This design comes from an exercise in tuning for small area, a short achievable clock period and few clock cycles on the open sky130 flow, not from production work.
At most, simulation tests tie the RTL to the original design; equivalence was not proved.
Some runs may be left out. An edit can pass the tests and still lose a function that they never use.
The RTL of runs 2 to 4, 6 and 7 was laid out without a check of its function.
Power figures rest on the tool's default switching activity, not on a simulated workload.

--- flow/design.v ---
module adder
#(
  parameter integer AWIDTH=5,
  parameter integer DWIDTH=32
 )
 (
  input  wire [DWIDTH-1:0] pc_out ,
  output  wire [DWIDTH-1:0] pc_out_new  
 );
  assign pc_out_new = pc_out + 4 ;
endmodule
module alu(in_a, in_b, ALU_Sel, alu_out);
    parameter DWIDTH = 32;
    input [DWIDTH-1:0] in_a, in_b;
    input [3:0]ALU_Sel;
    output reg [DWIDTH-1:0] alu_out;
    wire [4:0] shamt = in_b[4:0];
always @*
begin
case(ALU_Sel)
    4'b0000: alu_out = in_a + in_b ;                       
    4'b0001: alu_out = in_a - in_b;                        
    4'b0010: alu_out = in_a << shamt;                       
    4'b0011: alu_out = $signed(in_a) < $signed(in_b);      
    4'b0100: alu_out = in_a < in_b;                        
    4'b0101: alu_out = in_a ^ in_b;                        
    4'b0110: alu_out = in_a >> shamt;                       
    4'b0111: alu_out = $signed($signed(in_a) >>> shamt);                      
    4'b1000: alu_out = in_a | in_b;                        
    4'b1001: alu_out = in_a & in_b;                        
    4'b1010: alu_out = in_a + in_b;                        
    4'b1011: alu_out = in_a - in_b;                        
    4'b1100: alu_out = in_a << shamt;                       
    4'b1101: alu_out = in_a << shamt;                       
    4'b1110: alu_out = in_a >>> shamt;                      
    default: alu_out = 'h0;
endcase
end
endmodule
module branch_comp
#(
  parameter integer AWIDTH=32,
  parameter integer DWIDTH=32
 )
 (
  input                 BrUN ,
  input  [DWIDTH-1:0]   DataA , 
  input  [DWIDTH-1:0]   DataB  ,
  output wire           BrEQ, 
  output wire           BrLT  
 );
  assign BrEQ = (DataA == DataB);
  assign BrLT = BrUN ? (DataA <  DataB) : ($signed(DataA) <  $signed(DataB));
endmodule
module controller
#(
  parameter integer AWIDTH=32,
  parameter integer DWIDTH=32
 )
 (
  input                 BrEQ,
  input                 BrLT,
  input  [DWIDTH-1:0]   instr  ,
  output     reg           PCSel,
  output     reg [3:0]      ImmSel,
  output      reg          RegWEn,
  output      reg          BrUN,
  output    reg            ASel,
  output     reg           BSel,
  output  reg [3:0]        ALUSel,
  output   reg             MemRW,
  output    reg   [1:0]     WBSel,
  output reg [2:0]          Size
 );
 localparam  rtype1 = 7'b0110011, rtype2 = 7'b01110011, itype1 = 7'b0000011 , itype2 = 7'b0001111, itype3 = 7'b0010011,
                  itype4 = 7'b0011011 ,itype5 = 7'b1100111 , itype6 = 7'b1110011, stype = 7'b0100011, sbtype = 7'b1100011, utype1 = 7'b0010111,
                  utype2 = 7'b0110111, ujtype = 7'b1101111 ;
  localparam  add=4'b0000 , sub=4'b0001 , sll=4'b0010 , slt=4'b0011 , sltu=4'b0100 ,
                   xorr=4'b0101 , srl=4'b0110 , sra=4'b0111 , orr=4'b1000 , andd=4'b1001 ,
                   addw=4'b1010 ,subw=4'b1011 ,sllw=4'b1100 ,srlw=4'b1101 ,sraw=4'b1110 ;
  reg [6:0] opcode;
  reg [2:0] func3;
  reg [6:0] func7;
always @ (*) begin
  opcode <= instr [6:0];
  func3 <= instr [14:12];
  func7 <= instr [31:25];
  case (opcode)
    rtype1: begin
      case (func3)
        3'b000: begin
          case (func7[5])
            1'b0:  ALUSel <= add;
            1'b1:  ALUSel <= sub;
          endcase
        end
        3'b001: begin
          ALUSel <= sll;
        end
        3'b010: begin
          ALUSel <= slt;
        end
        3'b011: begin
          ALUSel <= sltu;
        end 
        3'b100: begin
          ALUSel <= xorr;
        end
        3'b101: begin
          case (func7[5])
            1'b0:  ALUSel <= srl;
            1'b1:  ALUSel <= sra;
          endcase
        end
        3'b110: begin
          ALUSel <= orr;
        end
        3'b111: begin
          ALUSel <= andd;
        end
      endcase
      {PCSel,ImmSel,RegWEn,BrUN,ASel,BSel,MemRW,WBSel,Size} <= { 1'b0,{4'b0000},1'b1,1'b0,1'b0,1'b0,1'b0,{2'b01},{3'b000} };
    end
    rtype2: begin
      case (func3)
        3'b000: begin
          case (func7[5])
            1'b0:  ALUSel <= addw;
            1'b1:  ALUSel <= subw;
          endcase
        end
        3'b001: begin
          ALUSel <= sllw;
        end
        3'b101: begin
          case (func7[5])
            1'b0:  ALUSel <= srlw;
            1'b1:  ALUSel <= sraw;
          endcase
        end
        default: begin
            ALUSel <= add;
        end
      endcase
    {PCSel,ImmSel,RegWEn,BrUN,ASel,BSel,MemRW,WBSel,Size} <= { 1'b0,{4'b0000},1'b1,1'b0,1'b0,1'b0,1'b0,{2'b01} ,{3'b000}};
    end
    itype1: begin
      case (func3)
        3'b000: begin
          ImmSel <= 4'b1000;
          Size   <= 3'b100;
        end
        3'b001: begin
          ImmSel <= 4'b1000;
          Size   <= 3'b101;
        end
        3'b010: begin
          ImmSel <= 4'b1000;
          Size   <= 3'b110;
        end
        3'b011: begin
          ImmSel <= 4'b1000;
          Size   <= 3'b111;
        end 
        3'b100: begin
          ImmSel <= 4'b0000;
          Size   <= 3'b000;
        end
        3'b101: begin
          ImmSel <= 4'b0000;
          Size   <= 3'b001;
        end
        3'b110: begin
          ImmSel <= 4'b0000;
          Size   <= 3'b010;
        end
        default: begin
          ImmSel <= 4'b0000;
          Size   <= 3'b000; 
        end
      endcase
      {PCSel,RegWEn,BrUN,ASel,BSel,MemRW,WBSel,ALUSel} <= { 1'b0,1'b1  ,1'b0,1'b0,1'b1,1'b0,2'b00, 4'b0000 };
    end
    itype3: begin
      case (func3)
        3'b000: begin
          ImmSel <= 4'b1000;
          ALUSel <= 4'b0000;
        end
        3'b001: begin
          ImmSel <= 4'b1000;
          ALUSel <= 4'b0010;
        end
        3'b010: begin
          ImmSel <= 4'b1000;
          ALUSel <= 4'b0011;
        end
        3'b011: begin
          ImmSel <= 4'b1000;
          ALUSel <= 4'b0100;
        end 
        3'b100: begin
          ImmSel <= 4'b1000;
          ALUSel <= 4'b0101;
        end
        3'b101: begin
          ImmSel <= 4'b1000;
          case (func7[5]) 
            1'b0: ALUSel <= 4'b0110;
            1'b1: ALUSel <= 4'b0111;
          endcase
        end
        3'b110: begin
          ImmSel <= 4'b1000;
          ALUSel <= 4'b1000;
        end
        3'b111: begin
          ImmSel <= 4'b1000;
          ALUSel <= 4'b1001;
        end
        default: begin
            ImmSel <= 4'b0000;
            ALUSel <= 4'b0000;
        end
      endcase
      {PCSel,RegWEn,BrUN,ASel,BSel,MemRW,WBSel , Size} <=  { 1'b0,1'b1,  1'b0,1'b0,1'b1,1'b0, {2'b01}, {3'b000}};
    end
    itype5: begin
      PCSel <= 1'b1;
      RegWEn<= 1'b1;
      BrUN  <= 'b0;
      ASel  <= 1'b0;
      BSel  <= 1'b1;
      MemRW <= 1'b0;
      WBSel <= 2'b10;
      Size  <= 'b0;
      ALUSel<= 4'b0000;
      ImmSel<= 4'b1000;
    end
    stype: begin
      case (func3)
        3'b000: begin
          Size <= 3'b000;
        end
        3'b001: begin
          Size <= 3'b001;
        end
        3'b010: begin
          Size <= 3'b010;
        end
        3'b011: begin
          Size <= 3'b000;    
        end 
        default: begin
            Size = 3'b000;
        end
      endcase
      MemRW <= 1'b1;
      ALUSel<= 4'b0000;
      PCSel <= 1'b0;
      ImmSel<= 4'b0001;
      BSel  <= 1'b1;
      ASel  <= 1'b0;
      WBSel <= 2'b00;
      RegWEn<= 1'b0;
      BrUN  <= 1'b0;
    end
    sbtype: begin
      RegWEn<= 1'b0;
      MemRW <= 1'b0;
      ALUSel<= 4'b0000;
      BSel  <= 1'b1;
      ASel  <= 1'b1;
      WBSel <= 2'b00;
      Size  <= 3'b000;
      case (func3)
        3'b000:begin
          ImmSel <= 4'b0010;
          BrUN   <= 1'b0;
          if(BrEQ) begin
            PCSel <= 1'b1;
          end
          else begin
            PCSel <= 1'b0;
          end
        end
        3'b001:begin
          ImmSel <= 4'b0010;
          BrUN   <= 1'b0;
          if(BrEQ) begin
            PCSel <= 1'b0;
          end
          else begin
            PCSel <= 1'b1;  
          end
        end
        3'b100:begin
          ImmSel <= 4'b0010;
          BrUN   <= 1'b0;
          if(BrLT) begin
            PCSel <= 1'b1;
          end
          else begin
            PCSel <= 1'b0;
          end
        end
        3'b101:begin
          ImmSel <= 4'b0010;
          BrUN   <= 1'b0;
          if(BrLT) begin
            PCSel <= 1'b0;
          end
          else begin
            PCSel <= 1'b1;
          end
        end
        3'b110:begin
          ImmSel <= 4'b0010;
          BrUN   <= 1'b1;
          if(BrLT) begin
            PCSel <= 1'b1;
          end
          else begin
            PCSel <= 1'b0;
          end
        end
        3'b111:begin
          ImmSel <= 4'b0010;
          BrUN   <= 1'b1;
          if(BrLT) begin
            PCSel <= 1'b0;
          end
          else begin
            PCSel <= 1'b1;
          end
        end
        default: begin
            ImmSel <= 4'b0000;
            BrUN   <= 1'b0;
            PCSel  <= 1'b0;
        end
      endcase
    end
    utype1: begin
      PCSel  <= 1'b0;
      ImmSel <= 4'b0011;
      BrUN   <= 1'b0;
      ASel   <= 1'b1;
      BSel   <= 1'b1;
      ALUSel <= 4'b0000;
      MemRW  <= 1'b0;
      RegWEn <= 1'b1;
      WBSel  <= 2'b01;
      Size   <= 3'b000;
    end
    utype2: begin
      PCSel  <= 1'b0;
      ImmSel <= 4'b0011;
      BrUN   <= 1'b0;
      ASel   <= 1'b1;
      BSel   <= 1'b1;
      ALUSel <= 4'b0000;
      MemRW  <= 1'b0;
      RegWEn <= 1'b1;
      WBSel  <= 2'b11;
      Size   <= 3'b000;
    end
    ujtype: begin
      WBSel <= 2'b10;
      RegWEn<= 1'b1;
      MemRW <= 1'b0;
      ALUSel<= 4'b0000;
      Size  <= 3'b000;
      ImmSel<= 4'b0100;
      ASel  <= 1'b1;
      BSel  <= 1'b1;
      BrUN  <= 1'b0;
      PCSel <= 1'b1;
    end
    default: begin
      {PCSel,ImmSel,RegWEn,BrUN,ASel,BSel,ALUSel,MemRW,WBSel,Size} <= { 1'b0,{4'b0000},1'b0,1'b0,1'b0,1'b0,{4'b0000},1'b0,{2'b00} ,{4'b000}};
    end
  endcase
end
endmodule
module dmem#
(
  parameter AWIDTH=5,
  parameter DWIDTH=32
 )
 (
  input  clk, MemRW,
  input  [AWIDTH-1:0]   Addr,
  input  [DWIDTH-1:0]   DataW,
  input  [2:0] Size,
  output reg [DWIDTH-1:0] DataR
 );
  localparam load_word = 3'b010, load_half_word = 3'b001, load_byte = 3'b000,
             load_word_signed = 3'b110, load_half_word_signed = 3'b101,
             load_byte_signed = 3'b100, load_double_word = 3'b111;
  localparam store_word = 2'b10, store_half_word = 2'b01, store_byte = 2'b00, store_double_word = 2'b11;
  reg [7:0] dmemory [0:31];
  wire [AWIDTH-1:0] Addr1 = Addr + 1'b1;
  wire [AWIDTH-1:0] Addr2 = Addr + 2'd2;
  wire [AWIDTH-1:0] Addr3 = Addr + 2'd3;
always @(posedge clk)
begin
    if ( MemRW )
    begin
      case(Size[1:0])
          store_word:
          begin
                dmemory[Addr] = DataW[7:0];
                dmemory[Addr1] = DataW[15:8];
                dmemory[Addr2] = DataW[23:16];
                dmemory[Addr3] = DataW[31:24];
          end
          store_half_word:
          begin
                dmemory[Addr] = DataW[7:0];
                dmemory[Addr1] = DataW[15:8];
          end
          store_byte:
          begin
                dmemory[Addr] = DataW[7:0];
          end
			 default: begin
			 dmemory[Addr] = dmemory[Addr];
			 end
      endcase
    end
end
always @*
begin
  case(Size)
      load_word:
      begin
                DataR[7:0] = dmemory[Addr];
                DataR[15:8] = dmemory[Addr1];
                DataR[23:16] = dmemory[Addr2];
                DataR[31:24] = dmemory[Addr3];
      end
      load_half_word:
      begin
                DataR[7:0] = dmemory[Addr];
                DataR[15:8] = dmemory[Addr1];
                DataR[23:16] = 8'h0;
                DataR[31:24] = 8'h0;
      end
      load_byte:
      begin
                DataR[7:0] = dmemory[Addr];
                DataR[15:8] = 8'h0;
                DataR[23:16] = 8'h0;
                DataR[31:24] = 8'h0;
      end
      load_word_signed:
      begin
                DataR[7:0] = dmemory[Addr];
                DataR[15:8] = dmemory[Addr1];
                DataR[23:16] = dmemory[Addr2];
                DataR[31:24] = dmemory[Addr3];
      end
      load_half_word_signed:
      begin
                DataR[7:0] = dmemory[Addr];
                DataR[15:8] = dmemory[Addr1];
                DataR[23:16] = {8{DataR[15]}};
                DataR[31:24] = {8{DataR[15]}};
      end
      load_byte_signed:
      begin
                DataR[7:0] = dmemory[Addr];
                DataR[15:8] = {8{DataR[7]}};  
                DataR[23:16] = {8{DataR[7]}};
                DataR[31:24] = {8{DataR[7]}};
      end
		default: begin
		DataR = 'b0;
		end
  endcase
end
endmodule
module imm_gen(in, ImmSel, out);
    parameter IMMWIDTH = 25;
    parameter DWIDTH   = 32;
    input [IMMWIDTH-1:0] in;
    input [3:0]          ImmSel;
    output reg [DWIDTH-1:0] out;
always @*
begin
case(ImmSel[2:0])
    3'b000: out = ImmSel[3]? { {{DWIDTH-12}{in[24]}} , {in[24 : 13]}  } :                            
                    { {{DWIDTH-12}{1'b0}} , {in[24 : 13]}  } ; 
    3'b001: out = { {{DWIDTH-12}{in[24]}} , {in[24 : 18]} , {in[4 : 0]} } ;                         
    3'b010: out = { {{DWIDTH-13}{in[24]}} , {in[24]} , {in[0]} , {in[23:18]} , {in[4:1]} ,1'b0} ;
    3'b011: out = { {in[24:5]} , {{DWIDTH-20}{1'b0}} } ;
    3'b100: out = { {{DWIDTH-21}{in[24]}} , {in[24]} , {in[12 : 5]} , {in[13]} , {in[23:14]} ,1'b0} ;    
    default: out = 'h0;
endcase
end
endmodule
module mux2x1 (sel, in0, in1, mux_out);
parameter WIDTH=32;
input sel;
input   [WIDTH-1:0] in0, in1;
output reg [WIDTH-1:0] mux_out;
always @ ( sel , in0 , in1 )
begin
    mux_out = sel ? in1 : in0 ;
end
endmodule
module mux4x1 (sel, mem, alu, pc,lui, mux_out);
parameter WIDTH=32;
input   [1:0]       sel;
input   [WIDTH-1:0] mem, alu, pc,lui ;
output reg [WIDTH-1:0] mux_out;
always @ ( sel , mem , alu , pc , lui )
begin
    case (sel)
        2'b00: mux_out = mem;
        2'b01: mux_out = alu;
        2'b10: mux_out = pc;
        2'b11: mux_out = lui;
    endcase
end
endmodule
module program_counter (pc_in , pc_out , clk , rst);
    parameter AWIDTH = 32;
    input clk , rst;
    input [AWIDTH-1:0]pc_in;
    output reg [AWIDTH-1:0]pc_out;
always @ ( posedge clk ) 
begin
    if (rst)
            pc_out <= 'b0;
    else
            pc_out <= pc_in;
end
endmodule
module reg_file
#(
  parameter integer RAWIDTH=5,
  parameter integer DWIDTH=32
 )
 (
  input                 clk  ,
  input                 RegWEn,
  input  [RAWIDTH-1:0]          AddrA,
  input  [RAWIDTH-1:0]          AddrB,
  input  [RAWIDTH-1:0]          AddrD,
  input  [DWIDTH-1:0]   DataD ,
  output  reg [DWIDTH-1:0]   DataA , 
  output  reg [DWIDTH-1:0]   DataB   
 );
  reg [DWIDTH-1:0] register [2**RAWIDTH-1:0];
  always @ (posedge clk) begin
          register[0] = 'b0;
          if (RegWEn)
            register[AddrD] = |AddrD ? DataD : 0;
  end
always @(*) begin
   DataA = register[AddrA];
   DataB = register[AddrB];
end
endmodule
module single_cycle_risc (
  input         clk,
  input         rst,
  output [31:0] imem_addr,
  input  [31:0] imem_data,
  output        wb_valid,
  output [4:0]  wb_rd,
  output [31:0] wb_data
);
wire [31:0] pc_out_new;
wire [31:0] pc;
wire [31:0] pc_in;
program_counter pc_reg(pc_in , pc , clk , rst);
wire [31:0] instr = imem_data;
assign imem_addr = pc;
adder add4(.pc_out(pc) , .pc_out_new(pc_out_new));
wire PCSel, RegWEn, BrUN, BrEQ, BrLT, ASel, BSel, MemRW;
wire [3:0] ImmSel;
wire [3:0] ALU_Sel;
wire [1:0] WBSel;
wire [2:0] Size;
controller controlLogic ( .BrEQ(BrEQ), .BrLT(BrLT), .instr(instr), .PCSel(PCSel), .ImmSel(ImmSel),
                          .RegWEn(RegWEn), .BrUN(BrUN), .ASel(ASel), .BSel(BSel), .ALUSel(ALU_Sel),
                          .MemRW(MemRW), .WBSel(WBSel), .Size(Size) );
wire [31:0] wb;
wire [31:0] DataA, DataB;
reg_file rfile(.clk (clk) , .RegWEn(RegWEn), .AddrA(instr[19:15]), .AddrB(instr[24:20]),
                .AddrD(instr[11:7]), .DataD(wb) ,.DataA (DataA), .DataB (DataB)   );
branch_comp br_cmp(  .BrUN(BrUN) , .DataA(DataA) ,  .DataB(DataB)  ,
                    .BrEQ(BrEQ),  .BrLT (BrLT)  );
wire [31:0] imm;
imm_gen imgen(.in(instr[31:7]), .ImmSel(ImmSel), .out(imm));
wire [31:0] DA, DB, alu_out;
mux2x1 m_a(.sel(ASel), .in0(DataA), .in1(pc), .mux_out(DA));
mux2x1 m_b(.sel(BSel), .in0(DataB), .in1(imm), .mux_out(DB));
alu arlu(.in_a(DA), .in_b(DB), .ALU_Sel(ALU_Sel), .alu_out(alu_out));
wire [31:0] DataR;
dmem dmemo( .clk(clk) ,.Size(Size) , .MemRW (MemRW), .Addr (alu_out[4:0]) ,  .DataW(DataB)  ,  .DataR(DataR)  );
mux4x1 m_wb(.sel(WBSel), .mem(DataR), .alu(alu_out), .pc(pc_out_new), .lui(imm), .mux_out(wb));
mux2x1 m_pc(.sel(PCSel), .in0(pc_out_new), .in1(alu_out), .mux_out(pc_in));
assign wb_valid = RegWEn & (|instr[11:7]);
assign wb_rd    = instr[11:7];
assign wb_data  = wb;
endmodule
--- flow/run.sh ---
#!/bin/bash
# synth_recipe.tcl (not shown) runs the flow's synth.tcl, then flattens the netlist and writes it again
# the make line also repeats each setting of config.mk as NAME=value (left out here)
make -C /OpenROAD-flow-scripts/flow DESIGN_CONFIG=/design/flow/config.mk WORK_HOME=/design/flow/orfs CLKGATE_MAP_FILE= SYNTH_SCRIPT=/design/flow/synth_recipe.tcl finish
--- flow/config.mk ---
export PLATFORM = sky130hd
export DESIGN_NAME = single_cycle_risc
export DESIGN_NICKNAME = single_cycle_risc
export VERILOG_FILES = /design/flow/design.v
export SDC_FILE = /design/flow/constraint.sdc
export NUM_CORES = 8
export LEC_CHECK = 0
export CAP_MARGIN = 30
export CELL_PAD_IN_SITES_DETAIL_PLACEMENT = 1
export CELL_PAD_IN_SITES_GLOBAL_PLACEMENT = 2
export CORE_MARGIN = 2
export CORE_UTILIZATION = 30
export PLACE_DENSITY = 0.35
export SLEW_MARGIN = 30
--- flow/constraint.sdc ---
create_clock -name core_clock -period 25.0 [get_ports {clk}]
set_input_delay 5.0000 -clock core_clock [delete_from_list [all_inputs] [get_ports {clk}]]
set_output_delay 5.0000 -clock core_clock [all_outputs]
set_load 0.01 [all_outputs]
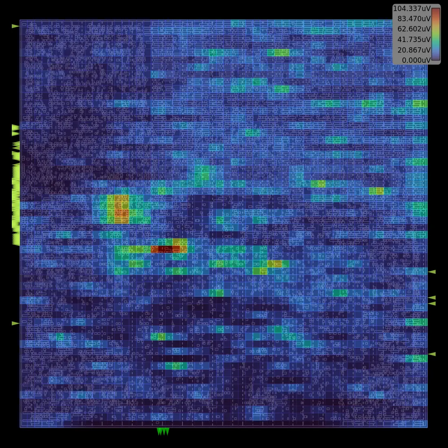
*Static IR drop, run 1*
pwr/cell area: 95.4 nW/um^2
Final Power: 10,400 uW
cell internal pwr: 5260 uW
NetSw: 5100 uW

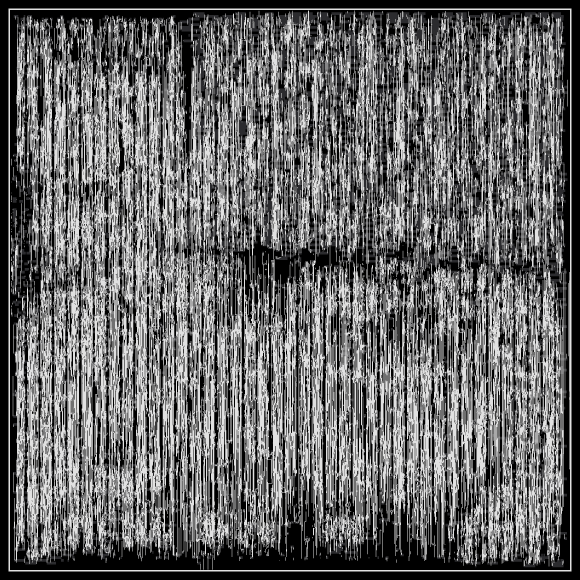
*Signal wires on met2, run 1*
Drawn at 1 px/um. Cells faint in the background.
wire length on this layer: 290 mm
share of all routed wire: 38%
main direction: vertical
longest straight run: 243 um
nets with wire on the layer: 8,240
drt total wl: 754 mm
Global Route met2 Usage: 60.4%

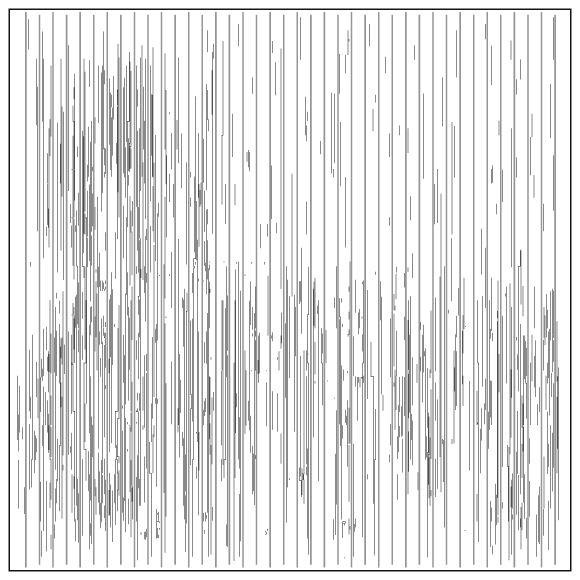
*Metal 4, run 1*
Drawn at 1 px/um. Supply wires on this layer in gray.
share of all routed wire: 5.8%
main direction: vertical
nets with wire on the layer: 482
longest straight run: 299 um
via count: 98.0k

run 1: placed cells by master (no fill, tap or decap), drive strengths merged, types with 64 or more instances in the layout:
cell type,synthesis,final
nor4,81,81
a211oi,133,133
o211ai,149,149
nand4,76,76
nand3,181,181
dfxtp,64,64
clkbuf,489,217
clkinv,6,65
a22o,71,71
a31oi,137,137
and3,65,65
clkdlybuf4s50,0,97
ha,139,139
mux4,284,284
edfxtp,1248,1248
buf,342,723
o21ai,423,423
and2,84,84
diode,0,116
a22oi,476,476
inv,152,157
nor2,550,550
a221oi,163,163
nand2,740,740
mux2,99,99
o22ai,85,85
mux2i,937,937
a21oi,811,811
nor3,170,170
run 1: routing by layer:
layer,share of wire [%],vias to the layer above,global-route usage (%)
met5,0.065,-,0.838
met4,5.8,72,24.1
met3,14,1737,20.3
met2,38,8323,60.4
met1,42,51900,63.0
li1,-,35900,-
run 1: kinds of logic after synthesis:
| logic type | after synthesis | synth area share (%) |
|---|---|---|
| AO/OA/AOI/OAI | 2975 | 21.7 |
| AND/OR/NAND/NOR | 2134 | 10.8 |
| XOR/XNOR | 65 | 0.622 |
| multiplexers | 1320 | 18.2 |
| buffers and inverters | 989 | 4.86 |
| adder cells (fa/ha/maj) | 141 | 1.92 |
| other | 1 | 0.00404 |
| flip-flops | 1312 | 41.8 |
run 1: path summary, 6_finish.rpt:
path / endpoint / cells after the start
max: wb_data[13] / 32
min: pc_reg.pc_out[27]$_SDFF_PP0_ / 2
max reg2reg: rfile.register[10][13]$_DFFE_PP_ / 32
min reg2reg: pc_reg.pc_out[27]$_SDFF_PP0_ / 2
run 1: flip-flops by register name (all words and copies together), names as in the netlist:
| register | count |
|---|---|
| rfile.register | 1024 |
| pc_reg.pc_out | 32 |
| dmemo.dmemory | 256 |
run 1: metrics by stage:
stage	util (%)	area, um^2	worst slack (ps)
after floorplan	-	92800	5740
after global placement	33.1	102000	2100
after detailed placement	33.3	103000	2170
after CTS	35.1	108000	2160
after global routing	35.1	108000	1660
final	35.2	108000	1210
run 1: report_power, final:
group	switching, uW	internal (uW)	leakage, uW
Sequential	15.7	2610	0.0123
Combinational	4000	1240	0.0228
Clock	1080	1410	0.00261
run 1: critical path, delay by kind of cell:
family | cells | cell delay, ps
buf+inv | 6 | 2550
fa+ha+maj | 2 | 920
simple gates | 8 | 4400
compound gates | 15 | 5520
mux | 1 | 170
run 1: cell type report:
class,instances,area (um^2)
Antenna cell,116,290
Clock buffer,217,4450
Clock inverter,84,935
Fill cell,33900,200000
Inverter,158,607
Multi-Input combinational cell,6667,51500
Sequential cell,1312,38800
Tap cell,4120,5150
Timing Repair Buffer,820,6800
run 1: cells in the mapped netlist, drive strengths merged, types with 19 or more instances:
cell type / n
nor2: 550
a31oi: 137
xnor2: 41
clkbuf: 489
a21o: 41
o21ai: 423
a32oi: 53
nand4: 76
dfxtp: 64
a222oi: 38
o221ai: 42
nand2: 740
a21oi: 811
inv: 152
nand2b: 49
o21a: 25
a22o: 71
o221a: 19
edfxtp: 1248
nand3: 181
a221oi: 163
a211o: 22
a221o: 27
nor2b: 35
nor3: 170
o211ai: 149
mux4: 284
o21bai: 20
and3: 65
o22ai: 85
ha: 139
o2111ai: 46
xor2: 24
mux2: 99
mux2i: 937
or2: 26
a2111oi: 34
buf: 342
a211oi: 133
or3: 23
a22oi: 476
and2: 84
nor4: 81
o31ai: 36
==> reports/results.ini, run 1 <==
[cts]
clockRootBuffer = clkbuf_16
cts_made_buffers = 166
cts_tree = yes
clk_latency_ps = 930
clk_pin_slew_ps = 40
cts.sinks = 1312
h-tree-depth = 4
post_cts_resized = 0
hold_buffers = 0
post_cts_buffers = 0
clockBufferDepth = 4

[cells_and_area]
nets = 9300
syn_to_final_growth_pct = 17.0
drive_gt1_share_pct = 19.0
fin_cells = 13500

[critical_path]
worstPathRequired_ps = 20000
crit_arrival_ps = 18790
cp_slowest_cell = nor2_2
cp-start-kind = input port
cp-startpoint = imem_data[17]
path_class = input port to primary output
worstReg2RegStart = rfile.register[31][0]$_DFFE_PP_
cp_max_fo = 41
cp-end-kind = primary output
r2r_slack_ps = 12080
critical_path.max_stage_delay_ps = 1010

[logic_synthesis]
postSynthCellCount = 8937
synth_enable_flop_cells = 1248
synth_top_flop_cell = edfxtp_1
synth_top_area_share_pct = 40.4
async_flop_share_pct = 0
synth_area_leaders = edfxtp_1 (40%), mux2i_1 (10%), mux4_2 (6.9%)
syn_avg_cell_area_um2 = 10.4
synth_area_um2 = 92700
yosysUniqueCellTypes = 120
ys_ff_latch = 1312
synth_top_cell_by_area = edfxtp_1
ys_warn_count = 9
seq_area_frac_synth_pct = 41.8

[placement]
placement.io_buffers = 103
place_congestion = 1.10
dpl.cell_count = 13100
place_hpwl_mm = 545

[floorplanning]
chipWidth_um = 560
start_util_pct = 30.1
io_pins = 104
die_area_um2 = 314000
core.rowCount = 204
fp.dieH_um = 560
core_um2 = 308000

[drt]
dr.pass1.iters = 7
route.detailed.drc = 0
drtIter0Drc = 17800
drtAntennaViolNets = 0
routed_via_density = 7.26
avgRoutedWirePerCell_um = 55.9

[global_route]
grt_pass1_vias = 90500
antenna_found_initial = 200
grt_pass1_wl_mm = 956
grt_use_total_pct = 46.2
grt_overflow = 0
grt_max_degree = 113

[worst_hold_path]
hp-class = flip-flop to flip-flop
hp-start = pc_reg.pc_out[27]$_SDFF_PP0_

[sta]
max_freq_mhz = 42.0
whs_ps = 794
slew_violations = 0
finalCritPeriodShare_pct = 95.2
grt_setup_unrepaired = false
setup-violations-final = 0
fin_skew_ps = 132
setup-tns-final_ps = 0
worstMarginPinSlew_ps = 1210
hold_viol_final = 0
relSlewSlack_pct = 19.1
period_minus_slack_ps = 23790

[power]
p_leak_uw = 0.0377
vdd_drop_max_uv = 115

[status]
status = finished clean

[flow_run]
drv_cap = 0

Testbench counts for the RTL of run 1, summed over its fixed seeds: cycles 30,116.
--- run 2 (changed files replaced; the others as in run 1) ---
removed: flow/run.sh
==> flow/design.v <==
module single_cycle_risc (
  input         clk,
  input         rst,
  output [31:0] imem_addr,
  input  [31:0] imem_data,
  output        wb_valid,
  output [4:0]  wb_rd,
  output [31:0] wb_data
);
reg [31:0] pc_f;
reg [31:0] ir;
reg        v_x;
reg [31:0] pc_x;    
reg        p_x;     
reg [1:0]  w_x;     
reg        wb_valid_r;
reg [4:0]  wb_rd_r;
reg [31:0] wb_data_r;
assign imem_addr = pc_f;
assign wb_valid  = wb_valid_r;
assign wb_rd     = wb_rd_r;
assign wb_data   = wb_data_r;
wire [4:0] op  = ir[6:2];
wire [2:0] f3  = ir[14:12];
wire [4:0] rd  = ir[11:7];
wire [4:0] rs1 = ir[19:15];
wire [4:0] rs2 = ir[24:20];
wire is_load   = (op == 5'b00000);
wire is_store  = (op == 5'b01000);
wire is_branch = (op == 5'b11000);
wire is_jalr   = (op == 5'b11001);
wire is_jal    = (op == 5'b11011);
wire is_opimm  = (op == 5'b00100);
wire is_op     = (op == 5'b01100);
wire is_auipc  = (op == 5'b00101);
wire is_lui    = (op == 5'b01101);
wire writes_rd = is_load | is_jalr | is_jal | is_opimm | is_op | is_auipc | is_lui;
wire rf_we     = v_x & writes_rd & (rd != 5'd0);
wire [31:0] imm_i = {{20{ir[31]}}, ir[31:20]};
wire [31:0] imm_s = {{20{ir[31]}}, ir[31:25], ir[11:7]};
wire [31:0] imm_b = {{19{ir[31]}}, ir[31], ir[7], ir[30:25], ir[11:8], 1'b0};
wire [31:0] imm_u = {ir[31:12], 12'b0};
wire [31:0] imm_j = {{11{ir[31]}}, ir[31], ir[19:12], ir[20], ir[30:21], 1'b0};
reg [1023:32] rf;
reg [31:0] rf1, rf2;
integer k;
always @* begin
  rf1 = 32'b0;
  rf2 = 32'b0;
  for (k = 1; k < 32; k = k + 1) begin
    rf1 = rf1 | ({32{rs1 == k}} & rf[32*k +: 32]);
    rf2 = rf2 | ({32{rs2 == k}} & rf[32*k +: 32]);
  end
end
wire byp1 = wb_valid_r & (wb_rd_r == rs1);
wire byp2 = wb_valid_r & (wb_rd_r == rs2);
wire [31:0] rv1 = byp1 ? wb_data_r : rf1;
wire [31:0] rv2 = byp2 ? wb_data_r : rf2;
wire [31:0] opb = (is_op | is_branch) ? rv2 : imm_i;
wire        sub = is_branch | (is_op & ir[30] & (f3 == 3'b000)) | (f3[2:1] == 2'b01);
wire [32:0] sum = {1'b0, rv1} + {1'b0, opb ^ {32{sub}}} + {32'b0, sub};
wire        ltu = ~sum[32];
wire        lts = (rv1[31] ^ opb[31]) ? rv1[31] : sum[31];
wire        eq  = (rv1 == rv2);
wire        sh_left = ~f3[2];
wire [31:0] sh_in;
wire [31:0] sh_out;
genvar g;
generate
  for (g = 0; g < 32; g = g + 1) begin : g_rev
    assign sh_in[g] = sh_left ? rv1[31-g] : rv1[g];
  end
endgenerate
wire        sh_fill = ir[30] & rv1[31] & ~sh_left;
wire [31:0] sh_r = $signed({sh_fill, sh_in}) >>> opb[4:0];
generate
  for (g = 0; g < 32; g = g + 1) begin : g_rev2
    assign sh_out[g] = sh_left ? sh_r[31-g] : sh_r[g];
  end
endgenerate
reg [31:0] alu;
always @* begin
  case (f3)
    3'b000: alu = sum[31:0];
    3'b001: alu = sh_out;
    3'b010: alu = {31'b0, lts};
    3'b011: alu = {31'b0, ltu};
    3'b100: alu = rv1 ^ opb;
    3'b101: alu = sh_out;
    3'b110: alu = rv1 | opb;
    default: alu = rv1 & opb;
  endcase
end
reg  [255:0] dm;    
wire [31:0] imm_ls = is_store ? imm_s : imm_i;
wire [4:0]  addr = rv1[4:0] + imm_ls[4:0];
wire [2:0]  aw   = addr[4:2];
wire [1:0]  ao   = addr[1:0];
wire [2:0]  aw1  = aw + 3'd1;
wire [2:0] lw1 = (ao <= 2'd1) ? aw : aw1;
wire [2:0] lw2 = (ao <= 2'd2) ? aw : aw1;
wire [2:0] lw3 = aw;
wire [2:0] lane_w [0:3];
assign lane_w[0] = (ao == 2'd0) ? aw : aw1;
assign lane_w[1] = lw1;
assign lane_w[2] = lw2;
assign lane_w[3] = lw3;
reg [7:0] lane_r [0:3];
integer w, j;
always @* begin
  for (j = 0; j < 4; j = j + 1) begin
    lane_r[j] = 8'b0;
    for (w = 0; w < 8; w = w + 1)
      lane_r[j] = lane_r[j] | ({8{lane_w[j] == w}} & dm[8*(w*4+j) +: 8]);
  end
end
wire [31:0] lanes = {lane_r[3], lane_r[2], lane_r[1], lane_r[0]};
reg  [31:0] mrd;    
always @* begin
  case (ao)
    2'd0: mrd = lanes;
    2'd1: mrd = {lanes[7:0],  lanes[31:8]};
    2'd2: mrd = {lanes[15:0], lanes[31:16]};
    default: mrd = {lanes[23:0], lanes[31:24]};
  endcase
end
wire        ld_sign = ~f3[2] & (f3[0] ? mrd[15] : mrd[7]);
wire [31:0] ld_val = {f3[1] ? mrd[31:16] : {16{ld_sign}},
                      (f3[1] | f3[0]) ? mrd[15:8] : {8{ld_sign}},
                      mrd[7:0]};
reg [31:0] st_data;
always @* begin
  case (ao)
    2'd0: st_data = rv2;
    2'd1: st_data = {rv2[23:0], rv2[31:24]};
    2'd2: st_data = {rv2[15:0], rv2[31:16]};
    default: st_data = {rv2[7:0], rv2[31:8]};
  endcase
end
wire [3:0] nb_mask = f3[1] ? 4'b1111 : (f3[0] ? 4'b0011 : 4'b0001);
wire [7:0] en_rot  = {nb_mask, nb_mask} << ao;
wire [3:0] lane_en = en_rot[7:4];
wire       st_en = v_x & is_store;
integer sw, sj;
always @(posedge clk) begin
  for (sw = 0; sw < 8; sw = sw + 1)
    for (sj = 0; sj < 4; sj = sj + 1)
      if (st_en & lane_en[sj] & (lane_w[sj] == sw))
        dm[8*(sw*4+sj) +: 8] <= st_data[sj*8 +: 8];
end
localparam NB = 3, TB = 6, GB = 8;
reg  [NB-1:0]   bv;
reg  [TB*NB-1:0] btag;
reg  [GB*NB-1:0] btgt;
reg  [1:0]      bptr;
reg  [NB-1:0]   bhit;
reg  [GB-1:0]   bsel;
reg  [1:0]      bway;
integer b;
always @* begin
  bsel = {GB{1'b0}};
  bway = 2'd0;
  for (b = 0; b < NB; b = b + 1) begin
    bhit[b] = bv[b] & (btag[TB*b +: TB] == pc_f[TB+1:2]);
    bsel = bsel | ({GB{bhit[b]}} & btgt[GB*b +: GB]);
    if (bhit[b]) bway = b;
  end
end
wire        bhit_any = |bhit;
wire [31:0] pc_seq   = pc_f + 32'd4;
wire [31:0] pc_pred  = bhit_any ? {pc_f[31:GB+2], bsel, 2'b00} : pc_seq;
wire [31:0] tgt_imm = is_jal ? imm_j : (is_auipc ? imm_u : imm_b);
wire [31:0] tgt    = pc_x + tgt_imm;
wire [31:0] link   = pc_x + 32'd4;
wire        taken  = f3[2] ? (f3[1] ? ltu : lts) ^ f3[0] : eq ^ f3[0];
wire        jump   = is_jal | (is_branch & taken);
wire        tgt_ne = (tgt != pc_f);
wire        redirect = v_x & (is_jalr | (jump ? tgt_ne : p_x));
wire [31:0] npc    = is_jalr ? {sum[31:1], 1'b0} : (jump ? tgt : link);
wire        bupd   = v_x & jump & tgt_ne;
reg [31:0] result;
always @* begin
  if (is_load)               result = ld_val;
  else if (is_jal | is_jalr) result = link;
  else if (is_lui)           result = imm_u;
  else if (is_auipc)         result = tgt;
  else                       result = alu;
end
always @(posedge clk) begin
  if (rst) begin
    pc_f       <= 32'b0;
    v_x        <= 1'b0;
    wb_valid_r <= 1'b0;
    bv         <= {NB{1'b0}};
    bptr       <= 2'd0;
  end else begin
    pc_f       <= redirect ? npc : pc_pred;
    v_x        <= ~redirect;
    wb_valid_r <= rf_we;
    if (bupd & ~p_x) begin
      bv[bptr] <= 1'b1;
      bptr     <= (bptr == NB - 1) ? 2'd0 : bptr + 2'd1;
    end
  end
  if (bupd) begin
    btag[TB*(p_x ? w_x : bptr) +: TB] <= pc_x[TB+1:2];
    btgt[GB*(p_x ? w_x : bptr) +: GB] <= tgt[GB+1:2];
  end
  ir        <= imem_data;
  pc_x      <= pc_f;
  p_x       <= bhit_any;
  w_x       <= bway;
  wb_rd_r   <= rd;
  wb_data_r <= result;
end
integer wk;
always @(posedge clk) begin
  for (wk = 1; wk < 32; wk = wk + 1)
    if (wb_valid_r & (wb_rd_r == wk))
      rf[32*wk +: 32] <= wb_data_r;
end
endmodule
==> flow/flow/run.sh <==
#!/bin/bash
set -euo pipefail
bash standard.sh SETUP_SLACK_MARGIN=18.5 TNS_END_PERCENT=0 finish > standard_flow.log 2>&1
==> flow/standard.sh <==
#!/bin/bash
# synth_recipe.tcl (not shown) runs the flow's synth.tcl, then flattens the netlist and writes it again
# the make line also repeats each setting of config.mk as NAME=value (left out here)
make -C /OpenROAD-flow-scripts/flow DESIGN_CONFIG=/design/flow/config.mk WORK_HOME=/design/flow/orfs CLKGATE_MAP_FILE= SYNTH_SCRIPT=/design/flow/synth_recipe.tcl "${@:-finish}"
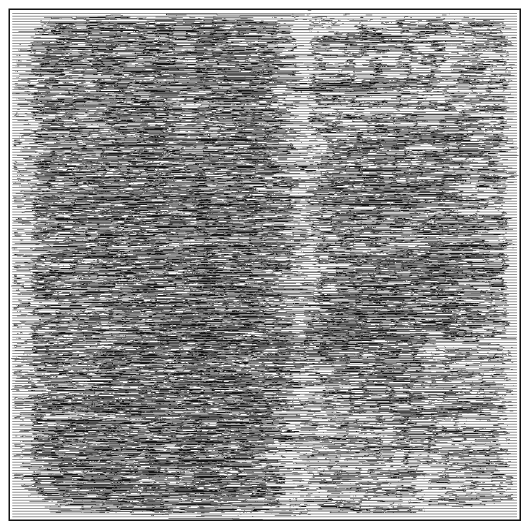
*M1 wires, run 2*
Drawn at 1 px/um. Supply wires on this layer in gray.
main direction: horizontal
nets with wire on the layer: 7,160
wire length on this layer: 206 mm
drt total wl: 524 mm
via count: 72.0k
GR Util met1: 49.9%

==> run 2 against run 1 <==
Worst setup slack gained 17000 ps. Count of clock-buffer cells in the layout rose by 15. Sequential share of layout area grew 7.5 points. Synthesized area shrank 17%. Via count shrank 26%. Wire length is 30% lower. Clock power increased by 3%. Total power decreased by 25%. Register-to-register slack better by 5700 ps. Worst hold slack got worse by 330 ps. Critical path type is now flip-flop to flip-flop. Utilization up 2.7 points.
==> reports/results.ini, run 2 <==
[logic_synthesis]
synth_top_area_share_pct = 50.6  ; +10 points
synth_area_um2 = 76600  ; -17%
ys_top_cells_by_count = edfxtp_1 (1,290), nand3_1 (867), a22oi_1 (371)
yosysMostFrequentCell = edfxtp_1
synth_enable_flop_cells = 1290  ; +3.4%
seq_area_frac_synth_pct = 54.2  ; +12 points
synth_top_flop_cell = edfxtp_1
async_flop_share_pct = 0  ; unchanged
postSynthCellCount = 6909  ; -23%

[critical_path]
critical_path.max_stage_delay_ps = 460  ; -550 ps
cp.depth = 26  ; -19%
r2r_slack_ps = 17760  ; +5680 ps
cp-end-kind = flip-flop
cp_max_fo = 48  ; +17%
critPathBufInv = 5  ; -1
path_class = flip-flop to flip-flop
cp-start-kind = flip-flop
crit_arrival_ps = 8000  ; -10,790 ps
critPathTopFamily = compound AO/OA/AOI/OAI gates
worstPathRequired_ps = 25770  ; +5770 ps
cp_slowest_cell = a2111oi_0

[cts]
clockBufferDepth = 3  ; -1
cts.sinks = 1431  ; +9.1%
cts_made_buffers = 175  ; +5.4%
clk_pin_slew_ps = 60  ; +20 ps
h-tree-depth = 4  ; unchanged
clk_latency_ps = 900  ; -30 ps

[drt]
drtIter0Drc = 10100  ; -43%
dr.pass1.iters = 6  ; -1
drtAntennaViolNets = 0  ; unchanged
avgRoutedWirePerCell_um = 48.1  ; -14%
route.detailed.drc = 0  ; unchanged
routed_via_density = 6.60  ; -9.1%

[power]
vdd_drop_max_uv = 70.6  ; -39%
powerDensity_nw_per_um2 = 80.3  ; -16%
comb_power_share_pct = 30.6  ; -20 points
p_seq_share_pct = 36.2  ; +11 points
p_sw_uw = 2790  ; -45%
p_int_uw = 4940  ; -6.0%
switching_share_pct = 36.1  ; -13 points

[placement]
place_congestion = 0.930  ; -16%
place_area_um2 = 83600  ; -19%
place_hpwl_mm = 330  ; -40%
placement.io_buffers = 101  ; -1.9%

[sta]
setup-violations-final = 0  ; unchanged
hold_viol_final = 0  ; unchanged
relSlewSlack_pct = 21.8  ; +2.7 points
finalCritPeriodShare_pct = 28.9  ; -66 points
period_minus_slack_ps = 7240  ; -16,560 ps
setup-tns-final_ps = 0  ; unchanged
worstMarginPinSlew_ps = 1170  ; -40.5 ps
slew_violations = 0  ; unchanged
fin_skew_ps = 88.4  ; -43.7 ps
grt_setup_unrepaired = true

[cells_and_area]
fin_util_pct = 37.9  ; +2.7 points
syn_to_final_growth_pct = 25.5
layout_commonest_cell = edfxtp_1
largest_reg_flops = 992  ; -3.1%
drive_gt1_share_pct = 20.9  ; +1.9 points
nets = 7550  ; -19%
finalInstanceArea_um2 = 96200  ; -11%
final_cell_mix = edfxtp_1 (1,290), nand3_1 (856), buf_4 (480), a22oi_1 (363), nand2_1 (342)

[global_route]
grt_max_degree = 82  ; -27%
grt_pass1_vias = 69800  ; -23%
grt_use_total_pct = 39.4  ; -6.8 points
grt_pass1_wl_mm = 685  ; -28%
antenna_found_initial = 52  ; -74%
grt_overflow = 0  ; unchanged

[status]
status = finished clean

[floorplanning]
start_util_pct = 30.2  ; +0.076 points
core.rowCount = 185  ; -9.3%
fp.dieH_um = 509  ; -9.0%
core_um2 = 254000  ; -18%
chipWidth_um = 509  ; -9.0%

[worst_hold_path]
whs_path_depth = 0  ; -2

[flow_run]
drv_cap = 0  ; unchanged

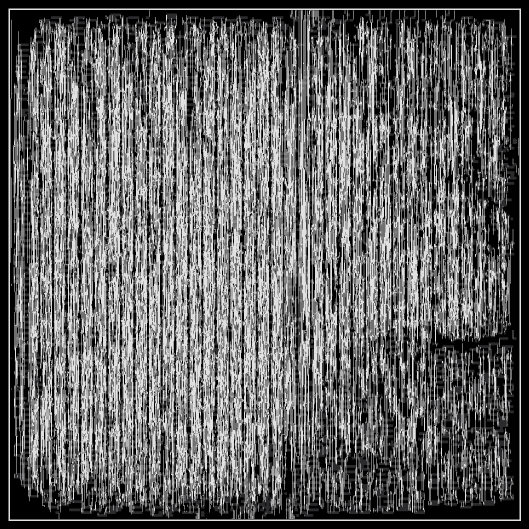
*Signal wires on met2, run 2*
Drawn at 1 px/um. Cells faint in the background.
main direction: vertical
share of all routed wire: 45%
nets with wire on the layer: 6,634
Global Route met2 Usage: 61.8%

run 2: power groups by stage:
stage / Sequential (uW) / Clock [uW] / Combinational, uW
6_report: 2800 / 2560 / 2360
5_1_grt: 2800 / 2670 / 2440
4_1_cts: 2800 / 2590 / 2270
3_5_place_dp: 2850 / 0 / 2020
3_3_place_gp: 2850 / 0 / 2000
2_1_floorplan: 2890 / 0 / 992
run 2: cells by family (layout without fill, tap and decap cells):
family,Yosys count,in the layout,share of synthesized area [%]
AOI/OAI and AO/OA,1579,1586,14.5
adders and majority gates,141,141,2.33
xor gates and xnor gates,247,247,3.03
DFF,1431,1431,54.2
muxes,358,358,5.56
and+or+nand+nor,2446,2450,16.4
other,0,23,0
buffers and inverters,707,1306,3.89
run 2: final timing paths:
path                                            start              endpoint
worst min register to register  pc_f[15]$_SDFFE_PP0P_      pc_x[15]$_DFF_P_
worst min-delay path            pc_f[15]$_SDFFE_PP0P_      pc_x[15]$_DFF_P_
worst max-delay path                   ir[17]$_DFF_P_  pc_f[0]$_SDFFE_PP0P_
worst max register to register         ir[17]$_DFF_P_  pc_f[0]$_SDFFE_PP0P_
run 2: area by class of cell:
cell class	count	area, um^2
clock buffer	232	4700
tap	3366	4210
timing repair buffer	830	9400
clock inverter	89	892
antenna	23	57.6
inverter	155	588
sequential	1431	41600
multi-input combinational	4782	34700
fill	27000	158000
run 2: what timing repair did:
action,in CTS,in global routing
pin swaps,91,43
gates cloned,41,2
hold buffers,0,0
resized for setup,687,88
setup buffers,266,35
setup endpoints to repair,528,242
run 2: metrics by stage:
step                cells  hold WS [ps]  power (uW)
CTS                 10800           460        7650
finish              10900           463        7730
global placement    10200           454        4850
floorplan            6909           357        3880
detailed placement  10200           452        4870
global route        10900           473        7910
run 2: per-layer routing:
layer	share of wire, %	track usage, %	vias to the layer above
met3	8.4	7.62	1319
met5	0.013	0	-
met1	39	49.9	38100
li1	-	-	28100
met4	7.5	24.5	8
met2	45	61.8	4450
run 2: worst register-to-register path: stages (launching register included):
cell	delay, ps
dfxtp_4	370
buf_16	230
buf_16	280
and3b_4	290
buf_12	180
and3_1	670
a2111oi_0	460
nand3_1	190
o32a_1	410
buf_4	240
ha_1	400
o21ai_0	110
nand2b_1	80
a21oi_1	90
a21oi_4	180
nand3b_1	200
a311oi_4	370
o311ai_4	140
a211o_1	360
a311oi_2	330
and2_4	260
o41ai_4	70
buf_6	160
o211a_4	300
a41o_4	330
mux2_4	320
nor2_2	70
## Run 3: what changed since run 2
--- a/flow/design.v
+++ b/flow/design.v
@@ -12,2 +12,4 @@
 reg        v_x;
+reg [31:0] a_r, b_r;  
+reg        fx1, fx2;  
 reg [31:0] pc_x;    
@@ -44,2 +46,4 @@
 reg [1023:32] rf;
+wire [4:0] f_rs1 = imem_data[19:15];
+wire [4:0] f_rs2 = imem_data[24:20];
 reg [31:0] rf1, rf2;
@@ -50,10 +54,12 @@
   for (k = 1; k < 32; k = k + 1) begin
-    rf1 = rf1 | ({32{rs1 == k}} & rf[32*k +: 32]);
-    rf2 = rf2 | ({32{rs2 == k}} & rf[32*k +: 32]);
-  end
-end
-wire byp1 = wb_valid_r & (wb_rd_r == rs1);
-wire byp2 = wb_valid_r & (wb_rd_r == rs2);
-wire [31:0] rv1 = byp1 ? wb_data_r : rf1;
-wire [31:0] rv2 = byp2 ? wb_data_r : rf2;
+    rf1 = rf1 | ({32{f_rs1 == k}} & rf[32*k +: 32]);
+    rf2 = rf2 | ({32{f_rs2 == k}} & rf[32*k +: 32]);
+  end
+end
+wire        byp1 = wb_valid_r & (wb_rd_r == f_rs1);
+wire        byp2 = wb_valid_r & (wb_rd_r == f_rs2);
+wire [31:0] f_rv1 = byp1 ? wb_data_r : rf1;
+wire [31:0] f_rv2 = byp2 ? wb_data_r : rf2;
+wire [31:0] rv1 = fx1 ? wb_data_r : a_r;
+wire [31:0] rv2 = fx2 ? wb_data_r : b_r;
 wire [31:0] opb = (is_op | is_branch) ? rv2 : imm_i;
@@ -209,2 +215,6 @@
   ir        <= imem_data;
+  a_r       <= f_rv1;
+  b_r       <= f_rv2;
+  fx1       <= rf_we & (rd == f_rs1);
+  fx2       <= rf_we & (rd == f_rs2);
   pc_x      <= pc_f;
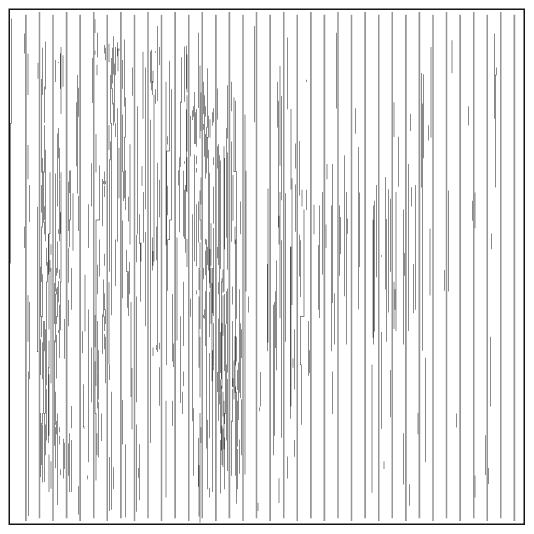
*Metal 4, run 3*
Drawn at 1 px/um. Supply wires on this layer in gray.
share of all routed wire: 5.7%
wire length on this layer: 28.0 mm
main direction: vertical
via count: 69.1k
drt total wl: 489 mm

==> run 3 against run 2 <==
Still clean. Count of clock-buffer cells in the layout shrank 3. Synthesized area grew 1.7%. Clock power grew 8.2%. Utilization shrank 1.1 points. Cell area shrank 0.83%. Largest cell class unchanged.
==> reports/results.ini, run 3 <==
[status]
status = finished clean

[cells_and_area]
nFillCells = 27300  ; +0.89%
drive_gt1_share_pct = 19.6  ; -1.3 points
nets = 7169  ; -5.0%
finalInstanceArea_um2 = 95400  ; -0.83%
largest_reg_flops = 992  ; unchanged
multi_input_area_um2 = 34300  ; -1.2%
final_cell_mix = edfxtp_1 (1,290), nand2_1 (438), a22oi_1 (435), buf_4 (332), a21oi_1 (326)
seqCellArea_um2 = 43100  ; +3.6%
layout_commonest_cell = edfxtp_1

[sta]
setup-violations-final = 0  ; unchanged
slew_violations = 0  ; unchanged
period_minus_slack_ps = 6780  ; -461 ps
grt_setup_unrepaired = true
hold_viol_final = 0  ; unchanged
worstMarginPinSlew_ps = 1120  ; -55.0 ps
fin_skew_ps = 126  ; +37.7 ps
relSlewSlack_pct = 24.9  ; +3.0 points
setup-tns-final_ps = 0  ; unchanged
whs_ps = 413  ; -49.7 ps
finalCritPeriodShare_pct = 27.1  ; -1.8 points

[floorplanning]
fp.dieH_um = 514  ; +0.82%
core.rowCount = 187  ; +1.1%
core_um2 = 259000  ; +2.0%
chipWidth_um = 514  ; +0.82%
start_util_pct = 30.1  ; -0.10 points

[critical_path]
critical_path.max_stage_delay_ps = 540  ; +80 ps
worstReg2RegStart = ir[2]$_DFF_P_
cp_max_fo = 21  ; -56%
worstPathRequired_ps = 25690  ; -80 ps
path_class = input port to flip-flop
cp-start-kind = input port
cp-end-kind = flip-flop
cp-startpoint = imem_data[23]
crit_arrival_ps = 7460  ; -540 ps
cp_slowest_cell = buf_6

[logic_synthesis]
ys_top_cells_by_count = edfxtp_1 (1,290), nand2_1 (446), a22oi_1 (435)
synth_enable_flop_cells = 1290  ; unchanged
synth_top_flop_cell = edfxtp_1
synth-xor-area-share_pct = 3.31  ; +0.29 points
synthAdderAreaFrac_pct = 2.33  ; -0.0060 points
seq_area_frac_synth_pct = 55.1  ; +0.81 points
postSynthCellCount = 6705  ; -3.0%
synth_top_family_by_area = compound AO/OA/AOI/OAI gates
synth_top_area_share_pct = 49.7  ; -0.83 points
yosysMostFrequentCell = edfxtp_1
yosys.area_share.simple_pct = 10.0  ; -6.4 points
synth_area_um2 = 77900  ; +1.7%
synth_compound_area_share_pct = 20.4  ; +5.9 points
muxShareOfSynthArea_pct = 5.52  ; -0.038 points
async_flop_share_pct = 0  ; unchanged

[power]
finalPower_uw = 8120  ; +5.1%
vdd_drop_max_uv = 77.6  ; +9.9%
powerDensity_nw_per_um2 = 85.1  ; +6.0%

[drt]
routed_via_density = 6.54  ; -0.91%
dr.pass1.iters = 8  ; +2
met2_length_mm = 223  ; -5.1%
drtIter0Drc = 9823  ; -3.0%
drtAntennaViolNets = 0  ; unchanged
wl_met1_mm = 198  ; -3.9%
avgRoutedWirePerCell_um = 46.3  ; -3.6%
wl_met3_mm = 39.6  ; -10%
route.detailed.drc = 0  ; unchanged

[cts]
clockBufferDepth = 3  ; unchanged
h-tree-depth = 4  ; unchanged
clk_pin_slew_ps = 50  ; about the same
cts_made_buffers = 182  ; +4.0%
cts.sinks = 1497  ; +4.6%
clk_latency_ps = 910  ; about the same

[placement]
placement.io_buffers = 101  ; unchanged
place_area_um2 = 84800  ; +1.5%
place_congestion = 0.940  ; +1.0%
place_hpwl_mm = 309  ; -6.3%

[global_route]
grt_pass1_vias = 67700  ; -3.1%
grt_pass1_wl_mm = 642  ; -6.3%
antenna_found_initial = 28  ; -46%
grt_max_degree = 67  ; -18%
grt_use_total_pct = 35.8  ; -3.6 points

[flow_run]
drv_cap = 0  ; unchanged

[worst_hold_path]
hp-start = pc_f[0]$_SDFFE_PP0P_

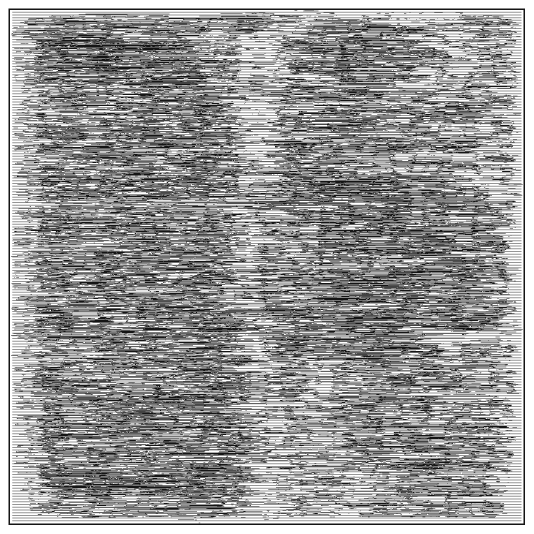
*M1 wires, run 3*
Drawn at 1 px/um. Supply wires on this layer in gray.
main direction: horizontal
nets with wire on the layer: 6,863
share of all routed wire: 40%
GR Util met1: 47.1%

-- run 3: changes by cell type in the layout (fill, tap and decap cells not counted), sizes merged, moves of 75 or more --
cell | previous run | this run
a221oi | 53 | 272
a22o | 54 | 253
and3 | 144 | 37
buf | 700 | 493
mux2i | 239 | 164
nand2 | 354 | 446
nand3 | 867 | 203
nand4 | 291 | 178
nor3 | 92 | 182
-- run 3: worst paths after layout --
kind | slack [ps] | endpoint | cells after the start
worst max-delay path | 18220 | b_r[27]$_DFF_P_ | 9
worst min-delay path | 410 | pc_x[0]$_DFF_P_ | 0
worst max register to register | 18370 | wb_data_r[16]$_DFF_P_ | 23
worst min register to register | 410 | pc_x[0]$_DFF_P_ | 0
-- run 3: per-stage QoR --
step	instances	util [%]
floorplan	6705	-
global placement	10000	32.7
detailed placement	10000	32.7
CTS	10500	36.2
global route	10600	36.8
finish	10600	36.8
-- run 3: area by class of cell --
type | instances | area share, %
Sequential cell | 1497 | 45.2
Tap cell | 3402 | 4.46
Clock buffer | 229 | 5.11
Multi-Input combinational cell | 4528 | 36.0
Timing Repair Buffer | 620 | 7.22
Clock inverter | 112 | 1.37
Inverter | 163 | 0.658
Antenna cell | 5 | 0.0131
-- run 3: kinds of logic after synthesis --
family,count (synthesis)
mux,310
xor+xnor,284
buf+inv,681
compound gates,2152
flops,1497
fa+ha+maj,143
simple gates,1638
-- run 3: per-layer routing --
metal  global-route usage, %  up-vias
met5                       0        -
met2                    57.7     4019
met4                    16.3       18
li1                        -    27500
met1                    47.1    36400
met3                    5.87     1120
-- run 3: where the power goes --
part           switching, uW  internal (uW)  total (uW)
registers               84.2           2890        2970
logic                   1600            782        2380
clock network           1200           1560        2770
total                   2890           5230        8120
-- run 3: repair_timing --
item / in CTS / in global routing
gates cloned: 23 / 13
resized for setup: 549 / 231
setup endpoints to repair: 393 / 241
pin swaps: 31 / 40
buffers inserted: 78 / 58
hold buffers: 0 / 0
-- run 3: worst max-delay path, delay by kind of cell --
family | cells | cell delay [ps]
buffers and inverters | 3 | 1100
AND/OR/NAND/NOR | 4 | 820
AO/OA/AOI/OAI | 2 | 480
## Run 4: what changed since run 3
==> flow/flow/run.sh (replaced) <==
#!/bin/bash
set -euo pipefail
bash standard.sh SETUP_SLACK_MARGIN=19 TNS_END_PERCENT=100 finish > standard_flow.log 2>&1
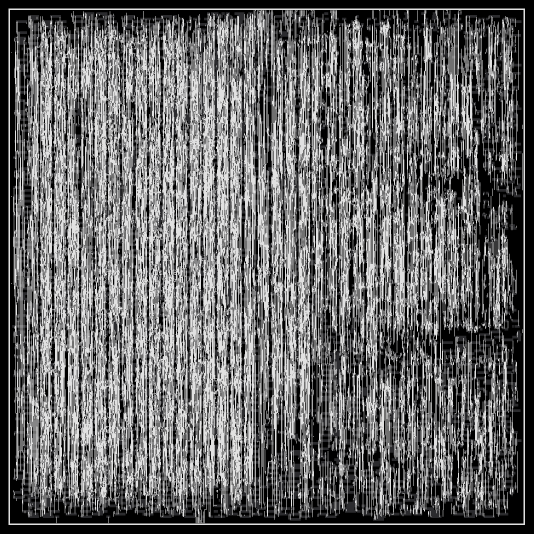
*Signal wires on met2, run 4*
Drawn at 1 px/um. Cells faint in the background.
nets with wire on the layer: 7,162
longest straight run: 183 um
share of all routed wire: 44%
wire length on this layer: 245 mm
main direction: vertical
drt total wl: 556 mm
via count: 75.5k
Global Route met2 Usage: 62.8%

==> run 4 against run 3 <==
Synthesized area unchanged. Largest cell class unchanged. Wire length up 14%. Sequential cell count unchanged. Synthesized cell count unchanged. First-iteration DRC count up 23%. Total power up 6.8%. Utilization up 5.8 points. Critical endpoint is now b_r[12]$_DFF_P_. Maximum frequency up 3.2%. Cell count up 7.7%. Cell area up 16%.
==> reports/results.ini, run 4 <==
[global_route]
grt_pass1_vias = 72600  ; +7.3%
antenna_found_initial = 60  ; +110%
grt_pass1_wl_mm = 716  ; +12%
grt_max_degree = 53  ; -21%

[cells_and_area]
final_cell_mix = edfxtp_1 (1,290), buf_4 (697), nand2_1 (432), a22oi_1 (390), nor2_1 (284)
nFillCells = 26600  ; -2.4%
seqCellArea_um2 = 43100  ; about the same
drive_gt1_share_pct = 33.5  ; +14 points
largest_reg_flops = 992  ; unchanged
nets = 7975  ; +11%
finalInstanceArea_um2 = 110000  ; +16%

[critical_path]
r2r_cells = 28  ; +22%
critical_path.max_stage_delay_ps = 450  ; -90 ps
cp-start-kind = input port
cp.depth = 12  ; +3
cp_slowest_cell = nor2_4
critPathTopFamily = simple AND/OR/NAND/NOR gates
endpoint = b_r[12]$_DFF_P_
r2r_slack_ps = 18880  ; +510 ps
cp-end-kind = flip-flop
cp-startpoint = imem_data[21]
cp_max_fo = 10  ; -52%
worstPathRequired_ps = 25720  ; +30 ps
r2r-end = wb_data_r[8]$_DFF_P_

[floorplanning]
core.rowCount = 187  ; unchanged
chipWidth_um = 514  ; unchanged

[cts]
clk_latency_ps = 890  ; -20 ps
cts_made_buffers = 189  ; +3.8%
h-tree-depth = 4  ; unchanged
clockBufferDepth = 4  ; +1
clk_pin_slew_ps = 60  ; about the same
hold_buffers = 0  ; unchanged

[logic_synthesis]
yosysMostFrequentCell = edfxtp_1
synth_enable_flop_cells = 1290  ; unchanged
synth_top_flop_cell = edfxtp_1
yosys.area_share.simple_pct = 10.0  ; unchanged
ys_top_cells_by_count = edfxtp_1 (1,290), nand2_1 (446), a22oi_1 (435)
synth_area_um2 = 77900  ; unchanged
seq_area_frac_synth_pct = 55.1  ; unchanged
synthAdderAreaFrac_pct = 2.33  ; unchanged
postSynthCellCount = 6705  ; unchanged
async_flop_share_pct = 0  ; unchanged
synth_compound_area_share_pct = 20.4  ; unchanged

[drt]
route.detailed.drc = 0  ; unchanged
drtAntennaViolNets = 0  ; unchanged
drtIter0Drc = 12100  ; +23%
avgRoutedWirePerCell_um = 48.9  ; +5.6%

[placement]
place_congestion = 0.954  ; +1.5%
place_area_um2 = 85300  ; +0.55%
place_hpwl_mm = 312  ; +0.84%

[sta]
setup-violations-final = 0  ; unchanged
period_minus_slack_ps = 6570  ; -210 ps
fin_skew_ps = 94.3  ; -31.8 ps
grt_setup_unrepaired = true
relSlewSlack_pct = 22.0  ; -2.8 points
slew_violations = 0  ; unchanged

[power]
vdd_drop_max_uv = 69.3  ; -11%

[status]
status = finished clean

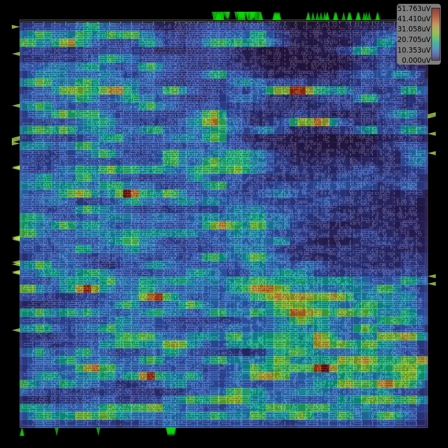
*Static IR drop, run 4*
pwr/cell area: 78.7 nW/um^2
cell internal pwr: 5590 uW
Final Power: 8680 uW

[run 4: worst min-delay path by stage]
| stage | end | cells after the start | start |
|---|---|---|---|
| after floorplan | pc_x[6]$_DFF_P_ | 0 | pc_f[6]$_SDFF_PP0_ |
| after global placement | pc_x[0]$_DFF_P_ | 0 | pc_f[0]$_SDFFE_PP0P_ |
| after detailed placement | pc_x[0]$_DFF_P_ | 0 | pc_f[0]$_SDFFE_PP0P_ |
| after CTS | pc_x[0]$_DFF_P_ | 1 | pc_f[0]$_SDFFE_PP0P_ |
| after global routing | pc_x[0]$_DFF_P_ | 1 | pc_f[0]$_SDFFE_PP0P_ |
| final | pc_x[0]$_DFF_P_ | 1 | pc_f[0]$_SDFFE_PP0P_ |
[run 4: area by class of cell]
| class | count | area share [%] |
|---|---|---|
| antenna | 21 | 0.0476 |
| clock buffer | 237 | 4.54 |
| multi-input combinational | 4530 | 33.9 |
| clock inverter | 102 | 0.951 |
| sequential | 1497 | 39.1 |
| tap | 3402 | 3.86 |
| inverter | 163 | 0.581 |
| timing repair buffer | 1417 | 17.1 |
[run 4: worst reg2reg max path: cells and delay by family (launching register included)]
kind	cells	cell delay, ps
buffers and inverters	12	2020
AOI/OAI and AO/OA	7	1350
adders and majority gates	3	810
muxes	2	790
xor gates and xnor gates	1	410
DFF	1	320
and+or+nand+nor	3	230
[run 4: timing repair]
action	CTS	global route
gates resized for setup	1722	339
pin swaps	367	279
setup endpoints to repair	475	244
gates cloned	97	11
setup buffers	685	182
[run 4: routing by layer]
metal / wire length, um / GRT usage, % / up-vias
met5: 134 / 0 / -
met4: 45700 / 26.5 / 22
met3: 55100 / 9.69 / 1688
met2: 245000 / 62.8 / 5312
met1: 211000 / 50.4 / 39300
li1: - / - / 29200
[run 4: power by group]
group / leakage [uW] / internal [uW] / total, uW / switching (uW)
Clock: 0.00295 / 1600 / 2790 / 1180
Combinational: 0.0227 / 1100 / 2930 / 1830
Sequential: 0.0135 / 2890 / 2960 / 76.6
[run 4: through the flow]
step | hold WS (ps) | cells | total power [uW] | setup WS (ps) | utilization [%]
after floorplan | 390 | 6705 | 4130 | 18510 | -
after global placement | 462 | 10000 | 5130 | 15620 | 32.8
after detailed placement | 458 | 10000 | 5130 | 15540 | 32.9
after CTS | 488 | 11200 | 8490 | 18460 | 41.2
after global routing | 494 | 11400 | 8870 | 18480 | 42.6
final | 496 | 11400 | 8680 | 18430 | 42.6
[run 4: kinds of logic (layout without fill, tap and decap cells)]
logic type | after synthesis | after routing
AOI/OAI and AO/OA | 2152 | 2152
and+or+nand+nor | 1638 | 1641
DFF | 1497 | 1497
buffers and inverters | 681 | 1919
muxes | 310 | 310
xor gates and xnor gates | 284 | 284
adders and majority gates | 143 | 143
other | 0 | 21
## Run 5: what changed since run 4
--- a/flow/design.v
+++ b/flow/design.v
@@ -12,7 +12,2 @@
 reg        v_x;
-reg [31:0] a_r, b_r;  
-reg        fx1, fx2;  
-reg [31:0] pc_x;    
-reg        p_x;     
-reg [1:0]  w_x;     
 reg        wb_valid_r;
@@ -46,20 +41,12 @@
 reg [1023:32] rf;
-wire [4:0] f_rs1 = imem_data[19:15];
-wire [4:0] f_rs2 = imem_data[24:20];
-reg [31:0] rf1, rf2;
+reg [31:0] rv1, rv2;
 integer k;
 always @* begin
-  rf1 = 32'b0;
-  rf2 = 32'b0;
+  rv1 = 32'b0;
+  rv2 = 32'b0;
   for (k = 1; k < 32; k = k + 1) begin
-    rf1 = rf1 | ({32{f_rs1 == k}} & rf[32*k +: 32]);
-    rf2 = rf2 | ({32{f_rs2 == k}} & rf[32*k +: 32]);
+    rv1 = rv1 | ({32{rs1 == k}} & rf[32*k +: 32]);
+    rv2 = rv2 | ({32{rs2 == k}} & rf[32*k +: 32]);
   end
 end
-wire        byp1 = wb_valid_r & (wb_rd_r == f_rs1);
-wire        byp2 = wb_valid_r & (wb_rd_r == f_rs2);
-wire [31:0] f_rv1 = byp1 ? wb_data_r : rf1;
-wire [31:0] f_rv2 = byp2 ? wb_data_r : rf2;
-wire [31:0] rv1 = fx1 ? wb_data_r : a_r;
-wire [31:0] rv2 = fx2 ? wb_data_r : b_r;
 wire [31:0] opb = (is_op | is_branch) ? rv2 : imm_i;
@@ -156,32 +143,8 @@
 end
-localparam NB = 3, TB = 6, GB = 8;
-reg  [NB-1:0]   bv;
-reg  [TB*NB-1:0] btag;
-reg  [GB*NB-1:0] btgt;
-reg  [1:0]      bptr;
-reg  [NB-1:0]   bhit;
-reg  [GB-1:0]   bsel;
-reg  [1:0]      bway;
-integer b;
-always @* begin
-  bsel = {GB{1'b0}};
-  bway = 2'd0;
-  for (b = 0; b < NB; b = b + 1) begin
-    bhit[b] = bv[b] & (btag[TB*b +: TB] == pc_f[TB+1:2]);
-    bsel = bsel | ({GB{bhit[b]}} & btgt[GB*b +: GB]);
-    if (bhit[b]) bway = b;
-  end
-end
-wire        bhit_any = |bhit;
-wire [31:0] pc_seq   = pc_f + 32'd4;
-wire [31:0] pc_pred  = bhit_any ? {pc_f[31:GB+2], bsel, 2'b00} : pc_seq;
+wire [31:0] pc_x   = pc_f - 32'd4;
 wire [31:0] tgt_imm = is_jal ? imm_j : (is_auipc ? imm_u : imm_b);
 wire [31:0] tgt    = pc_x + tgt_imm;
-wire [31:0] link   = pc_x + 32'd4;
 wire        taken  = f3[2] ? (f3[1] ? ltu : lts) ^ f3[0] : eq ^ f3[0];
-wire        jump   = is_jal | (is_branch & taken);
-wire        tgt_ne = (tgt != pc_f);
-wire        redirect = v_x & (is_jalr | (jump ? tgt_ne : p_x));
-wire [31:0] npc    = is_jalr ? {sum[31:1], 1'b0} : (jump ? tgt : link);
-wire        bupd   = v_x & jump & tgt_ne;
+wire        redirect = v_x & (is_jal | is_jalr | (is_branch & taken));
+wire [31:0] npc    = is_jalr ? {sum[31:1], 1'b0} : tgt;
 reg [31:0] result;
@@ -189,3 +152,3 @@
   if (is_load)               result = ld_val;
-  else if (is_jal | is_jalr) result = link;
+  else if (is_jal | is_jalr) result = pc_f;
   else if (is_lui)           result = imm_u;
@@ -199,25 +162,8 @@
     wb_valid_r <= 1'b0;
-    bv         <= {NB{1'b0}};
-    bptr       <= 2'd0;
   end else begin
-    pc_f       <= redirect ? npc : pc_pred;
+    pc_f       <= redirect ? npc : pc_f + 32'd4;
     v_x        <= ~redirect;
     wb_valid_r <= rf_we;
-    if (bupd & ~p_x) begin
-      bv[bptr] <= 1'b1;
-      bptr     <= (bptr == NB - 1) ? 2'd0 : bptr + 2'd1;
-    end
-  end
-  if (bupd) begin
-    btag[TB*(p_x ? w_x : bptr) +: TB] <= pc_x[TB+1:2];
-    btgt[GB*(p_x ? w_x : bptr) +: GB] <= tgt[GB+1:2];
   end
   ir        <= imem_data;
-  a_r       <= f_rv1;
-  b_r       <= f_rv2;
-  fx1       <= rf_we & (rd == f_rs1);
-  fx2       <= rf_we & (rd == f_rs2);
-  pc_x      <= pc_f;
-  p_x       <= bhit_any;
-  w_x       <= bway;
   wb_rd_r   <= rd;
@@ -228,4 +174,4 @@
   for (wk = 1; wk < 32; wk = wk + 1)
-    if (wb_valid_r & (wb_rd_r == wk))
-      rf[32*wk +: 32] <= wb_data_r;
+    if (rf_we & (rd == wk))
+      rf[32*wk +: 32] <= result;
 end
==> flow/run.sh (new file) <==
#!/bin/bash
# synth_recipe.tcl (not shown) runs the flow's synth.tcl, then flattens the netlist and writes it again
# the make line also repeats each setting of config.mk as NAME=value (left out here)
make -C /OpenROAD-flow-scripts/flow DESIGN_CONFIG=/design/flow/config.mk WORK_HOME=/design/flow/orfs CLKGATE_MAP_FILE= SYNTH_SCRIPT=/design/flow/synth_recipe.tcl finish
removed: flow/flow/run.sh
removed: flow/standard.sh
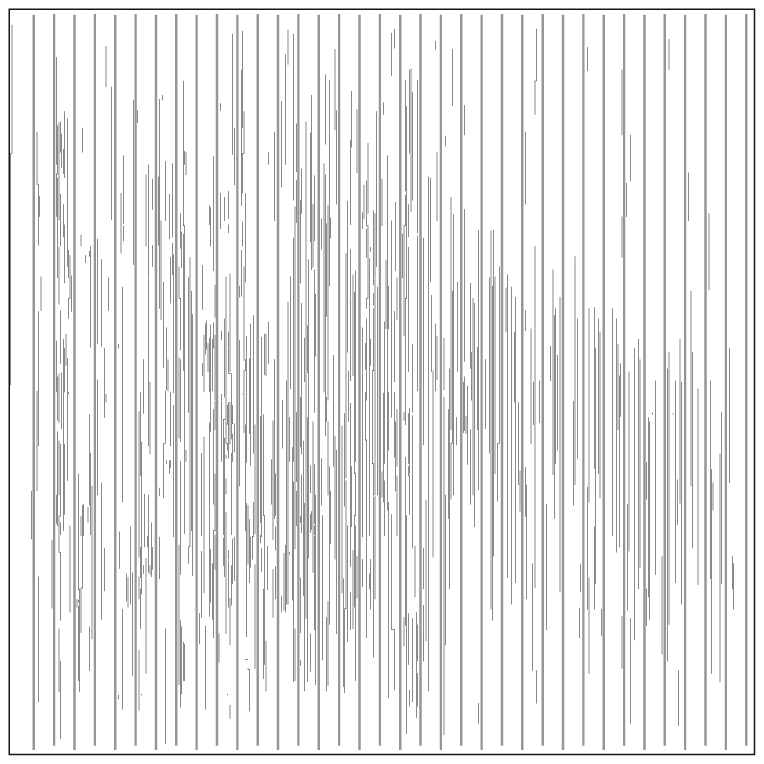
*Metal 4, run 5*
Drawn at 1.5 px/um. Supply wires on this layer in gray.
wire length on this layer: 35.5 mm
share of all routed wire: 7.3%
longest straight run: 343 um
nets with wire on the layer: 292
via count: 66.6k
drt total wl: 487 mm

==> run 5 against run 4 <==
Still clean on timing, DRC and antenna. Die area decreased by 6.8%. Cell area decreased by 23%. Sequential cell count decreased by 149. Sequential share of layout area increased by 7.2 points. Sequential power decreased by about 10%. Clock skew decreased by 19 ps. Critical path type is now flip-flop to flip-flop. Highest routed layer unchanged.
==> reports/results.ini, run 5 <==
[status]
status = finished clean

[drt]
routed_via_density = 6.77
route.detailed.drc = 0  ; unchanged
dr.pass1.iters = 9
drtAntennaViolNets = 0  ; unchanged
avgRoutedWirePerCell_um = 49.5  ; +1.1%
drtIter0Drc = 9921  ; -18%

[sta]
fin_skew_ps = 75.7  ; -18.7 ps
setup-tns-final_ps = 0
worstMarginPinSlew_ps = 1120
period_minus_slack_ps = 10940  ; +4370 ps
finalCritPeriodShare_pct = 43.7
setup_ws_ps = 14060  ; -4370 ps
setup-violations-final = 0  ; unchanged
grt_setup_unrepaired = false
max_freq_mhz = 91.4
slew_violations = 0  ; unchanged
relSlewSlack_pct = 25.1  ; +3.1 points
hold_viol_final = 0

[global_route]
grt_overflow = 0
grt_use_total_pct = 38.6
grt_pass1_wl_mm = 636  ; -11%
antenna_found_initial = 63  ; +5.0%
grt_max_degree = 90  ; +70%
grt_pass1_vias = 64600  ; -11%

[cells_and_area]
largest_reg_flops = 992  ; unchanged
nFillCells = 25700  ; -3.2%
nets = 6666  ; -16%
fin_util_pct = 35.5  ; -7.1 points
final_cell_mix = edfxtp_1 (1,248), and3_1 (683), a22oi_1 (469), buf_4 (335), nand2_1 (291)
layout_commonest_cell = edfxtp_1
syn_to_final_growth_pct = 17.5
drive_gt1_share_pct = 14.8  ; -19 points

[logic_synthesis]
postSynthCellCount = 6346  ; -5.4%
ys_warn_count = 2
synth_enable_flop_cells = 1248  ; -3.3%
ys_ff_latch = 1348
synth_area_um2 = 72600  ; -6.9%
async_flop_share_pct = 0  ; unchanged
yosysUniqueCellTypes = 114
synth_area_leaders = edfxtp_1 (52%), and3_1 (5.9%), a22oi_1 (4.9%)
yosysMostFrequentCell = edfxtp_1
synth_top_cell_by_area = edfxtp_1
ys_top_cells_by_count = edfxtp_1 (1,248), and3_1 (684), a22oi_1 (470)
syn_avg_cell_area_um2 = 11.4
synth_top_area_share_pct = 51.7
seq_area_frac_synth_pct = 54.4  ; -0.64 points
synth_top_flop_cell = edfxtp_1

[cts]
clockRootBuffer = clkbuf_16
cts_made_buffers = 165  ; -13%
h-tree-depth = 4  ; unchanged
clockBufferDepth = 3  ; -1
clk_pin_slew_ps = 60  ; about the same
cts_tree = yes
clk_latency_ps = 860  ; -30 ps
post_cts_resized = 0  ; -100%
post_cts_buffers = 0  ; -100%
cts.sinks = 1348
hold_buffers = 0  ; unchanged

[placement]
place_congestion = 0.942  ; -1.3%
placement.io_buffers = 100
dp_worst_setup_slack_ps = 14370  ; -1170 ps
place_hpwl_mm = 321  ; +2.9%

[critical_path]
critical_path.max_stage_delay_ps = 870  ; +420 ps
critPathBufInv = 8
cp_max_fo = 45  ; +35
path_class = flip-flop to flip-flop
cp-start-kind = flip-flop
crit_arrival_ps = 11450
critPathTopFamily = buffers and inverters
cp_slowest_cell = dfxtp_2
r2r_slack_ps = 14060  ; -4820 ps
worstPathRequired_ps = 25510  ; -210 ps
cp-end-kind = flip-flop
cpMostUsedCell = buf_4

[floorplanning]
core.rowCount = 180  ; -3.7%
fp.dieH_um = 496
core_um2 = 241000
io_pins = 104
chipWidth_um = 496  ; -3.5%
start_util_pct = 30.2
die_area_um2 = 246000

[power]
p_leak_uw = 0.0313
vdd_drop_max_uv = 55.1  ; -20%
powerDensity_nw_per_um2 = 84.0  ; +6.8%

[worst_hold_path]
hp-class = flip-flop to flip-flop

[flow_run]
drv_cap = 0

Testbench counts for the RTL of run 5, summed over its fixed seeds: cycles 36,730.
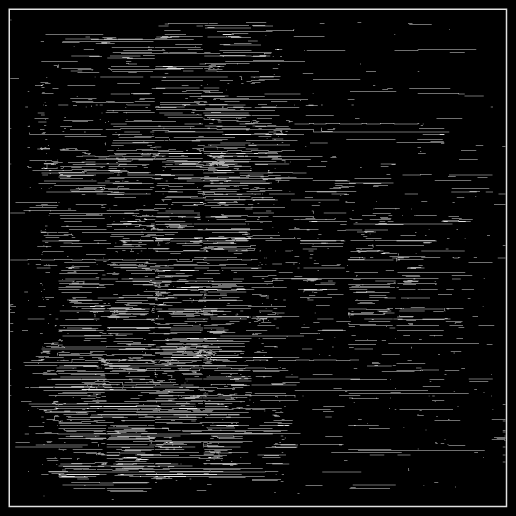
*Signal wires on met3, run 5*
Drawn at 1 px/um.
longest straight run: 216 um
wire length on this layer: 41.4 mm
share of all routed wire: 8.5%
nets with wire on the layer: 883
met3 Use GR: 7.06%

run 5: routing by layer:
| metal | wire (um) | GRT usage, % | vias up | part of all wire (%) |
|---|---|---|---|---|
| met3 | 41400 | 7.06 | 1279 | 8.5 |
| met4 | 35500 | 23.9 | 12 | 7.3 |
| met5 | 83 | 0 | - | 0.017 |
| li1 | - | - | 25600 | - |
| met1 | 190000 | 49.2 | 35300 | 39 |
| met2 | 220000 | 60.8 | 4348 | 45 |
run 5: logic make-up (layout without fill, tap and decap cells):
logic type | Yosys count | count (layout) | synth area share (%)
AOI/OAI and AO/OA | 1707 | 1707 | 17.5
xor gates and xnor gates | 146 | 146 | 1.80
adders and majority gates | 166 | 166 | 2.89
buffers and inverters | 712 | 973 | 3.97
DFF | 1348 | 1348 | 54.4
muxes | 185 | 185 | 3.37
other | 1 | 52 | 0.00517
and+or+nand+nor | 2081 | 2081 | 16.0
run 5: area by class of cell:
class / count / area (um^2) / area share [%]
clock buffer: 213 / 4500 / 5.28
antenna: 51 / 128 / 0.150
multi-input combinational: 4286 / 31200 / 36.5
inverter: 210 / 788 / 0.924
clock inverter: 95 / 1270 / 1.49
tap: 3185 / 3990 / 4.67
timing repair buffer: 455 / 3950 / 4.63
sequential: 1348 / 39500 / 46.3
run 5: report_power, final:
part / internal (uW) / total [uW] / switching (uW)
clock network: 1500 / 2590 / 1090
logic: 526 / 1920 / 1400
registers: 2630 / 2650 / 26.4
run 5: worst reg2reg max path: cells and delay by family, from the launching register on:
kind | cells | cell delay [ps]
AO/OA/AOI/OAI | 9 | 3010
adder cells (fa/ha/maj) | 1 | 350
buffers and inverters | 8 | 3450
flip-flops | 1 | 870
multiplexers | 2 | 1100
AND/OR/NAND/NOR | 7 | 1740
run 5: worst paths after layout:
path | from | endpoint | cells after the start
max | ir[15]$_DFF_P_ | rf[790]$_DFFE_PP_ | 27
min | ir[11]$_DFF_P_ | wb_rd_r[4]$_DFF_P_ | 0
max reg2reg | ir[15]$_DFF_P_ | rf[790]$_DFFE_PP_ | 27
min reg2reg | ir[11]$_DFF_P_ | wb_rd_r[4]$_DFF_P_ | 0
run 5: through the flow:
step | std cells | hold WS (ps) | cell area (um^2) | total power [uW]
3_5_place_dp | 9483 | 446 | 79300 | 4580
6_report | 9843 | 437 | 85300 | 7170
3_3_place_gp | 9467 | 443 | 78900 | 4560
5_1_grt | 9797 | 452 | 85200 | 7330
4_1_cts | 9791 | 451 | 85100 | 7160
2_1_floorplan | 6346 | 329 | 72600 | 3630
## Run 6: files that changed since run 5, shown whole
removed: flow/run.sh
==> flow/design.v <==
module single_cycle_risc (
  input         clk,
  input         rst,
  output [31:0] imem_addr,
  input  [31:0] imem_data,
  output        wb_valid,
  output [4:0]  wb_rd,
  output [31:0] wb_data
);
reg [31:0] pc_f;
reg        v_x;          
reg [31:0] a_r, b_r;     
reg        fx1, fx2;     
reg [31:0] imm_r;        
reg [31:0] alt_r;        
reg [4:0]  rd_x;
reg [2:0]  f3_x;         
reg [2:0]  op_x;         
reg        x_load, x_store, x_branch, x_jalr, x_link, x_wr, x_use2, x_sub, x_sra, x_pt;
reg        wb_valid_r;
reg [4:0]  wb_rd_r;
reg [31:0] wb_data_r;
assign imem_addr = pc_f;
assign wb_valid  = wb_valid_r;
assign wb_rd     = wb_rd_r;
assign wb_data   = wb_data_r;
wire [31:0] ins = imem_data;
wire [4:0]  f_op  = ins[6:2];
wire [2:0]  f_f3  = ins[14:12];
wire [4:0]  f_rd  = ins[11:7];
wire [4:0]  f_rs1 = ins[19:15];
wire [4:0]  f_rs2 = ins[24:20];
wire f_load   = (f_op == 5'b00000);
wire f_store  = (f_op == 5'b01000);
wire f_branch = (f_op == 5'b11000);
wire f_jalr   = (f_op == 5'b11001);
wire f_jal    = (f_op == 5'b11011);
wire f_opimm  = (f_op == 5'b00100);
wire f_opr    = (f_op == 5'b01100);
wire f_auipc  = (f_op == 5'b00101);
wire f_lui    = (f_op == 5'b01101);
wire f_arith  = f_opimm | f_opr;
reg [1023:32] rf;
reg [31:0] rf1, rf2;
integer k;
always @* begin
  rf1 = 32'b0;
  rf2 = 32'b0;
  for (k = 1; k < 32; k = k + 1) begin
    rf1 = rf1 | ({32{f_rs1 == k}} & rf[32*k +: 32]);
    rf2 = rf2 | ({32{f_rs2 == k}} & rf[32*k +: 32]);
  end
end
wire        byp1 = wb_valid_r & (wb_rd_r == f_rs1);
wire        byp2 = wb_valid_r & (wb_rd_r == f_rs2);
wire [31:0] f_a  = f_lui ? 32'b0 : (f_auipc ? pc_f : (byp1 ? wb_data_r : rf1));
wire [31:0] f_b  = byp2 ? wb_data_r : rf2;
wire        f_immu = ins[4] & ins[2];                
wire        f_imms = ~ins[6] & ins[5] & ~ins[4];     
wire [31:0] f_imm  = {f_immu ? ins[31:12] : {20{ins[31]}},
                      f_immu ? 7'b0 : ins[31:25],
                      f_immu ? 5'b0 : (f_imms ? ins[11:7] : ins[24:20])};
wire [31:0] f_immb = {{19{ins[31]}}, ins[31], ins[7], ins[30:25], ins[11:8], 1'b0};
wire [31:0] f_immj = {{11{ins[31]}}, ins[31], ins[19:12], ins[20], ins[30:21], 1'b0};
wire [31:0] pc_seq = pc_f + 32'd4;
wire [31:0] f_tgtb = pc_f + f_immb;
wire [31:0] f_tgtj = pc_f + f_immj;
wire [31:0] f_tgt  = f_jal ? f_tgtj : f_tgtb;
wire        f_pt   = f_jal | (f_branch & ins[31]);
wire [31:0] rv1 = fx1 ? wb_data_r : a_r;
wire [31:0] rv2 = fx2 ? wb_data_r : b_r;
wire [31:0] opb = x_use2 ? rv2 : imm_r;
wire [32:0] sum = {1'b0, rv1} + {1'b0, opb ^ {32{x_sub}}} + {32'b0, x_sub};
wire        ltu = ~sum[32];
wire        lts = (rv1[31] ^ opb[31]) ? rv1[31] : sum[31];
wire        eq  = (rv1 == rv2);
wire        sh_left = ~op_x[2];
wire [31:0] sh_in;
wire [31:0] sh_out;
genvar g;
generate
  for (g = 0; g < 32; g = g + 1) begin : g_rev
    assign sh_in[g] = sh_left ? rv1[31-g] : rv1[g];
  end
endgenerate
wire [31:0] sh_r = $signed({x_sra & rv1[31], sh_in}) >>> opb[4:0];
generate
  for (g = 0; g < 32; g = g + 1) begin : g_rev2
    assign sh_out[g] = sh_left ? sh_r[31-g] : sh_r[g];
  end
endgenerate
reg [31:0] alu;
always @* begin
  case (op_x)
    3'b000: alu = sum[31:0];
    3'b001: alu = sh_out;
    3'b010: alu = {31'b0, lts};
    3'b011: alu = {31'b0, ltu};
    3'b100: alu = rv1 ^ opb;
    3'b101: alu = sh_out;
    3'b110: alu = rv1 | opb;
    default: alu = rv1 & opb;
  endcase
end
reg  [255:0] dm;
wire [4:0]  addr = rv1[4:0] + imm_r[4:0];
wire [2:0]  aw   = addr[4:2];
wire [1:0]  ao   = addr[1:0];
wire [2:0]  aw1  = aw + 3'd1;
wire [2:0] lane_w [0:3];
assign lane_w[0] = (ao == 2'd0) ? aw : aw1;
assign lane_w[1] = (ao <= 2'd1) ? aw : aw1;
assign lane_w[2] = (ao <= 2'd2) ? aw : aw1;
assign lane_w[3] = aw;
reg [7:0] lane_r [0:3];
integer w, j;
always @* begin
  for (j = 0; j < 4; j = j + 1) begin
    lane_r[j] = 8'b0;
    for (w = 0; w < 8; w = w + 1)
      lane_r[j] = lane_r[j] | ({8{lane_w[j] == w}} & dm[8*(w*4+j) +: 8]);
  end
end
wire [31:0] lanes = {lane_r[3], lane_r[2], lane_r[1], lane_r[0]};
reg  [31:0] mrd;    
always @* begin
  case (ao)
    2'd0: mrd = lanes;
    2'd1: mrd = {lanes[7:0],  lanes[31:8]};
    2'd2: mrd = {lanes[15:0], lanes[31:16]};
    default: mrd = {lanes[23:0], lanes[31:24]};
  endcase
end
wire        ld_sign = ~f3_x[2] & (f3_x[0] ? mrd[15] : mrd[7]);
wire [31:0] ld_val = {f3_x[1] ? mrd[31:16] : {16{ld_sign}},
                      (f3_x[1] | f3_x[0]) ? mrd[15:8] : {8{ld_sign}},
                      mrd[7:0]};
reg [31:0] st_data;
always @* begin
  case (ao)
    2'd0: st_data = rv2;
    2'd1: st_data = {rv2[23:0], rv2[31:24]};
    2'd2: st_data = {rv2[15:0], rv2[31:16]};
    default: st_data = {rv2[7:0], rv2[31:8]};
  endcase
end
wire [3:0] nb_mask = f3_x[1] ? 4'b1111 : (f3_x[0] ? 4'b0011 : 4'b0001);
wire [7:0] en_rot  = {nb_mask, nb_mask} << ao;
wire [3:0] lane_en = en_rot[7:4];
wire       st_en   = v_x & x_store;
integer sw, sj;
always @(posedge clk) begin
  for (sw = 0; sw < 8; sw = sw + 1)
    for (sj = 0; sj < 4; sj = sj + 1)
      if (st_en & lane_en[sj] & (lane_w[sj] == sw))
        dm[8*(sw*4+sj) +: 8] <= st_data[sj*8 +: 8];
end
wire        taken    = f3_x[2] ? ((f3_x[1] ? ltu : lts) ^ f3_x[0]) : (eq ^ f3_x[0]);
wire        redirect = v_x & (x_jalr | (x_branch & (taken ^ x_pt)));
wire [31:0] npc      = x_jalr ? {sum[31:1], 1'b0} : alt_r;
wire        rf_we    = v_x & x_wr;
wire [31:0] result = x_load ? ld_val : (x_link ? alt_r : alu);
always @(posedge clk) begin
  if (rst) begin
    pc_f       <= 32'b0;
    v_x        <= 1'b0;
    wb_valid_r <= 1'b0;
  end else begin
    pc_f       <= redirect ? npc : (f_pt ? f_tgt : pc_seq);
    v_x        <= ~redirect;
    wb_valid_r <= rf_we;
  end
  a_r      <= f_a;
  b_r      <= f_b;
  fx1      <= rf_we & (rd_x == f_rs1) & ~f_lui & ~f_auipc;
  fx2      <= rf_we & (rd_x == f_rs2);
  imm_r    <= f_imm;
  alt_r    <= (f_branch & ~ins[31]) ? f_tgtb : pc_seq;
  rd_x     <= f_rd;
  f3_x     <= f_f3;
  op_x     <= f_arith ? f_f3 : 3'b000;
  x_load   <= f_load;
  x_store  <= f_store;
  x_branch <= f_branch;
  x_jalr   <= f_jalr;
  x_link   <= f_jal | f_jalr;
  x_wr     <= (f_load | f_jalr | f_jal | f_arith | f_auipc | f_lui) & (f_rd != 5'd0);
  x_use2   <= f_opr | f_branch;
  x_sub    <= f_branch | (f_opr & ins[30] & (f_f3 == 3'b000)) | (f_arith & (f_f3[2:1] == 2'b01));
  x_sra    <= f_arith & ins[30] & (f_f3 == 3'b101);
  x_pt     <= f_branch & ins[31];
  wb_rd_r   <= rd_x;
  wb_data_r <= result;
end
integer wk;
always @(posedge clk) begin
  for (wk = 1; wk < 32; wk = wk + 1)
    if (wb_valid_r & (wb_rd_r == wk))
      rf[32*wk +: 32] <= wb_data_r;
end
endmodule
==> flow/flow/run.sh <==
#!/bin/bash
# Layout: the standard ORFS flow (standard.sh), with
#  - timing repair aimed well below the design's clock period (a setup-slack
#    margin), so that the period the layout achieves gets optimised;
set -euo pipefail
CTS="-sink_clustering_enable -repair_clock_nets -sink_clustering_size 20 -sink_clustering_max_diameter 100 -dont_use_dummy_load -buf_list {sky130_fd_sc_hd__clkbuf_8 sky130_fd_sc_hd__clkbuf_16}"
bash standard.sh SETUP_SLACK_MARGIN=18.5 TNS_END_PERCENT=0 "CTS_ARGS=$CTS" finish > standard_flow.log 2>&1
==> flow/standard.sh <==
#!/bin/bash
# synth_recipe.tcl (not shown) runs the flow's synth.tcl, then flattens the netlist and writes it again
# the make line also repeats each setting of config.mk as NAME=value (left out here)
make -C /OpenROAD-flow-scripts/flow DESIGN_CONFIG=/design/flow/config.mk WORK_HOME=/design/flow/orfs CLKGATE_MAP_FILE= SYNTH_SCRIPT=/design/flow/synth_recipe.tcl "${@:-finish}"
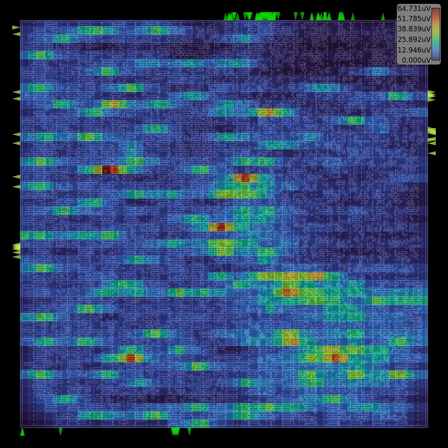
*Static IR drop, run 6*
pwr/cell area: 81.3 nW/um^2
Final Power: 6980 uW
NetSw: 2670 uW
cell internal pwr: 4310 uW

==> run 6 against run 5 <==
Sequential cell count rose by 122. Utilization shrank 0.052 points. Clock power fell by 41%. Count of clock-buffer cells in the layout shrank 120. Combinational power increased by 21%. Critical path type is now input port to flip-flop. Non-clock buffer count is 88 higher.
==> reports/results.ini, run 6 <==
[critical_path]
worstReg2RegStart = fx1$_DFF_P_
r2r-end = wb_data_r[27]$_DFF_P_
cp-start-kind = input port
endpoint = b_r[18]$_DFF_P_
worstPathRequired_ps = 25630  ; +120 ps

[placement]
place_hpwl_mm = 284  ; -11%

[sta]
max_freq_mhz = 135  ; +47%
whs_ps = 404  ; -33.2 ps
slew_violations = 0  ; unchanged
fin_skew_ps = 124  ; +48.2 ps
setup-violations-final = 0  ; unchanged
relSlewSlack_pct = 27.0  ; +1.9 points

[cells_and_area]
multi_input_area_um2 = 31500  ; +0.94%
nets = 6444  ; -3.3%
drive_gt1_share_pct = 17.5  ; +2.7 points
final_cell_mix = edfxtp_1 (1,248), a22oi_1 (483), nand2_1 (409), buf_4 (299), nor2_1 (290)
largest_reg_flops = 992  ; unchanged
seqCellArea_um2 = 42000  ; +6.3%

[logic_synthesis]
synth_area_um2 = 73000  ; +0.58%
yosysMostFrequentCell = edfxtp_1
yosysUniqueCellTypes = 92  ; -19%
ys_warn_count = 2  ; unchanged
syn_avg_cell_area_um2 = 12.1  ; +5.5%
synth_area_leaders = edfxtp_1 (51%), dfxtp_1 (6.1%), a22oi_1 (5.0%)

[cts]
clockBufferDepth = 3  ; unchanged
clockRootBuffer = clkbuf_16
clk_pin_slew_ps = 80  ; +20 ps
cts_tree = yes

[global_route]
grt_max_degree = 69  ; -23%
grt_pass1_wl_mm = 581  ; -8.6%

[drt]
route.detailed.drc = 0  ; unchanged
dr.pass1.iters = 6  ; -3

[floorplanning]
start_util_pct = 30.1  ; -0.076 points
core_um2 = 243000  ; +0.84%
core.rowCount = 181  ; +0.56%
fp.dieH_um = 497  ; +0.29%

[power]
p_leak_uw = 0.0285  ; -8.9%

[status]
status = finished clean

[worst_hold_path]
hp-class = flip-flop to flip-flop

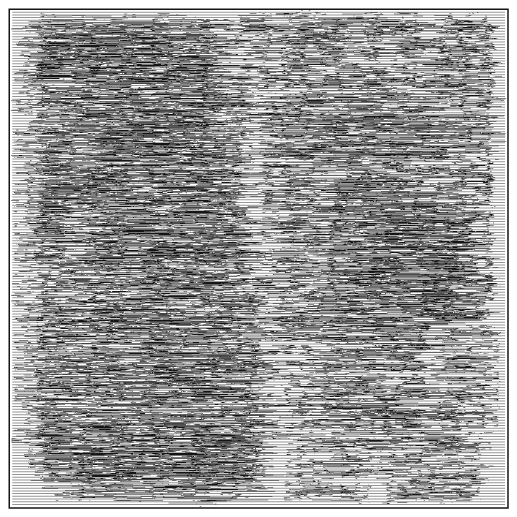
*M1 wires, run 6*
Drawn at 1 px/um. Supply wires on this layer in gray.
wire length on this layer: 181 mm
share of all routed wire: 41%
nets with wire on the layer: 6,124
via count: 61.8k
drt total wl: 443 mm
GR Util met1: 45.5%

run 6: layout make-up:
class                           count  share of cell area (%)
Sequential cell                  1470                    48.9
Multi-Input combinational cell   4019                    36.6
Timing Repair Buffer              543                    6.50
Tap cell                         3202                    4.67
Clock buffer                       93                    2.71
Inverter                          130                   0.576
Antenna cell                       11                  0.0321
run 6: what timing repair did:
action,CTS,global route
hold endpoints to repair,0,0
gates cloned,6,2
gates resized for setup,471,122
endpoints found under the setup margin,228,219
setup buffers,92,26
pin swaps,73,57
run 6: metal layers:
layer / GRT usage (%) / wire (um)
met1: 45.5 / 181000
met2: 56.1 / 205000
met3: 5.52 / 33700
met4: 15.2 / 23300
met5: 0 / 286
run 6: worst max-delay path, stage by stage:
cell and delay (ps):
dlygate4sd2_1 300, buf_12 170, or3b_2 570, nor2_4 420, buf_8 370, buf_6 330, a221oi_2 150, nand3_1 160
nor3_4 90, a21oi_1 430
run 6: cells by family after synthesis:
kind of cell | count (synthesis) | share of synthesized area (%)
AO/OA/AOI/OAI | 1946 | 19.8
adder cells (fa/ha/maj) | 153 | 2.66
flip-flops | 1470 | 57.4
AND/OR/NAND/NOR | 1421 | 9.15
XOR/XNOR | 188 | 2.28
multiplexers | 311 | 5.66
buffers and inverters | 561 | 2.96
run 6: how the worst min path moves through the flow:
stage	start	endpoint	slack [ps]	depth (start not counted)
floorplan	rd_x[1]$_DFF_P_	wb_rd_r[1]$_DFF_P_	370	0
global placement	rd_x[2]$_DFF_P_	wb_rd_r[2]$_DFF_P_	390	0
detailed placement	rd_x[1]$_DFF_P_	wb_rd_r[1]$_DFF_P_	390	0
CTS	rd_x[1]$_DFF_P_	wb_rd_r[1]$_DFF_P_	400	0
global route	rd_x[2]$_DFF_P_	wb_rd_r[2]$_DFF_P_	410	0
finish	rd_x[2]$_DFF_P_	wb_rd_r[2]$_DFF_P_	400	0
run 6: metrics by stage:
stage	area, um^2	std cells	setup WS [ps]	util [%]
global placement	79700	9227	15110	32.9
CTS	85000	9426	17800	35.0
detailed placement	80000	9235	15360	33.0
floorplan	73100	6050	17520	-
global route	85800	9458	17730	35.4
finish	85900	9468	17570	35.4
run 6: power breakdown:
group | leakage, uW | internal (uW) | switching (uW)
Clock | 0.00115 | 658 | 867
Combinational | 0.0142 | 647 | 1670
Sequential | 0.0131 | 3010 | 128
## Run 7: what changed since run 6
--- a/flow/design.v
+++ b/flow/design.v
@@ -1 +1,49 @@
+module aoi222 (
+  input  a0, b0, a1, b1, a2, b2,
+  output y
+);
+  assign y = ~((a0 & b0) | (a1 & b1) | (a2 & b2));
+endmodule
+module nand4x (
+  input  a, b, c, d,
+  output y
+);
+  assign y = ~(a & b & c & d);
+endmodule
+module nand3x (
+  input  a, b, c,
+  output y
+);
+  assign y = ~(a & b & c);
+endmodule
+module sel33 (
+  input  [32:0] s,
+  input  [32:0] d,
+  output        y
+);
+  wire [10:0] n;
+  genvar g;
+  generate
+    for (g = 0; g < 11; g = g + 1) begin : grp
+      aoi222 u (.a0(s[3*g]), .b0(d[3*g]), .a1(s[3*g+1]), .b1(d[3*g+1]),
+                .a2(s[3*g+2]), .b2(d[3*g+2]), .y(n[g]));
+    end
+  endgenerate
+  wire o0, o1, o2;
+  nand4x q0 (.a(n[0]), .b(n[1]), .c(n[2]),  .d(n[3]), .y(o0));
+  nand4x q1 (.a(n[4]), .b(n[5]), .c(n[6]),  .d(n[7]), .y(o1));
+  nand3x q2 (.a(n[8]), .b(n[9]), .c(n[10]), .y(o2));
+  assign y = o0 | o1 | o2;
+endmodule
+module sel8 (
+  input  [7:0] s,
+  input  [7:0] d,
+  output       y
+);
+  wire [2:0] n;
+  aoi222 u0 (.a0(s[0]), .b0(d[0]), .a1(s[1]), .b1(d[1]), .a2(s[2]), .b2(d[2]), .y(n[0]));
+  aoi222 u1 (.a0(s[3]), .b0(d[3]), .a1(s[4]), .b1(d[4]), .a2(s[5]), .b2(d[5]), .y(n[1]));
+  aoi222 u2 (.a0(s[6]), .b0(d[6]), .a1(s[7]), .b1(d[7]), .a2(1'b0), .b2(1'b0), .y(n[2]));
+  nand3x q (.a(n[0]), .b(n[1]), .c(n[2]), .y(y));
+endmodule
 module single_cycle_risc (
@@ -43,16 +91,32 @@
 reg [1023:32] rf;
-reg [31:0] rf1, rf2;
-integer k;
-always @* begin
-  rf1 = 32'b0;
-  rf2 = 32'b0;
-  for (k = 1; k < 32; k = k + 1) begin
-    rf1 = rf1 | ({32{f_rs1 == k}} & rf[32*k +: 32]);
-    rf2 = rf2 | ({32{f_rs2 == k}} & rf[32*k +: 32]);
-  end
-end
 wire        byp1 = wb_valid_r & (wb_rd_r == f_rs1);
 wire        byp2 = wb_valid_r & (wb_rd_r == f_rs2);
-wire [31:0] f_a  = f_lui ? 32'b0 : (f_auipc ? pc_f : (byp1 ? wb_data_r : rf1));
-wire [31:0] f_b  = byp2 ? wb_data_r : rf2;
+wire        blk1 = byp1 | f_lui | f_auipc;
+wire [32:0] s1, s2;
+genvar r;
+generate
+  for (r = 1; r < 32; r = r + 1) begin : g_sel
+    assign s1[r] = (f_rs1 == r) & ~blk1;
+    assign s2[r] = (f_rs2 == r) & ~byp2;
+  end
+endgenerate
+assign s1[0]  = byp1 & ~f_lui & ~f_auipc;
+assign s1[32] = f_auipc;
+assign s2[0]  = byp2;
+assign s2[32] = 1'b0;
+wire [31:0] f_a, f_b;
+generate
+  for (r = 0; r < 32; r = r + 1) begin : g_rd
+    wire [32:0] d1 = {pc_f[r], rf[32*31+r], rf[32*30+r], rf[32*29+r], rf[32*28+r],
+                      rf[32*27+r], rf[32*26+r], rf[32*25+r], rf[32*24+r], rf[32*23+r],
+                      rf[32*22+r], rf[32*21+r], rf[32*20+r], rf[32*19+r], rf[32*18+r],
+                      rf[32*17+r], rf[32*16+r], rf[32*15+r], rf[32*14+r], rf[32*13+r],
+                      rf[32*12+r], rf[32*11+r], rf[32*10+r], rf[32*9+r],  rf[32*8+r],
+                      rf[32*7+r],  rf[32*6+r],  rf[32*5+r],  rf[32*4+r],  rf[32*3+r],
+                      rf[32*2+r],  rf[32*1+r],  wb_data_r[r]};
+    wire [32:0] d2 = {1'b0, d1[31:0]};
+    sel33 u1 (.s(s1), .d(d1), .y(f_a[r]));
+    sel33 u2 (.s(s2), .d(d2), .y(f_b[r]));
+  end
+endgenerate
 wire        f_immu = ins[4] & ins[2];                
@@ -114,11 +178,11 @@
 assign lane_w[3] = aw;
-reg [7:0] lane_r [0:3];
-integer w, j;
-always @* begin
-  for (j = 0; j < 4; j = j + 1) begin
-    lane_r[j] = 8'b0;
-    for (w = 0; w < 8; w = w + 1)
-      lane_r[j] = lane_r[j] | ({8{lane_w[j] == w}} & dm[8*(w*4+j) +: 8]);
-  end
-end
+wire [7:0] lane_r [0:3];
+generate
+  for (r = 0; r < 32; r = r + 1) begin : g_dm
+    wire [7:0] ws = 8'b1 << lane_w[r/8];
+    wire [7:0] wd = {dm[8*(28+r/8)+r%8], dm[8*(24+r/8)+r%8], dm[8*(20+r/8)+r%8], dm[8*(16+r/8)+r%8],
+                     dm[8*(12+r/8)+r%8], dm[8*(8+r/8)+r%8],  dm[8*(4+r/8)+r%8],  dm[8*(r/8)+r%8]};
+    sel8 u (.s(ws), .d(wd), .y(lane_r[r/8][r%8]));
+  end
+endgenerate
 wire [31:0] lanes = {lane_r[3], lane_r[2], lane_r[1], lane_r[0]};
--- a/flow/config.mk
+++ b/flow/config.mk
@@ -14 +14,2 @@
 export SLEW_MARGIN = 30
+export SYNTH_HIERARCHICAL = 1
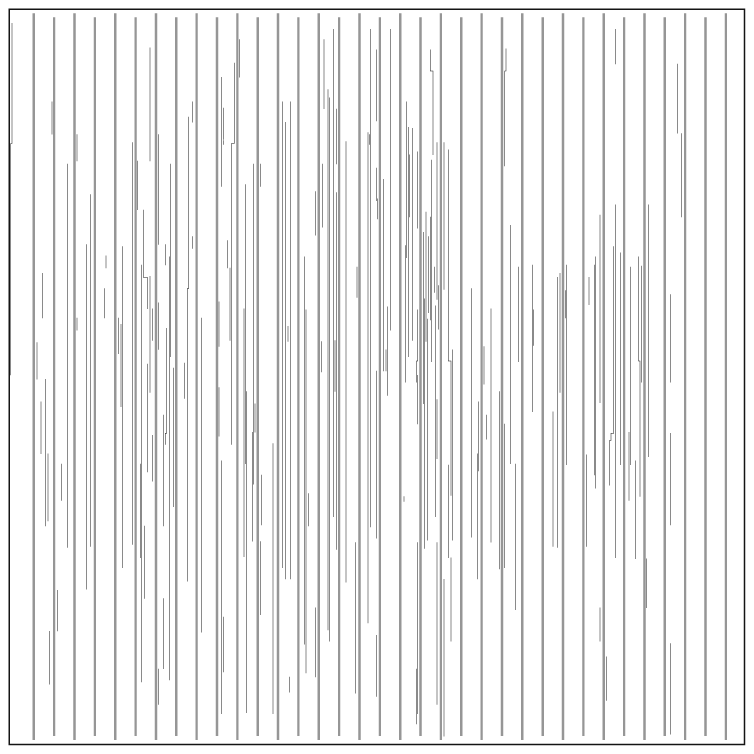
*Metal 4, run 7*
Drawn at 1.5 px/um. Supply wires on this layer in gray.
main direction: vertical
longest straight run: 362 um
nets with wire on the layer: 119
drt total wl: 376 mm
via count: 55.9k

==> run 7 against run 6 <==
Clock power hardly changed. Maximum frequency decreased by 1.3%. Non-clock buffer count fell by 90. Count of clock-buffer cells in the layout unchanged. Total power decreased by 2.7%. Sequential cell count stayed put. Sequential share of layout area increased by 2.1 points. Via count is 9.7% lower. Wire length is 15% lower. Combinational power decreased by 6%. Worst hold slack worse by 37 ps. Largest cell class unchanged. Largest power group unchanged.
==> reports/results.ini, run 7 <==
[sta]
finalCritPeriodShare_pct = 30.1
fin_skew_ps = 146  ; +22.4 ps
slew_violations = 0  ; unchanged
period_minus_slack_ps = 7530
setup-violations-final = 0  ; unchanged
setup_ws_ps = 17470  ; -101 ps
hold_viol_final = 0
max_freq_mhz = 133  ; -1.3%
relSlewSlack_pct = 25.8  ; -1.2 points
setup-tns-final_ps = 0
whs_ps = 367  ; -36.8 ps
worstMarginPinSlew_ps = 1110

[drt]
routed_via_density = 6.26
drtIter0Drc = 8485
avgRoutedWirePerCell_um = 42.1
route.detailed.drc = 0  ; unchanged
dr.pass1.iters = 7  ; +1

[critical_path]
critical_path.max_stage_delay_ps = 460  ; -110 ps
r2r-end = wb_data_r[29]$_DFF_P_
cp_max_fo = 16
cp_slowest_cell = or3_1
critPathTopFamily = simple AND/OR/NAND/NOR gates
worstReg2RegStart = fx1$_DFF_P_
cp-start-kind = input port
path_cells = buf_6, buf_12, xor2_1, nor4_1, and3_4, buf_12, nand3b_1, buf_4, nor2_4, bufbuf_16, a222oi_1, nand3_2, or3_1
critPathBufInv = 5  ; +1
worstPathRequired_ps = 25630  ; about the same
cpMostUsedCell = buf_12
crit_arrival_ps = 8160

[floorplanning]
die_area_um2 = 239000
fp.dieH_um = 489  ; -1.6%
core_um2 = 235000  ; -3.2%
core.rowCount = 178  ; -1.7%
start_util_pct = 30.1  ; about the same

[cts]
clockRootBuffer = clkbuf_16
hold_buffers = 0
clockBufferDepth = 3  ; unchanged
clk_latency_ps = 800
cts.sinks = 1470
cts_tree = yes
clk_pin_slew_ps = 90  ; about the same
h-tree-depth = 3

[cells_and_area]
multi_input_area_um2 = 28800  ; -8.4%
seqCellArea_um2 = 42000  ; about the same
nets = 5929  ; -8.0%
drive_gt1_share_pct = 16.5  ; -1.0 points
largest_reg_flops = 992  ; unchanged
final_cell_mix = edfxtp_1 (1,248), a222oi_1 (801), a21oi_1 (271), nor2_1 (268), buf_4 (238)
syn_to_final_growth_pct = 16.6
nFillCells = 24800

[worst_hold_path]
hp-class = flip-flop to flip-flop
hp-start = rd_x[3]$_DFF_P_
whs_path_depth = 0  ; unchanged
hold_path_end = wb_rd_r[3]$_DFF_P_

[logic_synthesis]
ys_warn_count = 7  ; +5
yosysUniqueCellTypes = 92  ; unchanged
ys_top_cells_by_count = edfxtp_1 (1,248), a222oi_1 (801), nor2_1 (376)
synth_area_um2 = 70600  ; -3.2%
yosysMostFrequentCell = edfxtp_1
ys_ff_latch = 1470
synth_area_leaders = edfxtp_1 (53%), a222oi_1 (11%), dfxtp_1 (6.3%)
postSynthCellCount = 5374
synth_enable_flop_cells = 1248
synth_top_flop_cell = edfxtp_1
syn_avg_cell_area_um2 = 13.1  ; +9.0%

[global_route]
antenna_found_initial = 35
grtUsageMet3_pct = 2.93  ; -2.6 points
use_met2_pct = 50.5  ; -5.6 points
grt_max_degree = 80  ; +16%
busiest_layer = met2
grt_pass1_wl_mm = 499  ; -14%

[power]
p_leak_uw = 0.0273  ; -4.4%
finalPower_uw = 6790  ; -2.7%
powerDensity_nw_per_um2 = 82.4  ; +1.4%

[status]
status = finished clean

[placement]
dp_worst_setup_slack_ps = 15040  ; -321 ps
place_hpwl_mm = 249  ; -13%

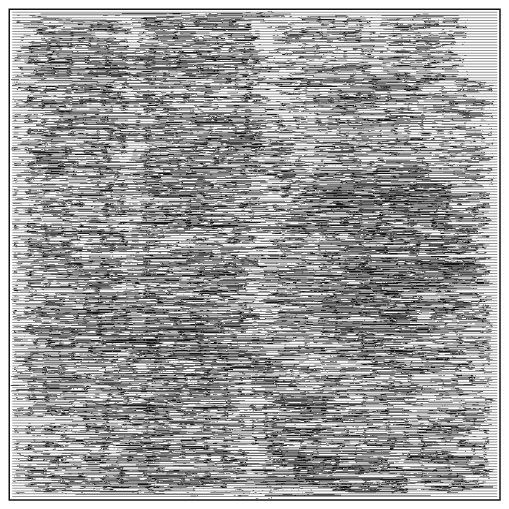
*M1 wires, run 7*
Drawn at 1 px/um. Supply wires on this layer in gray.
nets with wire on the layer: 5,703
share of all routed wire: 42%
GR Util met1: 41.1%

==> run 7: changes by cell type after synthesis, moves of 41 or more <==
cell,change
a221oi_1,-229
clkbuf_1,-213
nand3b_1,-41
a22o_1,-229
a222oi_1,+730
buf_4,+69
nor3_1,-50
or3_1,+61
nand2_1,-172
o22ai_1,-84
a22oi_1,-475
==> run 7: worst reg2reg max path, cell delays in order, from the launching register on <==
cell and delay (ps):
dfxtp_2 590, mux2i_1 310, buf_4 300, inv_1 320
fa_4 530, a21o_1 190, a21oi_1 230, xnor2_2 340
ha_1 430, o21ai_0 130, and2_1 180, nand2_1 120
nor2_1 540, a222oi_1 250, nand3_1 240, mux2_2 210
o21ai_1 130, nor2_1 150, a21oi_1 50, or3_1 440
nand2_1 420, o22ai_1 340, nor2_1 620
==> run 7: what timing repair did <==
item | 4_1_cts | 5_1_grt
endpoints found under the setup margin | 228 | 229
gates resized for setup | 395 | 11
buffers inserted | 69 | 1
pin swaps | 92 | 3
gates cloned | 15 | 0
endpoints found under the hold margin | 0 | 0
==> run 7: kinds of logic after synthesis <==
family / after synthesis / share of synthesized area (%)
fa+ha+maj: 153 / 2.75
xor+xnor: 197 / 2.44
compound gates: 1631 / 18.9
mux: 295 / 5.61
other cells: 33 / 0.175
flops: 1470 / 59.3
buf+inv: 400 / 2.63
simple gates: 1195 / 8.13
==> run 7: metal layers <==
metal	routed length, um	up-vias
met3	21300	380
met1	159000	29800
li1	-	23400
met5	20	-
met2	178000	2269
met4	17300	4
==> run 7: through the flow <==
stage,cells,instance area [um^2],util (%)
finish,8930,82400,35.1
CTS,8888,82200,35.0
global route,8920,82400,35.1
global placement,8710,77400,33.0
detailed placement,8711,77400,33.0
floorplan,5469,71100,-
==> run 7: worst max-delay path by stage <==
stage / startpoint / endpoint / slack [ps] / cells after the start
2_1_floorplan: imem_data[23] / b_r[0]$_DFF_P_ / 17390 / 10
5_1_grt: imem_data[22] / b_r[20]$_DFF_P_ / 17520 / 14
4_1_cts: imem_data[16] / a_r[12]$_DFF_P_ / 17690 / 14
3_5_place_dp: imem_data[23] / b_r[2]$_DFF_P_ / 15040 / 12
6_report: imem_data[22] / b_r[31]$_DFF_P_ / 17470 / 13
3_3_place_gp: imem_data[23] / b_r[4]$_DFF_P_ / 15000 / 12
==> run 7: power breakdown <==
part / total [uW] / internal, uW / switching [uW] / leakage (uW)
registers: 3110 / 3010 / 99.8 / 0.0131
logic: 2180 / 610 / 1570 / 0.0130
clock network: 1500 / 657 / 847 / 0.00115
==> run 7: final cells by class <==
type	instances	share of cell area, %
flip-flops and latches	1470	51.0
multi-input cells	3599	35.0
clock buffers	93	2.82
inverters	125	0.589
well taps	3150	4.78
diodes	40	0.121
repair buffers	453	5.76
==> run 7: per-module statistics from Yosys (local to each module, per instance) <==
module             area, um^2  flops+latches  cells
single_cycle_risc       60800           1470   4254
aoi222                   10.0              0      1
nand4x                   6.26              0      1
sel33                    6.26              0      1
nand3x                   5.00              0      1
sel8                     3.75              0      1
## Run 8: what changed since run 7
--- a/flow/design.v
+++ b/flow/design.v
@@ -91,5 +91,5 @@
 reg [1023:32] rf;
+wire [31:0] wdec = {31'b0, wb_valid_r} << wb_rd_r;
 wire        byp1 = wb_valid_r & (wb_rd_r == f_rs1);
 wire        byp2 = wb_valid_r & (wb_rd_r == f_rs2);
-wire        blk1 = byp1 | f_lui | f_auipc;
 wire [32:0] s1, s2;
@@ -98,4 +98,4 @@
   for (r = 1; r < 32; r = r + 1) begin : g_sel
-    assign s1[r] = (f_rs1 == r) & ~blk1;
-    assign s2[r] = (f_rs2 == r) & ~byp2;
+    assign s1[r] = (f_rs1 == r) & ~wdec[r] & ~f_lui & ~f_auipc;
+    assign s2[r] = (f_rs2 == r) & ~wdec[r];
   end
@@ -169,11 +169,14 @@
 reg  [255:0] dm;
-wire [4:0]  addr = rv1[4:0] + imm_r[4:0];
+wire [4:0]  addr_a = a_r[4:0] + imm_r[4:0];
+wire [4:0]  addr_w = wb_data_r[4:0] + imm_r[4:0];
+wire [4:0]  addr = fx1 ? addr_w : addr_a;
 wire [2:0]  aw   = addr[4:2];
 wire [1:0]  ao   = addr[1:0];
-wire [2:0]  aw1  = aw + 3'd1;
-wire [2:0] lane_w [0:3];
-assign lane_w[0] = (ao == 2'd0) ? aw : aw1;
-assign lane_w[1] = (ao <= 2'd1) ? aw : aw1;
-assign lane_w[2] = (ao <= 2'd2) ? aw : aw1;
-assign lane_w[3] = aw;
+wire [7:0] ws0 = 8'b1 << aw;
+wire [7:0] ws1 = {ws0[6:0], ws0[7]};
+wire [7:0] lane_s [0:3];
+assign lane_s[0] = (ao == 2'd0) ? ws0 : ws1;
+assign lane_s[1] = (ao <= 2'd1) ? ws0 : ws1;
+assign lane_s[2] = (ao <= 2'd2) ? ws0 : ws1;
+assign lane_s[3] = ws0;
 wire [7:0] lane_r [0:3];
@@ -181,6 +184,5 @@
   for (r = 0; r < 32; r = r + 1) begin : g_dm
-    wire [7:0] ws = 8'b1 << lane_w[r/8];
     wire [7:0] wd = {dm[8*(28+r/8)+r%8], dm[8*(24+r/8)+r%8], dm[8*(20+r/8)+r%8], dm[8*(16+r/8)+r%8],
                      dm[8*(12+r/8)+r%8], dm[8*(8+r/8)+r%8],  dm[8*(4+r/8)+r%8],  dm[8*(r/8)+r%8]};
-    sel8 u (.s(ws), .d(wd), .y(lane_r[r/8][r%8]));
+    sel8 u (.s(lane_s[r/8]), .d(wd), .y(lane_r[r/8][r%8]));
   end
@@ -218,3 +220,3 @@
     for (sj = 0; sj < 4; sj = sj + 1)
-      if (st_en & lane_en[sj] & (lane_w[sj] == sw))
+      if (st_en & lane_en[sj] & lane_s[sj][sw])
         dm[8*(sw*4+sj) +: 8] <= st_data[sj*8 +: 8];
==> flow/flow/run.sh (replaced) <==
#!/bin/bash
# Layout: the standard ORFS flow (standard.sh), with
#  - timing repair aimed well below the design's clock period (a setup-slack
#    margin), so that the period the layout achieves gets optimised;
#  - port buffers of a stronger cell than the default delay buffer;
set -euo pipefail
CTS="-sink_clustering_enable -repair_clock_nets -sink_clustering_size 20 -sink_clustering_max_diameter 100 -dont_use_dummy_load -buf_list {sky130_fd_sc_hd__clkbuf_8 sky130_fd_sc_hd__clkbuf_16}"
bash standard.sh SETUP_SLACK_MARGIN=${MARGIN:-18.6} TNS_END_PERCENT=${TNS:-100} \
  "BUFFER_PORTS_ARGS=-buffer_cell sky130_fd_sc_hd__buf_4" "CTS_ARGS=$CTS" finish > standard_flow.log 2>&1
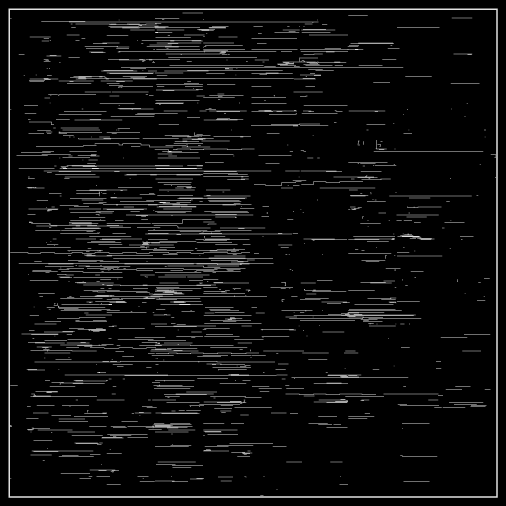
*Signal wires on met3, run 8*
Drawn at 1 px/um.
nets with wire on the layer: 719
share of all routed wire: 6.5%
longest straight run: 282 um
main direction: horizontal
met3 Use GR: 3.79%
via count: 57.7k
drt total wl: 405 mm

==> run 8 against run 7 <==
Still clean. Die area fell by 1.2%. Non-clock buffer count rose by 250. Global-route usage rose by 2.6 points. Clock skew fell by 9.3 ps. First-iteration DRC count rose by 16%. Critical path type unchanged. Largest cell class unchanged.
==> reports/results.ini, run 8 <==
[worst_hold_path]
hold_path_end = wb_rd_r[2]$_DFF_P_
hp-class = flip-flop to flip-flop
whs_path_depth = 0  ; unchanged
hp-start = rd_x[2]$_DFF_P_

[floorplanning]
die_area_um2 = 236000  ; -1.2%
core.rowCount = 177  ; -0.56%
fp.dieH_um = 486  ; -0.61%
core_um2 = 232000  ; -1.2%
start_util_pct = 30.1  ; about the same
io_pins = 104
chipWidth_um = 486

[critical_path]
r2r-end = pc_f[30]$_SDFF_PP0_
worstReg2RegStart = fx2$_DFF_P_
critPathBufInv = 2  ; -3
cp-start-kind = input port
critPathTopFamily = compound AO/OA/AOI/OAI gates
crit_arrival_ps = 7640  ; -520 ps
worstPathRequired_ps = 25560  ; -70 ps
cp-end-kind = flip-flop
critical_path.max_stage_delay_ps = 380  ; -80 ps
cp_slowest_cell = o311ai_4
path_cells = buf_12, ha_4, a211oi_4, o211ai_1, a32o_2, o311ai_4, buf_6, nand3_2, nand2_2, o21ai_2, xor2_2, nor2_2, a21oi_4
r2r_cells = 17
r2r_slack_ps = 18560
cp_max_fo = 3  ; -13
path_class = input port to flip-flop

[cts]
h-tree-depth = 3  ; unchanged
clockBufferDepth = 3  ; unchanged
clk_latency_ps = 790  ; about the same
clockRootBuffer = clkbuf_16
cts_tree = yes
cts.sinks = 1470  ; unchanged
clk_pin_slew_ps = 80  ; about the same

[cells_and_area]
largest_reg_flops = 992  ; unchanged
final_cell_mix = edfxtp_1 (1,248), a222oi_1 (801), buf_4 (415), nand2_1 (235), nor2_1 (225)
syn_to_final_growth_pct = 23.9
finalInstanceArea_um2 = 86500  ; +4.9%
layout_commonest_cell = edfxtp_1
nets = 6098  ; +2.9%
drive_gt1_share_pct = 24.7  ; +8.2 points

[logic_synthesis]
syn_avg_cell_area_um2 = 13.2  ; +0.42%
synth_enable_flop_cells = 1248  ; unchanged
ys_warn_count = 7  ; unchanged
async_flop_share_pct = 0
synth_area_leaders = edfxtp_1 (54%), a222oi_1 (11%), dfxtp_1 (6.4%)
synth_top_flop_cell = edfxtp_1
postSynthCellCount = 5286  ; -1.6%
synth_top_area_share_pct = 53.7
seq_area_frac_synth_pct = 60.1
yosysUniqueCellTypes = 90  ; -2.2%
ys_ff_latch = 1470  ; unchanged
synth_area_um2 = 69800  ; -1.2%
synth_top_cell_by_area = edfxtp_1
ys_top_cells_by_count = edfxtp_1 (1,248), a222oi_1 (801), nor2_1 (278)
yosysMostFrequentCell = edfxtp_1

[global_route]
grt_max_degree = 76  ; -5.0%
antenna_found_initial = 49  ; +40%
grt_pass1_vias = 55700
grt_overflow = 0
grt_pass1_wl_mm = 531  ; +6.4%
grt_use_total_pct = 33.2

[sta]
hold_viol_final = 0  ; unchanged
setup-violations-final = 0  ; unchanged
worstMarginPinSlew_ps = 1060  ; -42.6 ps
setup_ws_ps = 17920  ; +447 ps
period_minus_slack_ps = 7080  ; -447 ps
grt_setup_unrepaired = true
fin_skew_ps = 137  ; -9.27 ps
max_freq_mhz = 141  ; +6.3%
setup-tns-final_ps = 0  ; unchanged
relSlewSlack_pct = 27.1  ; +1.3 points
slew_violations = 0  ; unchanged
finalCritPeriodShare_pct = 28.3  ; -1.8 points

[placement]
dp_worst_setup_slack_ps = 16200  ; +1160 ps
placement.io_buffers = 101
place_area_um2 = 76600  ; -1.1%
place_hpwl_mm = 251  ; +0.74%

[power]
vdd_drop_max_uv = 71.1
p_leak_uw = 0.0293  ; +7.4%
powerDensity_nw_per_um2 = 83.4  ; +1.2%

[drt]
drtIter0Drc = 9822  ; +16%
avgRoutedWirePerCell_um = 45.0  ; +6.9%
dr.pass1.iters = 10  ; +3
routed_via_density = 6.41  ; +2.5%
route.detailed.drc = 0  ; unchanged
drtAntennaViolNets = 0

[status]
status = finished clean

[flow_run]
drv_cap = 0

Testbench counts for the RTL of run 8, summed over its fixed seeds: cycles 32,822.
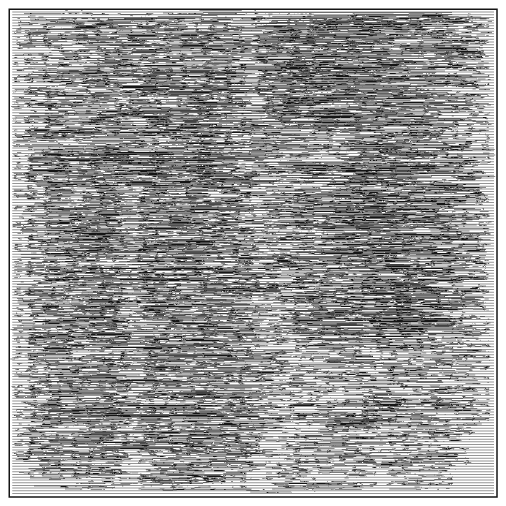
*M1 wires, run 8*
Drawn at 1 px/um. Supply wires on this layer in gray.
main direction: horizontal
longest straight run: 249 um
nets with wire on the layer: 5,849
wire length on this layer: 171 mm
share of all routed wire: 42%
GR Util met1: 45.4%

-- run 8: worst max-delay path by stage --
stage	start	to	cells past startpoint
CTS	imem_data[9]	alt_r[30]$_DFF_P_	13
detailed placement	imem_data[22]	pc_f[28]$_SDFF_PP0_	13
global placement	imem_data[4]	a_r[4]$_DFF_P_	11
finish	imem_data[27]	alt_r[30]$_DFF_P_	13
global route	imem_data[31]	alt_r[30]$_DFF_P_	12
floorplan	imem_data[4]	a_r[0]$_DFF_P_	8
-- run 8: area by class of cell --
cell class	count	area (um^2)
fill	23900	145000
sequential	1470	42100
multi-input combinational	3527	29400
timing repair buffer	703	8200
tap	3043	3810
clock buffer	94	2350
inverter	121	522
antenna	34	85.1
-- run 8: kinds of logic after synthesis --
| group | share of synthesized area (%) |
|---|---|
| xor gates and xnor gates | 2.47 |
| adders and majority gates | 2.68 |
| other | 0.178 |
| buffers and inverters | 2.50 |
| muxes | 5.03 |
| and+or+nand+nor | 8.22 |
| DFF | 60.1 |
| AOI/OAI and AO/OA | 18.8 |
-- run 8: through the flow --
step	std cells	hold slack (ps)	total power [uW]	utilization [%]
after CTS	8906	407	7170	36.8
after global routing	8979	419	7390	37.3
after global placement	8518	401	5110	33.0
after detailed placement	8518	391	5130	33.0
after floorplan	5381	364	4050	-
final	8992	404	7210	37.3
-- run 8: what timing repair did --
| action | in CTS | in global routing |
|---|---|---|
| setup buffers | 250 | 49 |
| setup endpoints to repair | 211 | 140 |
| hold buffers | 0 | 0 |
| gates cloned | 44 | 1 |
| pin swaps | 302 | 184 |
| resized for setup | 699 | 122 |
-- run 8: power by group --
group / internal (uW) / switching (uW)
Sequential: 3020 / 87.5
Clock: 664 / 855
Combinational: 840 / 1750
-- run 8: Yosys stat by module (local to each module, per instance) --
module	cell area [um^2]	flip-flops and latches
aoi222	10.0	0
nand3x	5.00	0
nand4x	6.26	0
sel33	6.26	0
sel8	3.75	0
single_cycle_risc	60000	1470
-- run 8: routing by layer --
metal	vias to the layer above	track usage (%)	routed length, um
li1	23600	-	-
met1	30900	45.4	171000
met2	2606	52.9	185000
met3	475	3.79	26100
met4	8	15.3	22200
met5	-	0	49
-- run 8: worst reg2reg max path, delay by kind of cell (launching register included) --
family / cells / cell delay, ps
compound gates: 7 / 2630
simple gates: 4 / 1100
buf+inv: 2 / 820
mux: 1 / 600
xor+xnor: 2 / 430
fa+ha+maj: 1 / 430
flops: 1 / 330
## Run 9: what changed since run 8
--- a/flow/flow/run.sh
+++ b/flow/flow/run.sh
@@ -7,3 +7,3 @@
 CTS="-sink_clustering_enable -repair_clock_nets -sink_clustering_size 20 -sink_clustering_max_diameter 100 -dont_use_dummy_load -buf_list {sky130_fd_sc_hd__clkbuf_8 sky130_fd_sc_hd__clkbuf_16}"
-bash standard.sh SETUP_SLACK_MARGIN=${MARGIN:-18.6} TNS_END_PERCENT=${TNS:-100} \
+bash standard.sh SETUP_SLACK_MARGIN=${MARGIN:-18.5} TNS_END_PERCENT=${TNS:-0} \
   "BUFFER_PORTS_ARGS=-buffer_cell sky130_fd_sc_hd__buf_4" "CTS_ARGS=$CTS" finish > standard_flow.log 2>&1
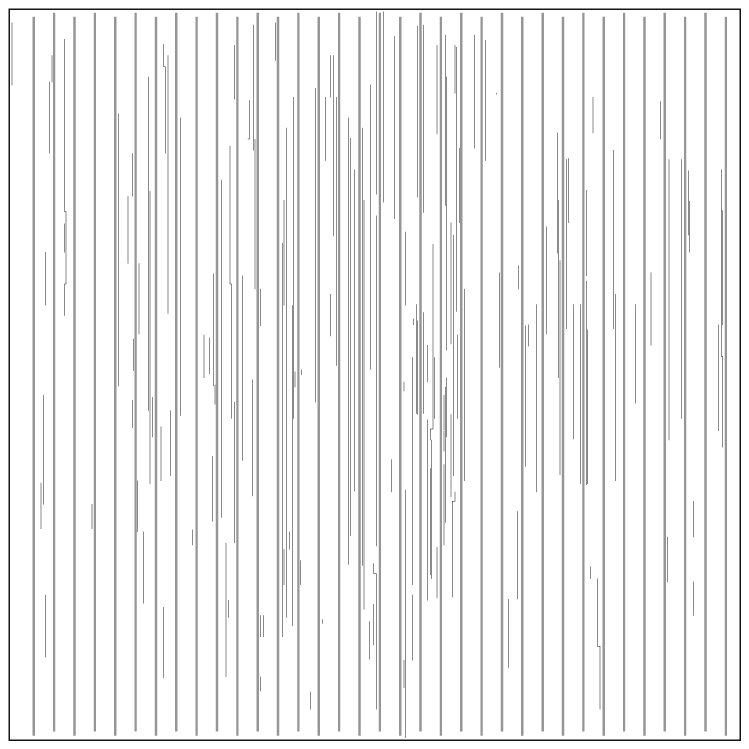
*Metal 4, run 9*
Drawn at 1.5 px/um. Supply wires on this layer in gray.
longest straight run: 326 um
nets with wire on the layer: 103
drt total wl: 370 mm
via count: 55.1k

==> run 9 against run 8 <==
Non-clock buffer count decreased by 305. Maximum frequency decreased by 2.0%. Wire length decreased by 8.5%. Sequential power increased by 2%. Via count decreased by 4.4%. Clock skew increased by 12 ps. Worst hold slack improved by 15 ps. Synthesized area unchanged. Cell area decreased by 7.1%. Die area unchanged. Clock power about the same. First-iteration DRC count decreased by 15%.
==> reports/results.ini, run 9 <==
[status]
status = finished clean

[power]
p_leak_uw = 0.0265  ; -9.6%
vdd_drop_max_uv = 69.6  ; -2.1%
powerDensity_nw_per_um2 = 82.5  ; -1.1%

[cells_and_area]
nets = 5791  ; -5.0%
layout_commonest_cell = edfxtp_1
nFillCells = 24300  ; +1.8%
drive_gt1_share_pct = 17.2  ; -7.5 points
fin_util_pct = 34.7  ; -2.6 points
largest_reg_flops = 992  ; unchanged
final_cell_mix = edfxtp_1 (1,248), a222oi_1 (801), buf_4 (352), nand2_1 (241), nor2_1 (237)
finalInstanceArea_um2 = 80300  ; -7.1%
syn_to_final_growth_pct = 15.2

[global_route]
busiest_layer = met2
grt_max_degree = 81  ; +6.6%
grt_use_total_pct = 30.3  ; -2.9 points
grt_pass1_vias = 53600  ; -3.8%
grt_overflow = 0  ; unchanged
use_met2_pct = 50.1  ; -2.7 points
antenna_found_initial = 55  ; +12%
use_met1_pct = 41.1  ; -4.2 points
grt_pass1_wl_mm = 492  ; -7.4%

[placement]
dp_worst_setup_slack_ps = 15890  ; -312 ps
place_congestion = 0.895
place_hpwl_mm = 249  ; -0.67%
place_area_um2 = 76100  ; -0.60%
placement.io_buffers = 101  ; unchanged

[cts]
cts_tree = yes
clk_pin_slew_ps = 90  ; about the same
cts_made_buffers = 92
h-tree-depth = 3  ; unchanged
cts.sinks = 1470  ; unchanged
clockBufferDepth = 3  ; unchanged
clk_latency_ps = 800  ; about the same
clockRootBuffer = clkbuf_16

[floorplanning]
io_pins = 104  ; unchanged
core.rowCount = 177  ; unchanged
fp.dieH_um = 486  ; unchanged
die_area_um2 = 236000  ; unchanged
chipWidth_um = 486  ; unchanged
core_um2 = 232000  ; unchanged
start_util_pct = 30.1  ; unchanged

[sta]
setup-tns-final_ps = 0  ; unchanged
worstMarginPinSlew_ps = 1100  ; +39.4 ps
period_minus_slack_ps = 7220  ; +144 ps
hold_viol_final = 0  ; unchanged
whs_ps = 419  ; +15.4 ps
setup_ws_ps = 17780  ; -144 ps
slew_violations = 0  ; unchanged
max_freq_mhz = 138  ; -2.0%
finalCritPeriodShare_pct = 28.9  ; +0.58 points
grt_setup_unrepaired = true
relSlewSlack_pct = 26.2  ; -0.94 points
fin_skew_ps = 148  ; +11.5 ps
setup-violations-final = 0  ; unchanged

[logic_synthesis]
async_flop_share_pct = 0  ; unchanged
ys_ff_latch = 1470  ; unchanged
synth_area_leaders = edfxtp_1 (54%), a222oi_1 (11%), dfxtp_1 (6.4%)
ys_top_cells_by_count = edfxtp_1 (1,248), a222oi_1 (801), nor2_1 (278)
postSynthCellCount = 5286  ; unchanged
yosysMostFrequentCell = edfxtp_1
synth_top_flop_cell = edfxtp_1
synth_area_um2 = 69800  ; unchanged
ys_warn_count = 7  ; unchanged
seq_area_frac_synth_pct = 60.1  ; unchanged
synth_enable_flop_cells = 1248  ; unchanged
synth_top_area_share_pct = 53.7  ; unchanged
yosysUniqueCellTypes = 90  ; unchanged
synth_top_cell_by_area = edfxtp_1
syn_avg_cell_area_um2 = 13.2  ; unchanged

[critical_path]
cp_max_fo = 32  ; +29
critPathBufInv = 5  ; +3
r2r_cells = 24  ; +7
cp_slowest_cell = or3_1
worstReg2RegStart = fx1$_DFF_P_
cp-start-kind = input port
path_cells = buf_16, clkinvlp_4, buf_4, buf_4, nand3_1, nor3_2, buf_4, a222oi_1, nand4_1, or3_1
worstPathRequired_ps = 25540  ; -20 ps
r2r_slack_ps = 18140  ; -420 ps
r2r-end = wb_data_r[30]$_DFF_P_
cp-end-kind = flip-flop
cpMostUsedCell = buf_4
critPathTopFamily = simple AND/OR/NAND/NOR gates
crit_arrival_ps = 7760  ; +120 ps
path_class = input port to flip-flop
critical_path.max_stage_delay_ps = 630  ; +250 ps

[drt]
routed_via_density = 6.31  ; -1.5%
avgRoutedWirePerCell_um = 42.4  ; -5.8%
route.detailed.drc = 0  ; unchanged
drtIter0Drc = 8347  ; -15%
drtAntennaViolNets = 0  ; unchanged
dr.pass1.iters = 11  ; +1

[flow_run]
drv_cap = 0  ; unchanged

[worst_hold_path]
hp-start = rd_x[1]$_DFF_P_
hold_path_end = wb_rd_r[1]$_DFF_P_
hp-class = flip-flop to flip-flop
whs_path_depth = 0  ; unchanged

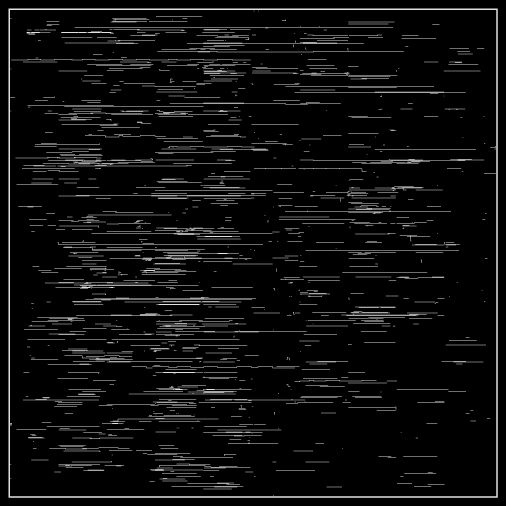
*Signal wires on met3, run 9*
Drawn at 1 px/um.
share of all routed wire: 6.7%
main direction: horizontal
wire length on this layer: 24.7 mm
longest straight run: 205 um
met3 Use GR: 3.62%

-- run 9: cell counts after synthesis --
Identical to the previous run, type by type.
-- run 9: worst max path at each step --
stage	startpoint	to	slack [ps]	cells past startpoint
floorplan	imem_data[4]	a_r[0]$_DFF_P_	16380	8
global placement	imem_data[22]	pc_f[29]$_SDFF_PP0_	15950	12
detailed placement	imem_data[22]	pc_f[29]$_SDFF_PP0_	15890	12
CTS	imem_data[11]	pc_f[27]$_SDFF_PP0_	17970	13
global route	imem_data[24]	pc_f[26]$_SDFF_PP0_	17810	15
finish	imem_data[22]	b_r[9]$_DFF_P_	17780	10
-- run 9: worst reg2reg max path, stage by stage, from the launching register on --
cell,delay (ps)
dfxtp_2,340
buf_8,280
mux2i_1,310
buf_4,260
inv_1,260
fa_4,600
a21o_1,210
a21oi_2,240
xor2_1,450
nand2_4,230
nor2_1,250
buf_4,250
mux2_2,340
a222oi_1,160
nand3_2,200
mux2_2,200
nor2_1,40
a21oi_1,200
a21oi_1,100
or3_4,440
and2_4,270
a21boi_0,170
buf_4,210
or3_1,400
o22ai_4,290
-- run 9: timing repair --
action                     in CTS  in global routing
buffers inserted               26                  9
gates resized for setup       242                 48
hold buffers                    0                  0
setup endpoints to repair     205                200
pin swaps                      64                 21
gates cloned                    2                  0
-- run 9: cell families (layout without fill, tap and decap cells) --
family	after synthesis	after routing	share of synthesized area (%)
flops	1470	1470	60.1
fa+ha+maj	147	147	2.68
xor+xnor	197	197	2.47
buf+inv	385	611	2.50
compound gates	1595	1595	18.8
other cells	33	209	0.178
simple gates	1171	1172	8.22
mux	288	288	5.03
-- run 9: area by class of cell --
| type | instances | area (um^2) | share of cell area [%] |
|---|---|---|---|
| diodes | 81 | 203 | 0.252 |
| clock buffers | 92 | 2300 | 2.87 |
| inverters | 121 | 464 | 0.578 |
| multi-input cells | 3527 | 28300 | 35.2 |
| flip-flops and latches | 1470 | 42000 | 52.3 |
| well taps | 3043 | 3810 | 4.74 |
| repair buffers | 398 | 3300 | 4.11 |
-- run 9: per-module statistics from Yosys, one instance, submodules excluded --
module / flops+latches / copies in the design
nand4x: 0 / 128
aoi222: 0 / 800
sel33: 0 / 64
nand3x: 0 / 96
sel8: 0 / 32
single_cycle_risc: 1470 / 1
-- run 9: power by group --
part           internal (uW)  switching, uW  total (uW)
clock                    651            844        1490
combinational            536           1440        1980
sequential              3010            145        3160
total                   4200           2430        6630
-- run 9: stage by stage --
| stage | std cells | power, uW |
|---|---|---|
| 3_5_place_dp | 8519 | 5130 |
| 6_report | 8732 | 6630 |
| 2_1_floorplan | 5381 | 4040 |
| 4_1_cts | 8639 | 6650 |
| 5_1_grt | 8716 | 6830 |
| 3_3_place_gp | 8519 | 5110 |
-- run 9: per-layer routing --
layer / vias up / share of wire (%)
met5: - / 0.028
met4: 16 / 3.5
met3: 360 / 6.7
met2: 2326 / 48
met1: 29400 / 42
li1: 23100 / -

[what the ideal ports hide]
In the flow no input, the clock included, has a driving cell. The finished layouts below were timed again as built, in two steps.
Step 1 sets driving cells, clkbuf_16 on the clock port and buf_2 on the other inputs (assumed; they add their load-dependent delay and slew).
Step 2, shift: input delay + t, output delay - t, t = (earliest + latest rising clock arrival at the registers) / 2. This alone moves slack from input paths to output paths.
a / b / c = no drivers / after step 1 / after step 2; a / b = the first two.
run	t, ns	slack for setup (ns)	slew at the worst register clock pin (ns)
run 1	0.975	1.206 / 1.184 / 1.184	0.07 / 0.07
run 2	0.949	17.763 / 17.763 / 17.763	0.07 / 0.07
run 3	0.940	18.224 / 18.217 / 17.354	0.07 / 0.07
run 4	0.950	18.434 / 18.272 / 17.322	0.07 / 0.07
run 5	0.921	14.064 / 14.064 / 14.064	0.07 / 0.07
run 6	0.834	17.574 / 17.651 / 16.818	0.10 / 0.10
run 7	0.831	17.473 / 17.538 / 16.707	0.09 / 0.09
run 8	0.824	17.920 / 17.965 / 17.141	0.09 / 0.09
run 9	0.818	17.776 / 17.785 / 16.967	0.09 / 0.09
After both steps every run listed still meets setup and hold. The setup slack of run 4, which loses most, moves by -0.162 ns with the drivers and by -1.112 ns with both steps.
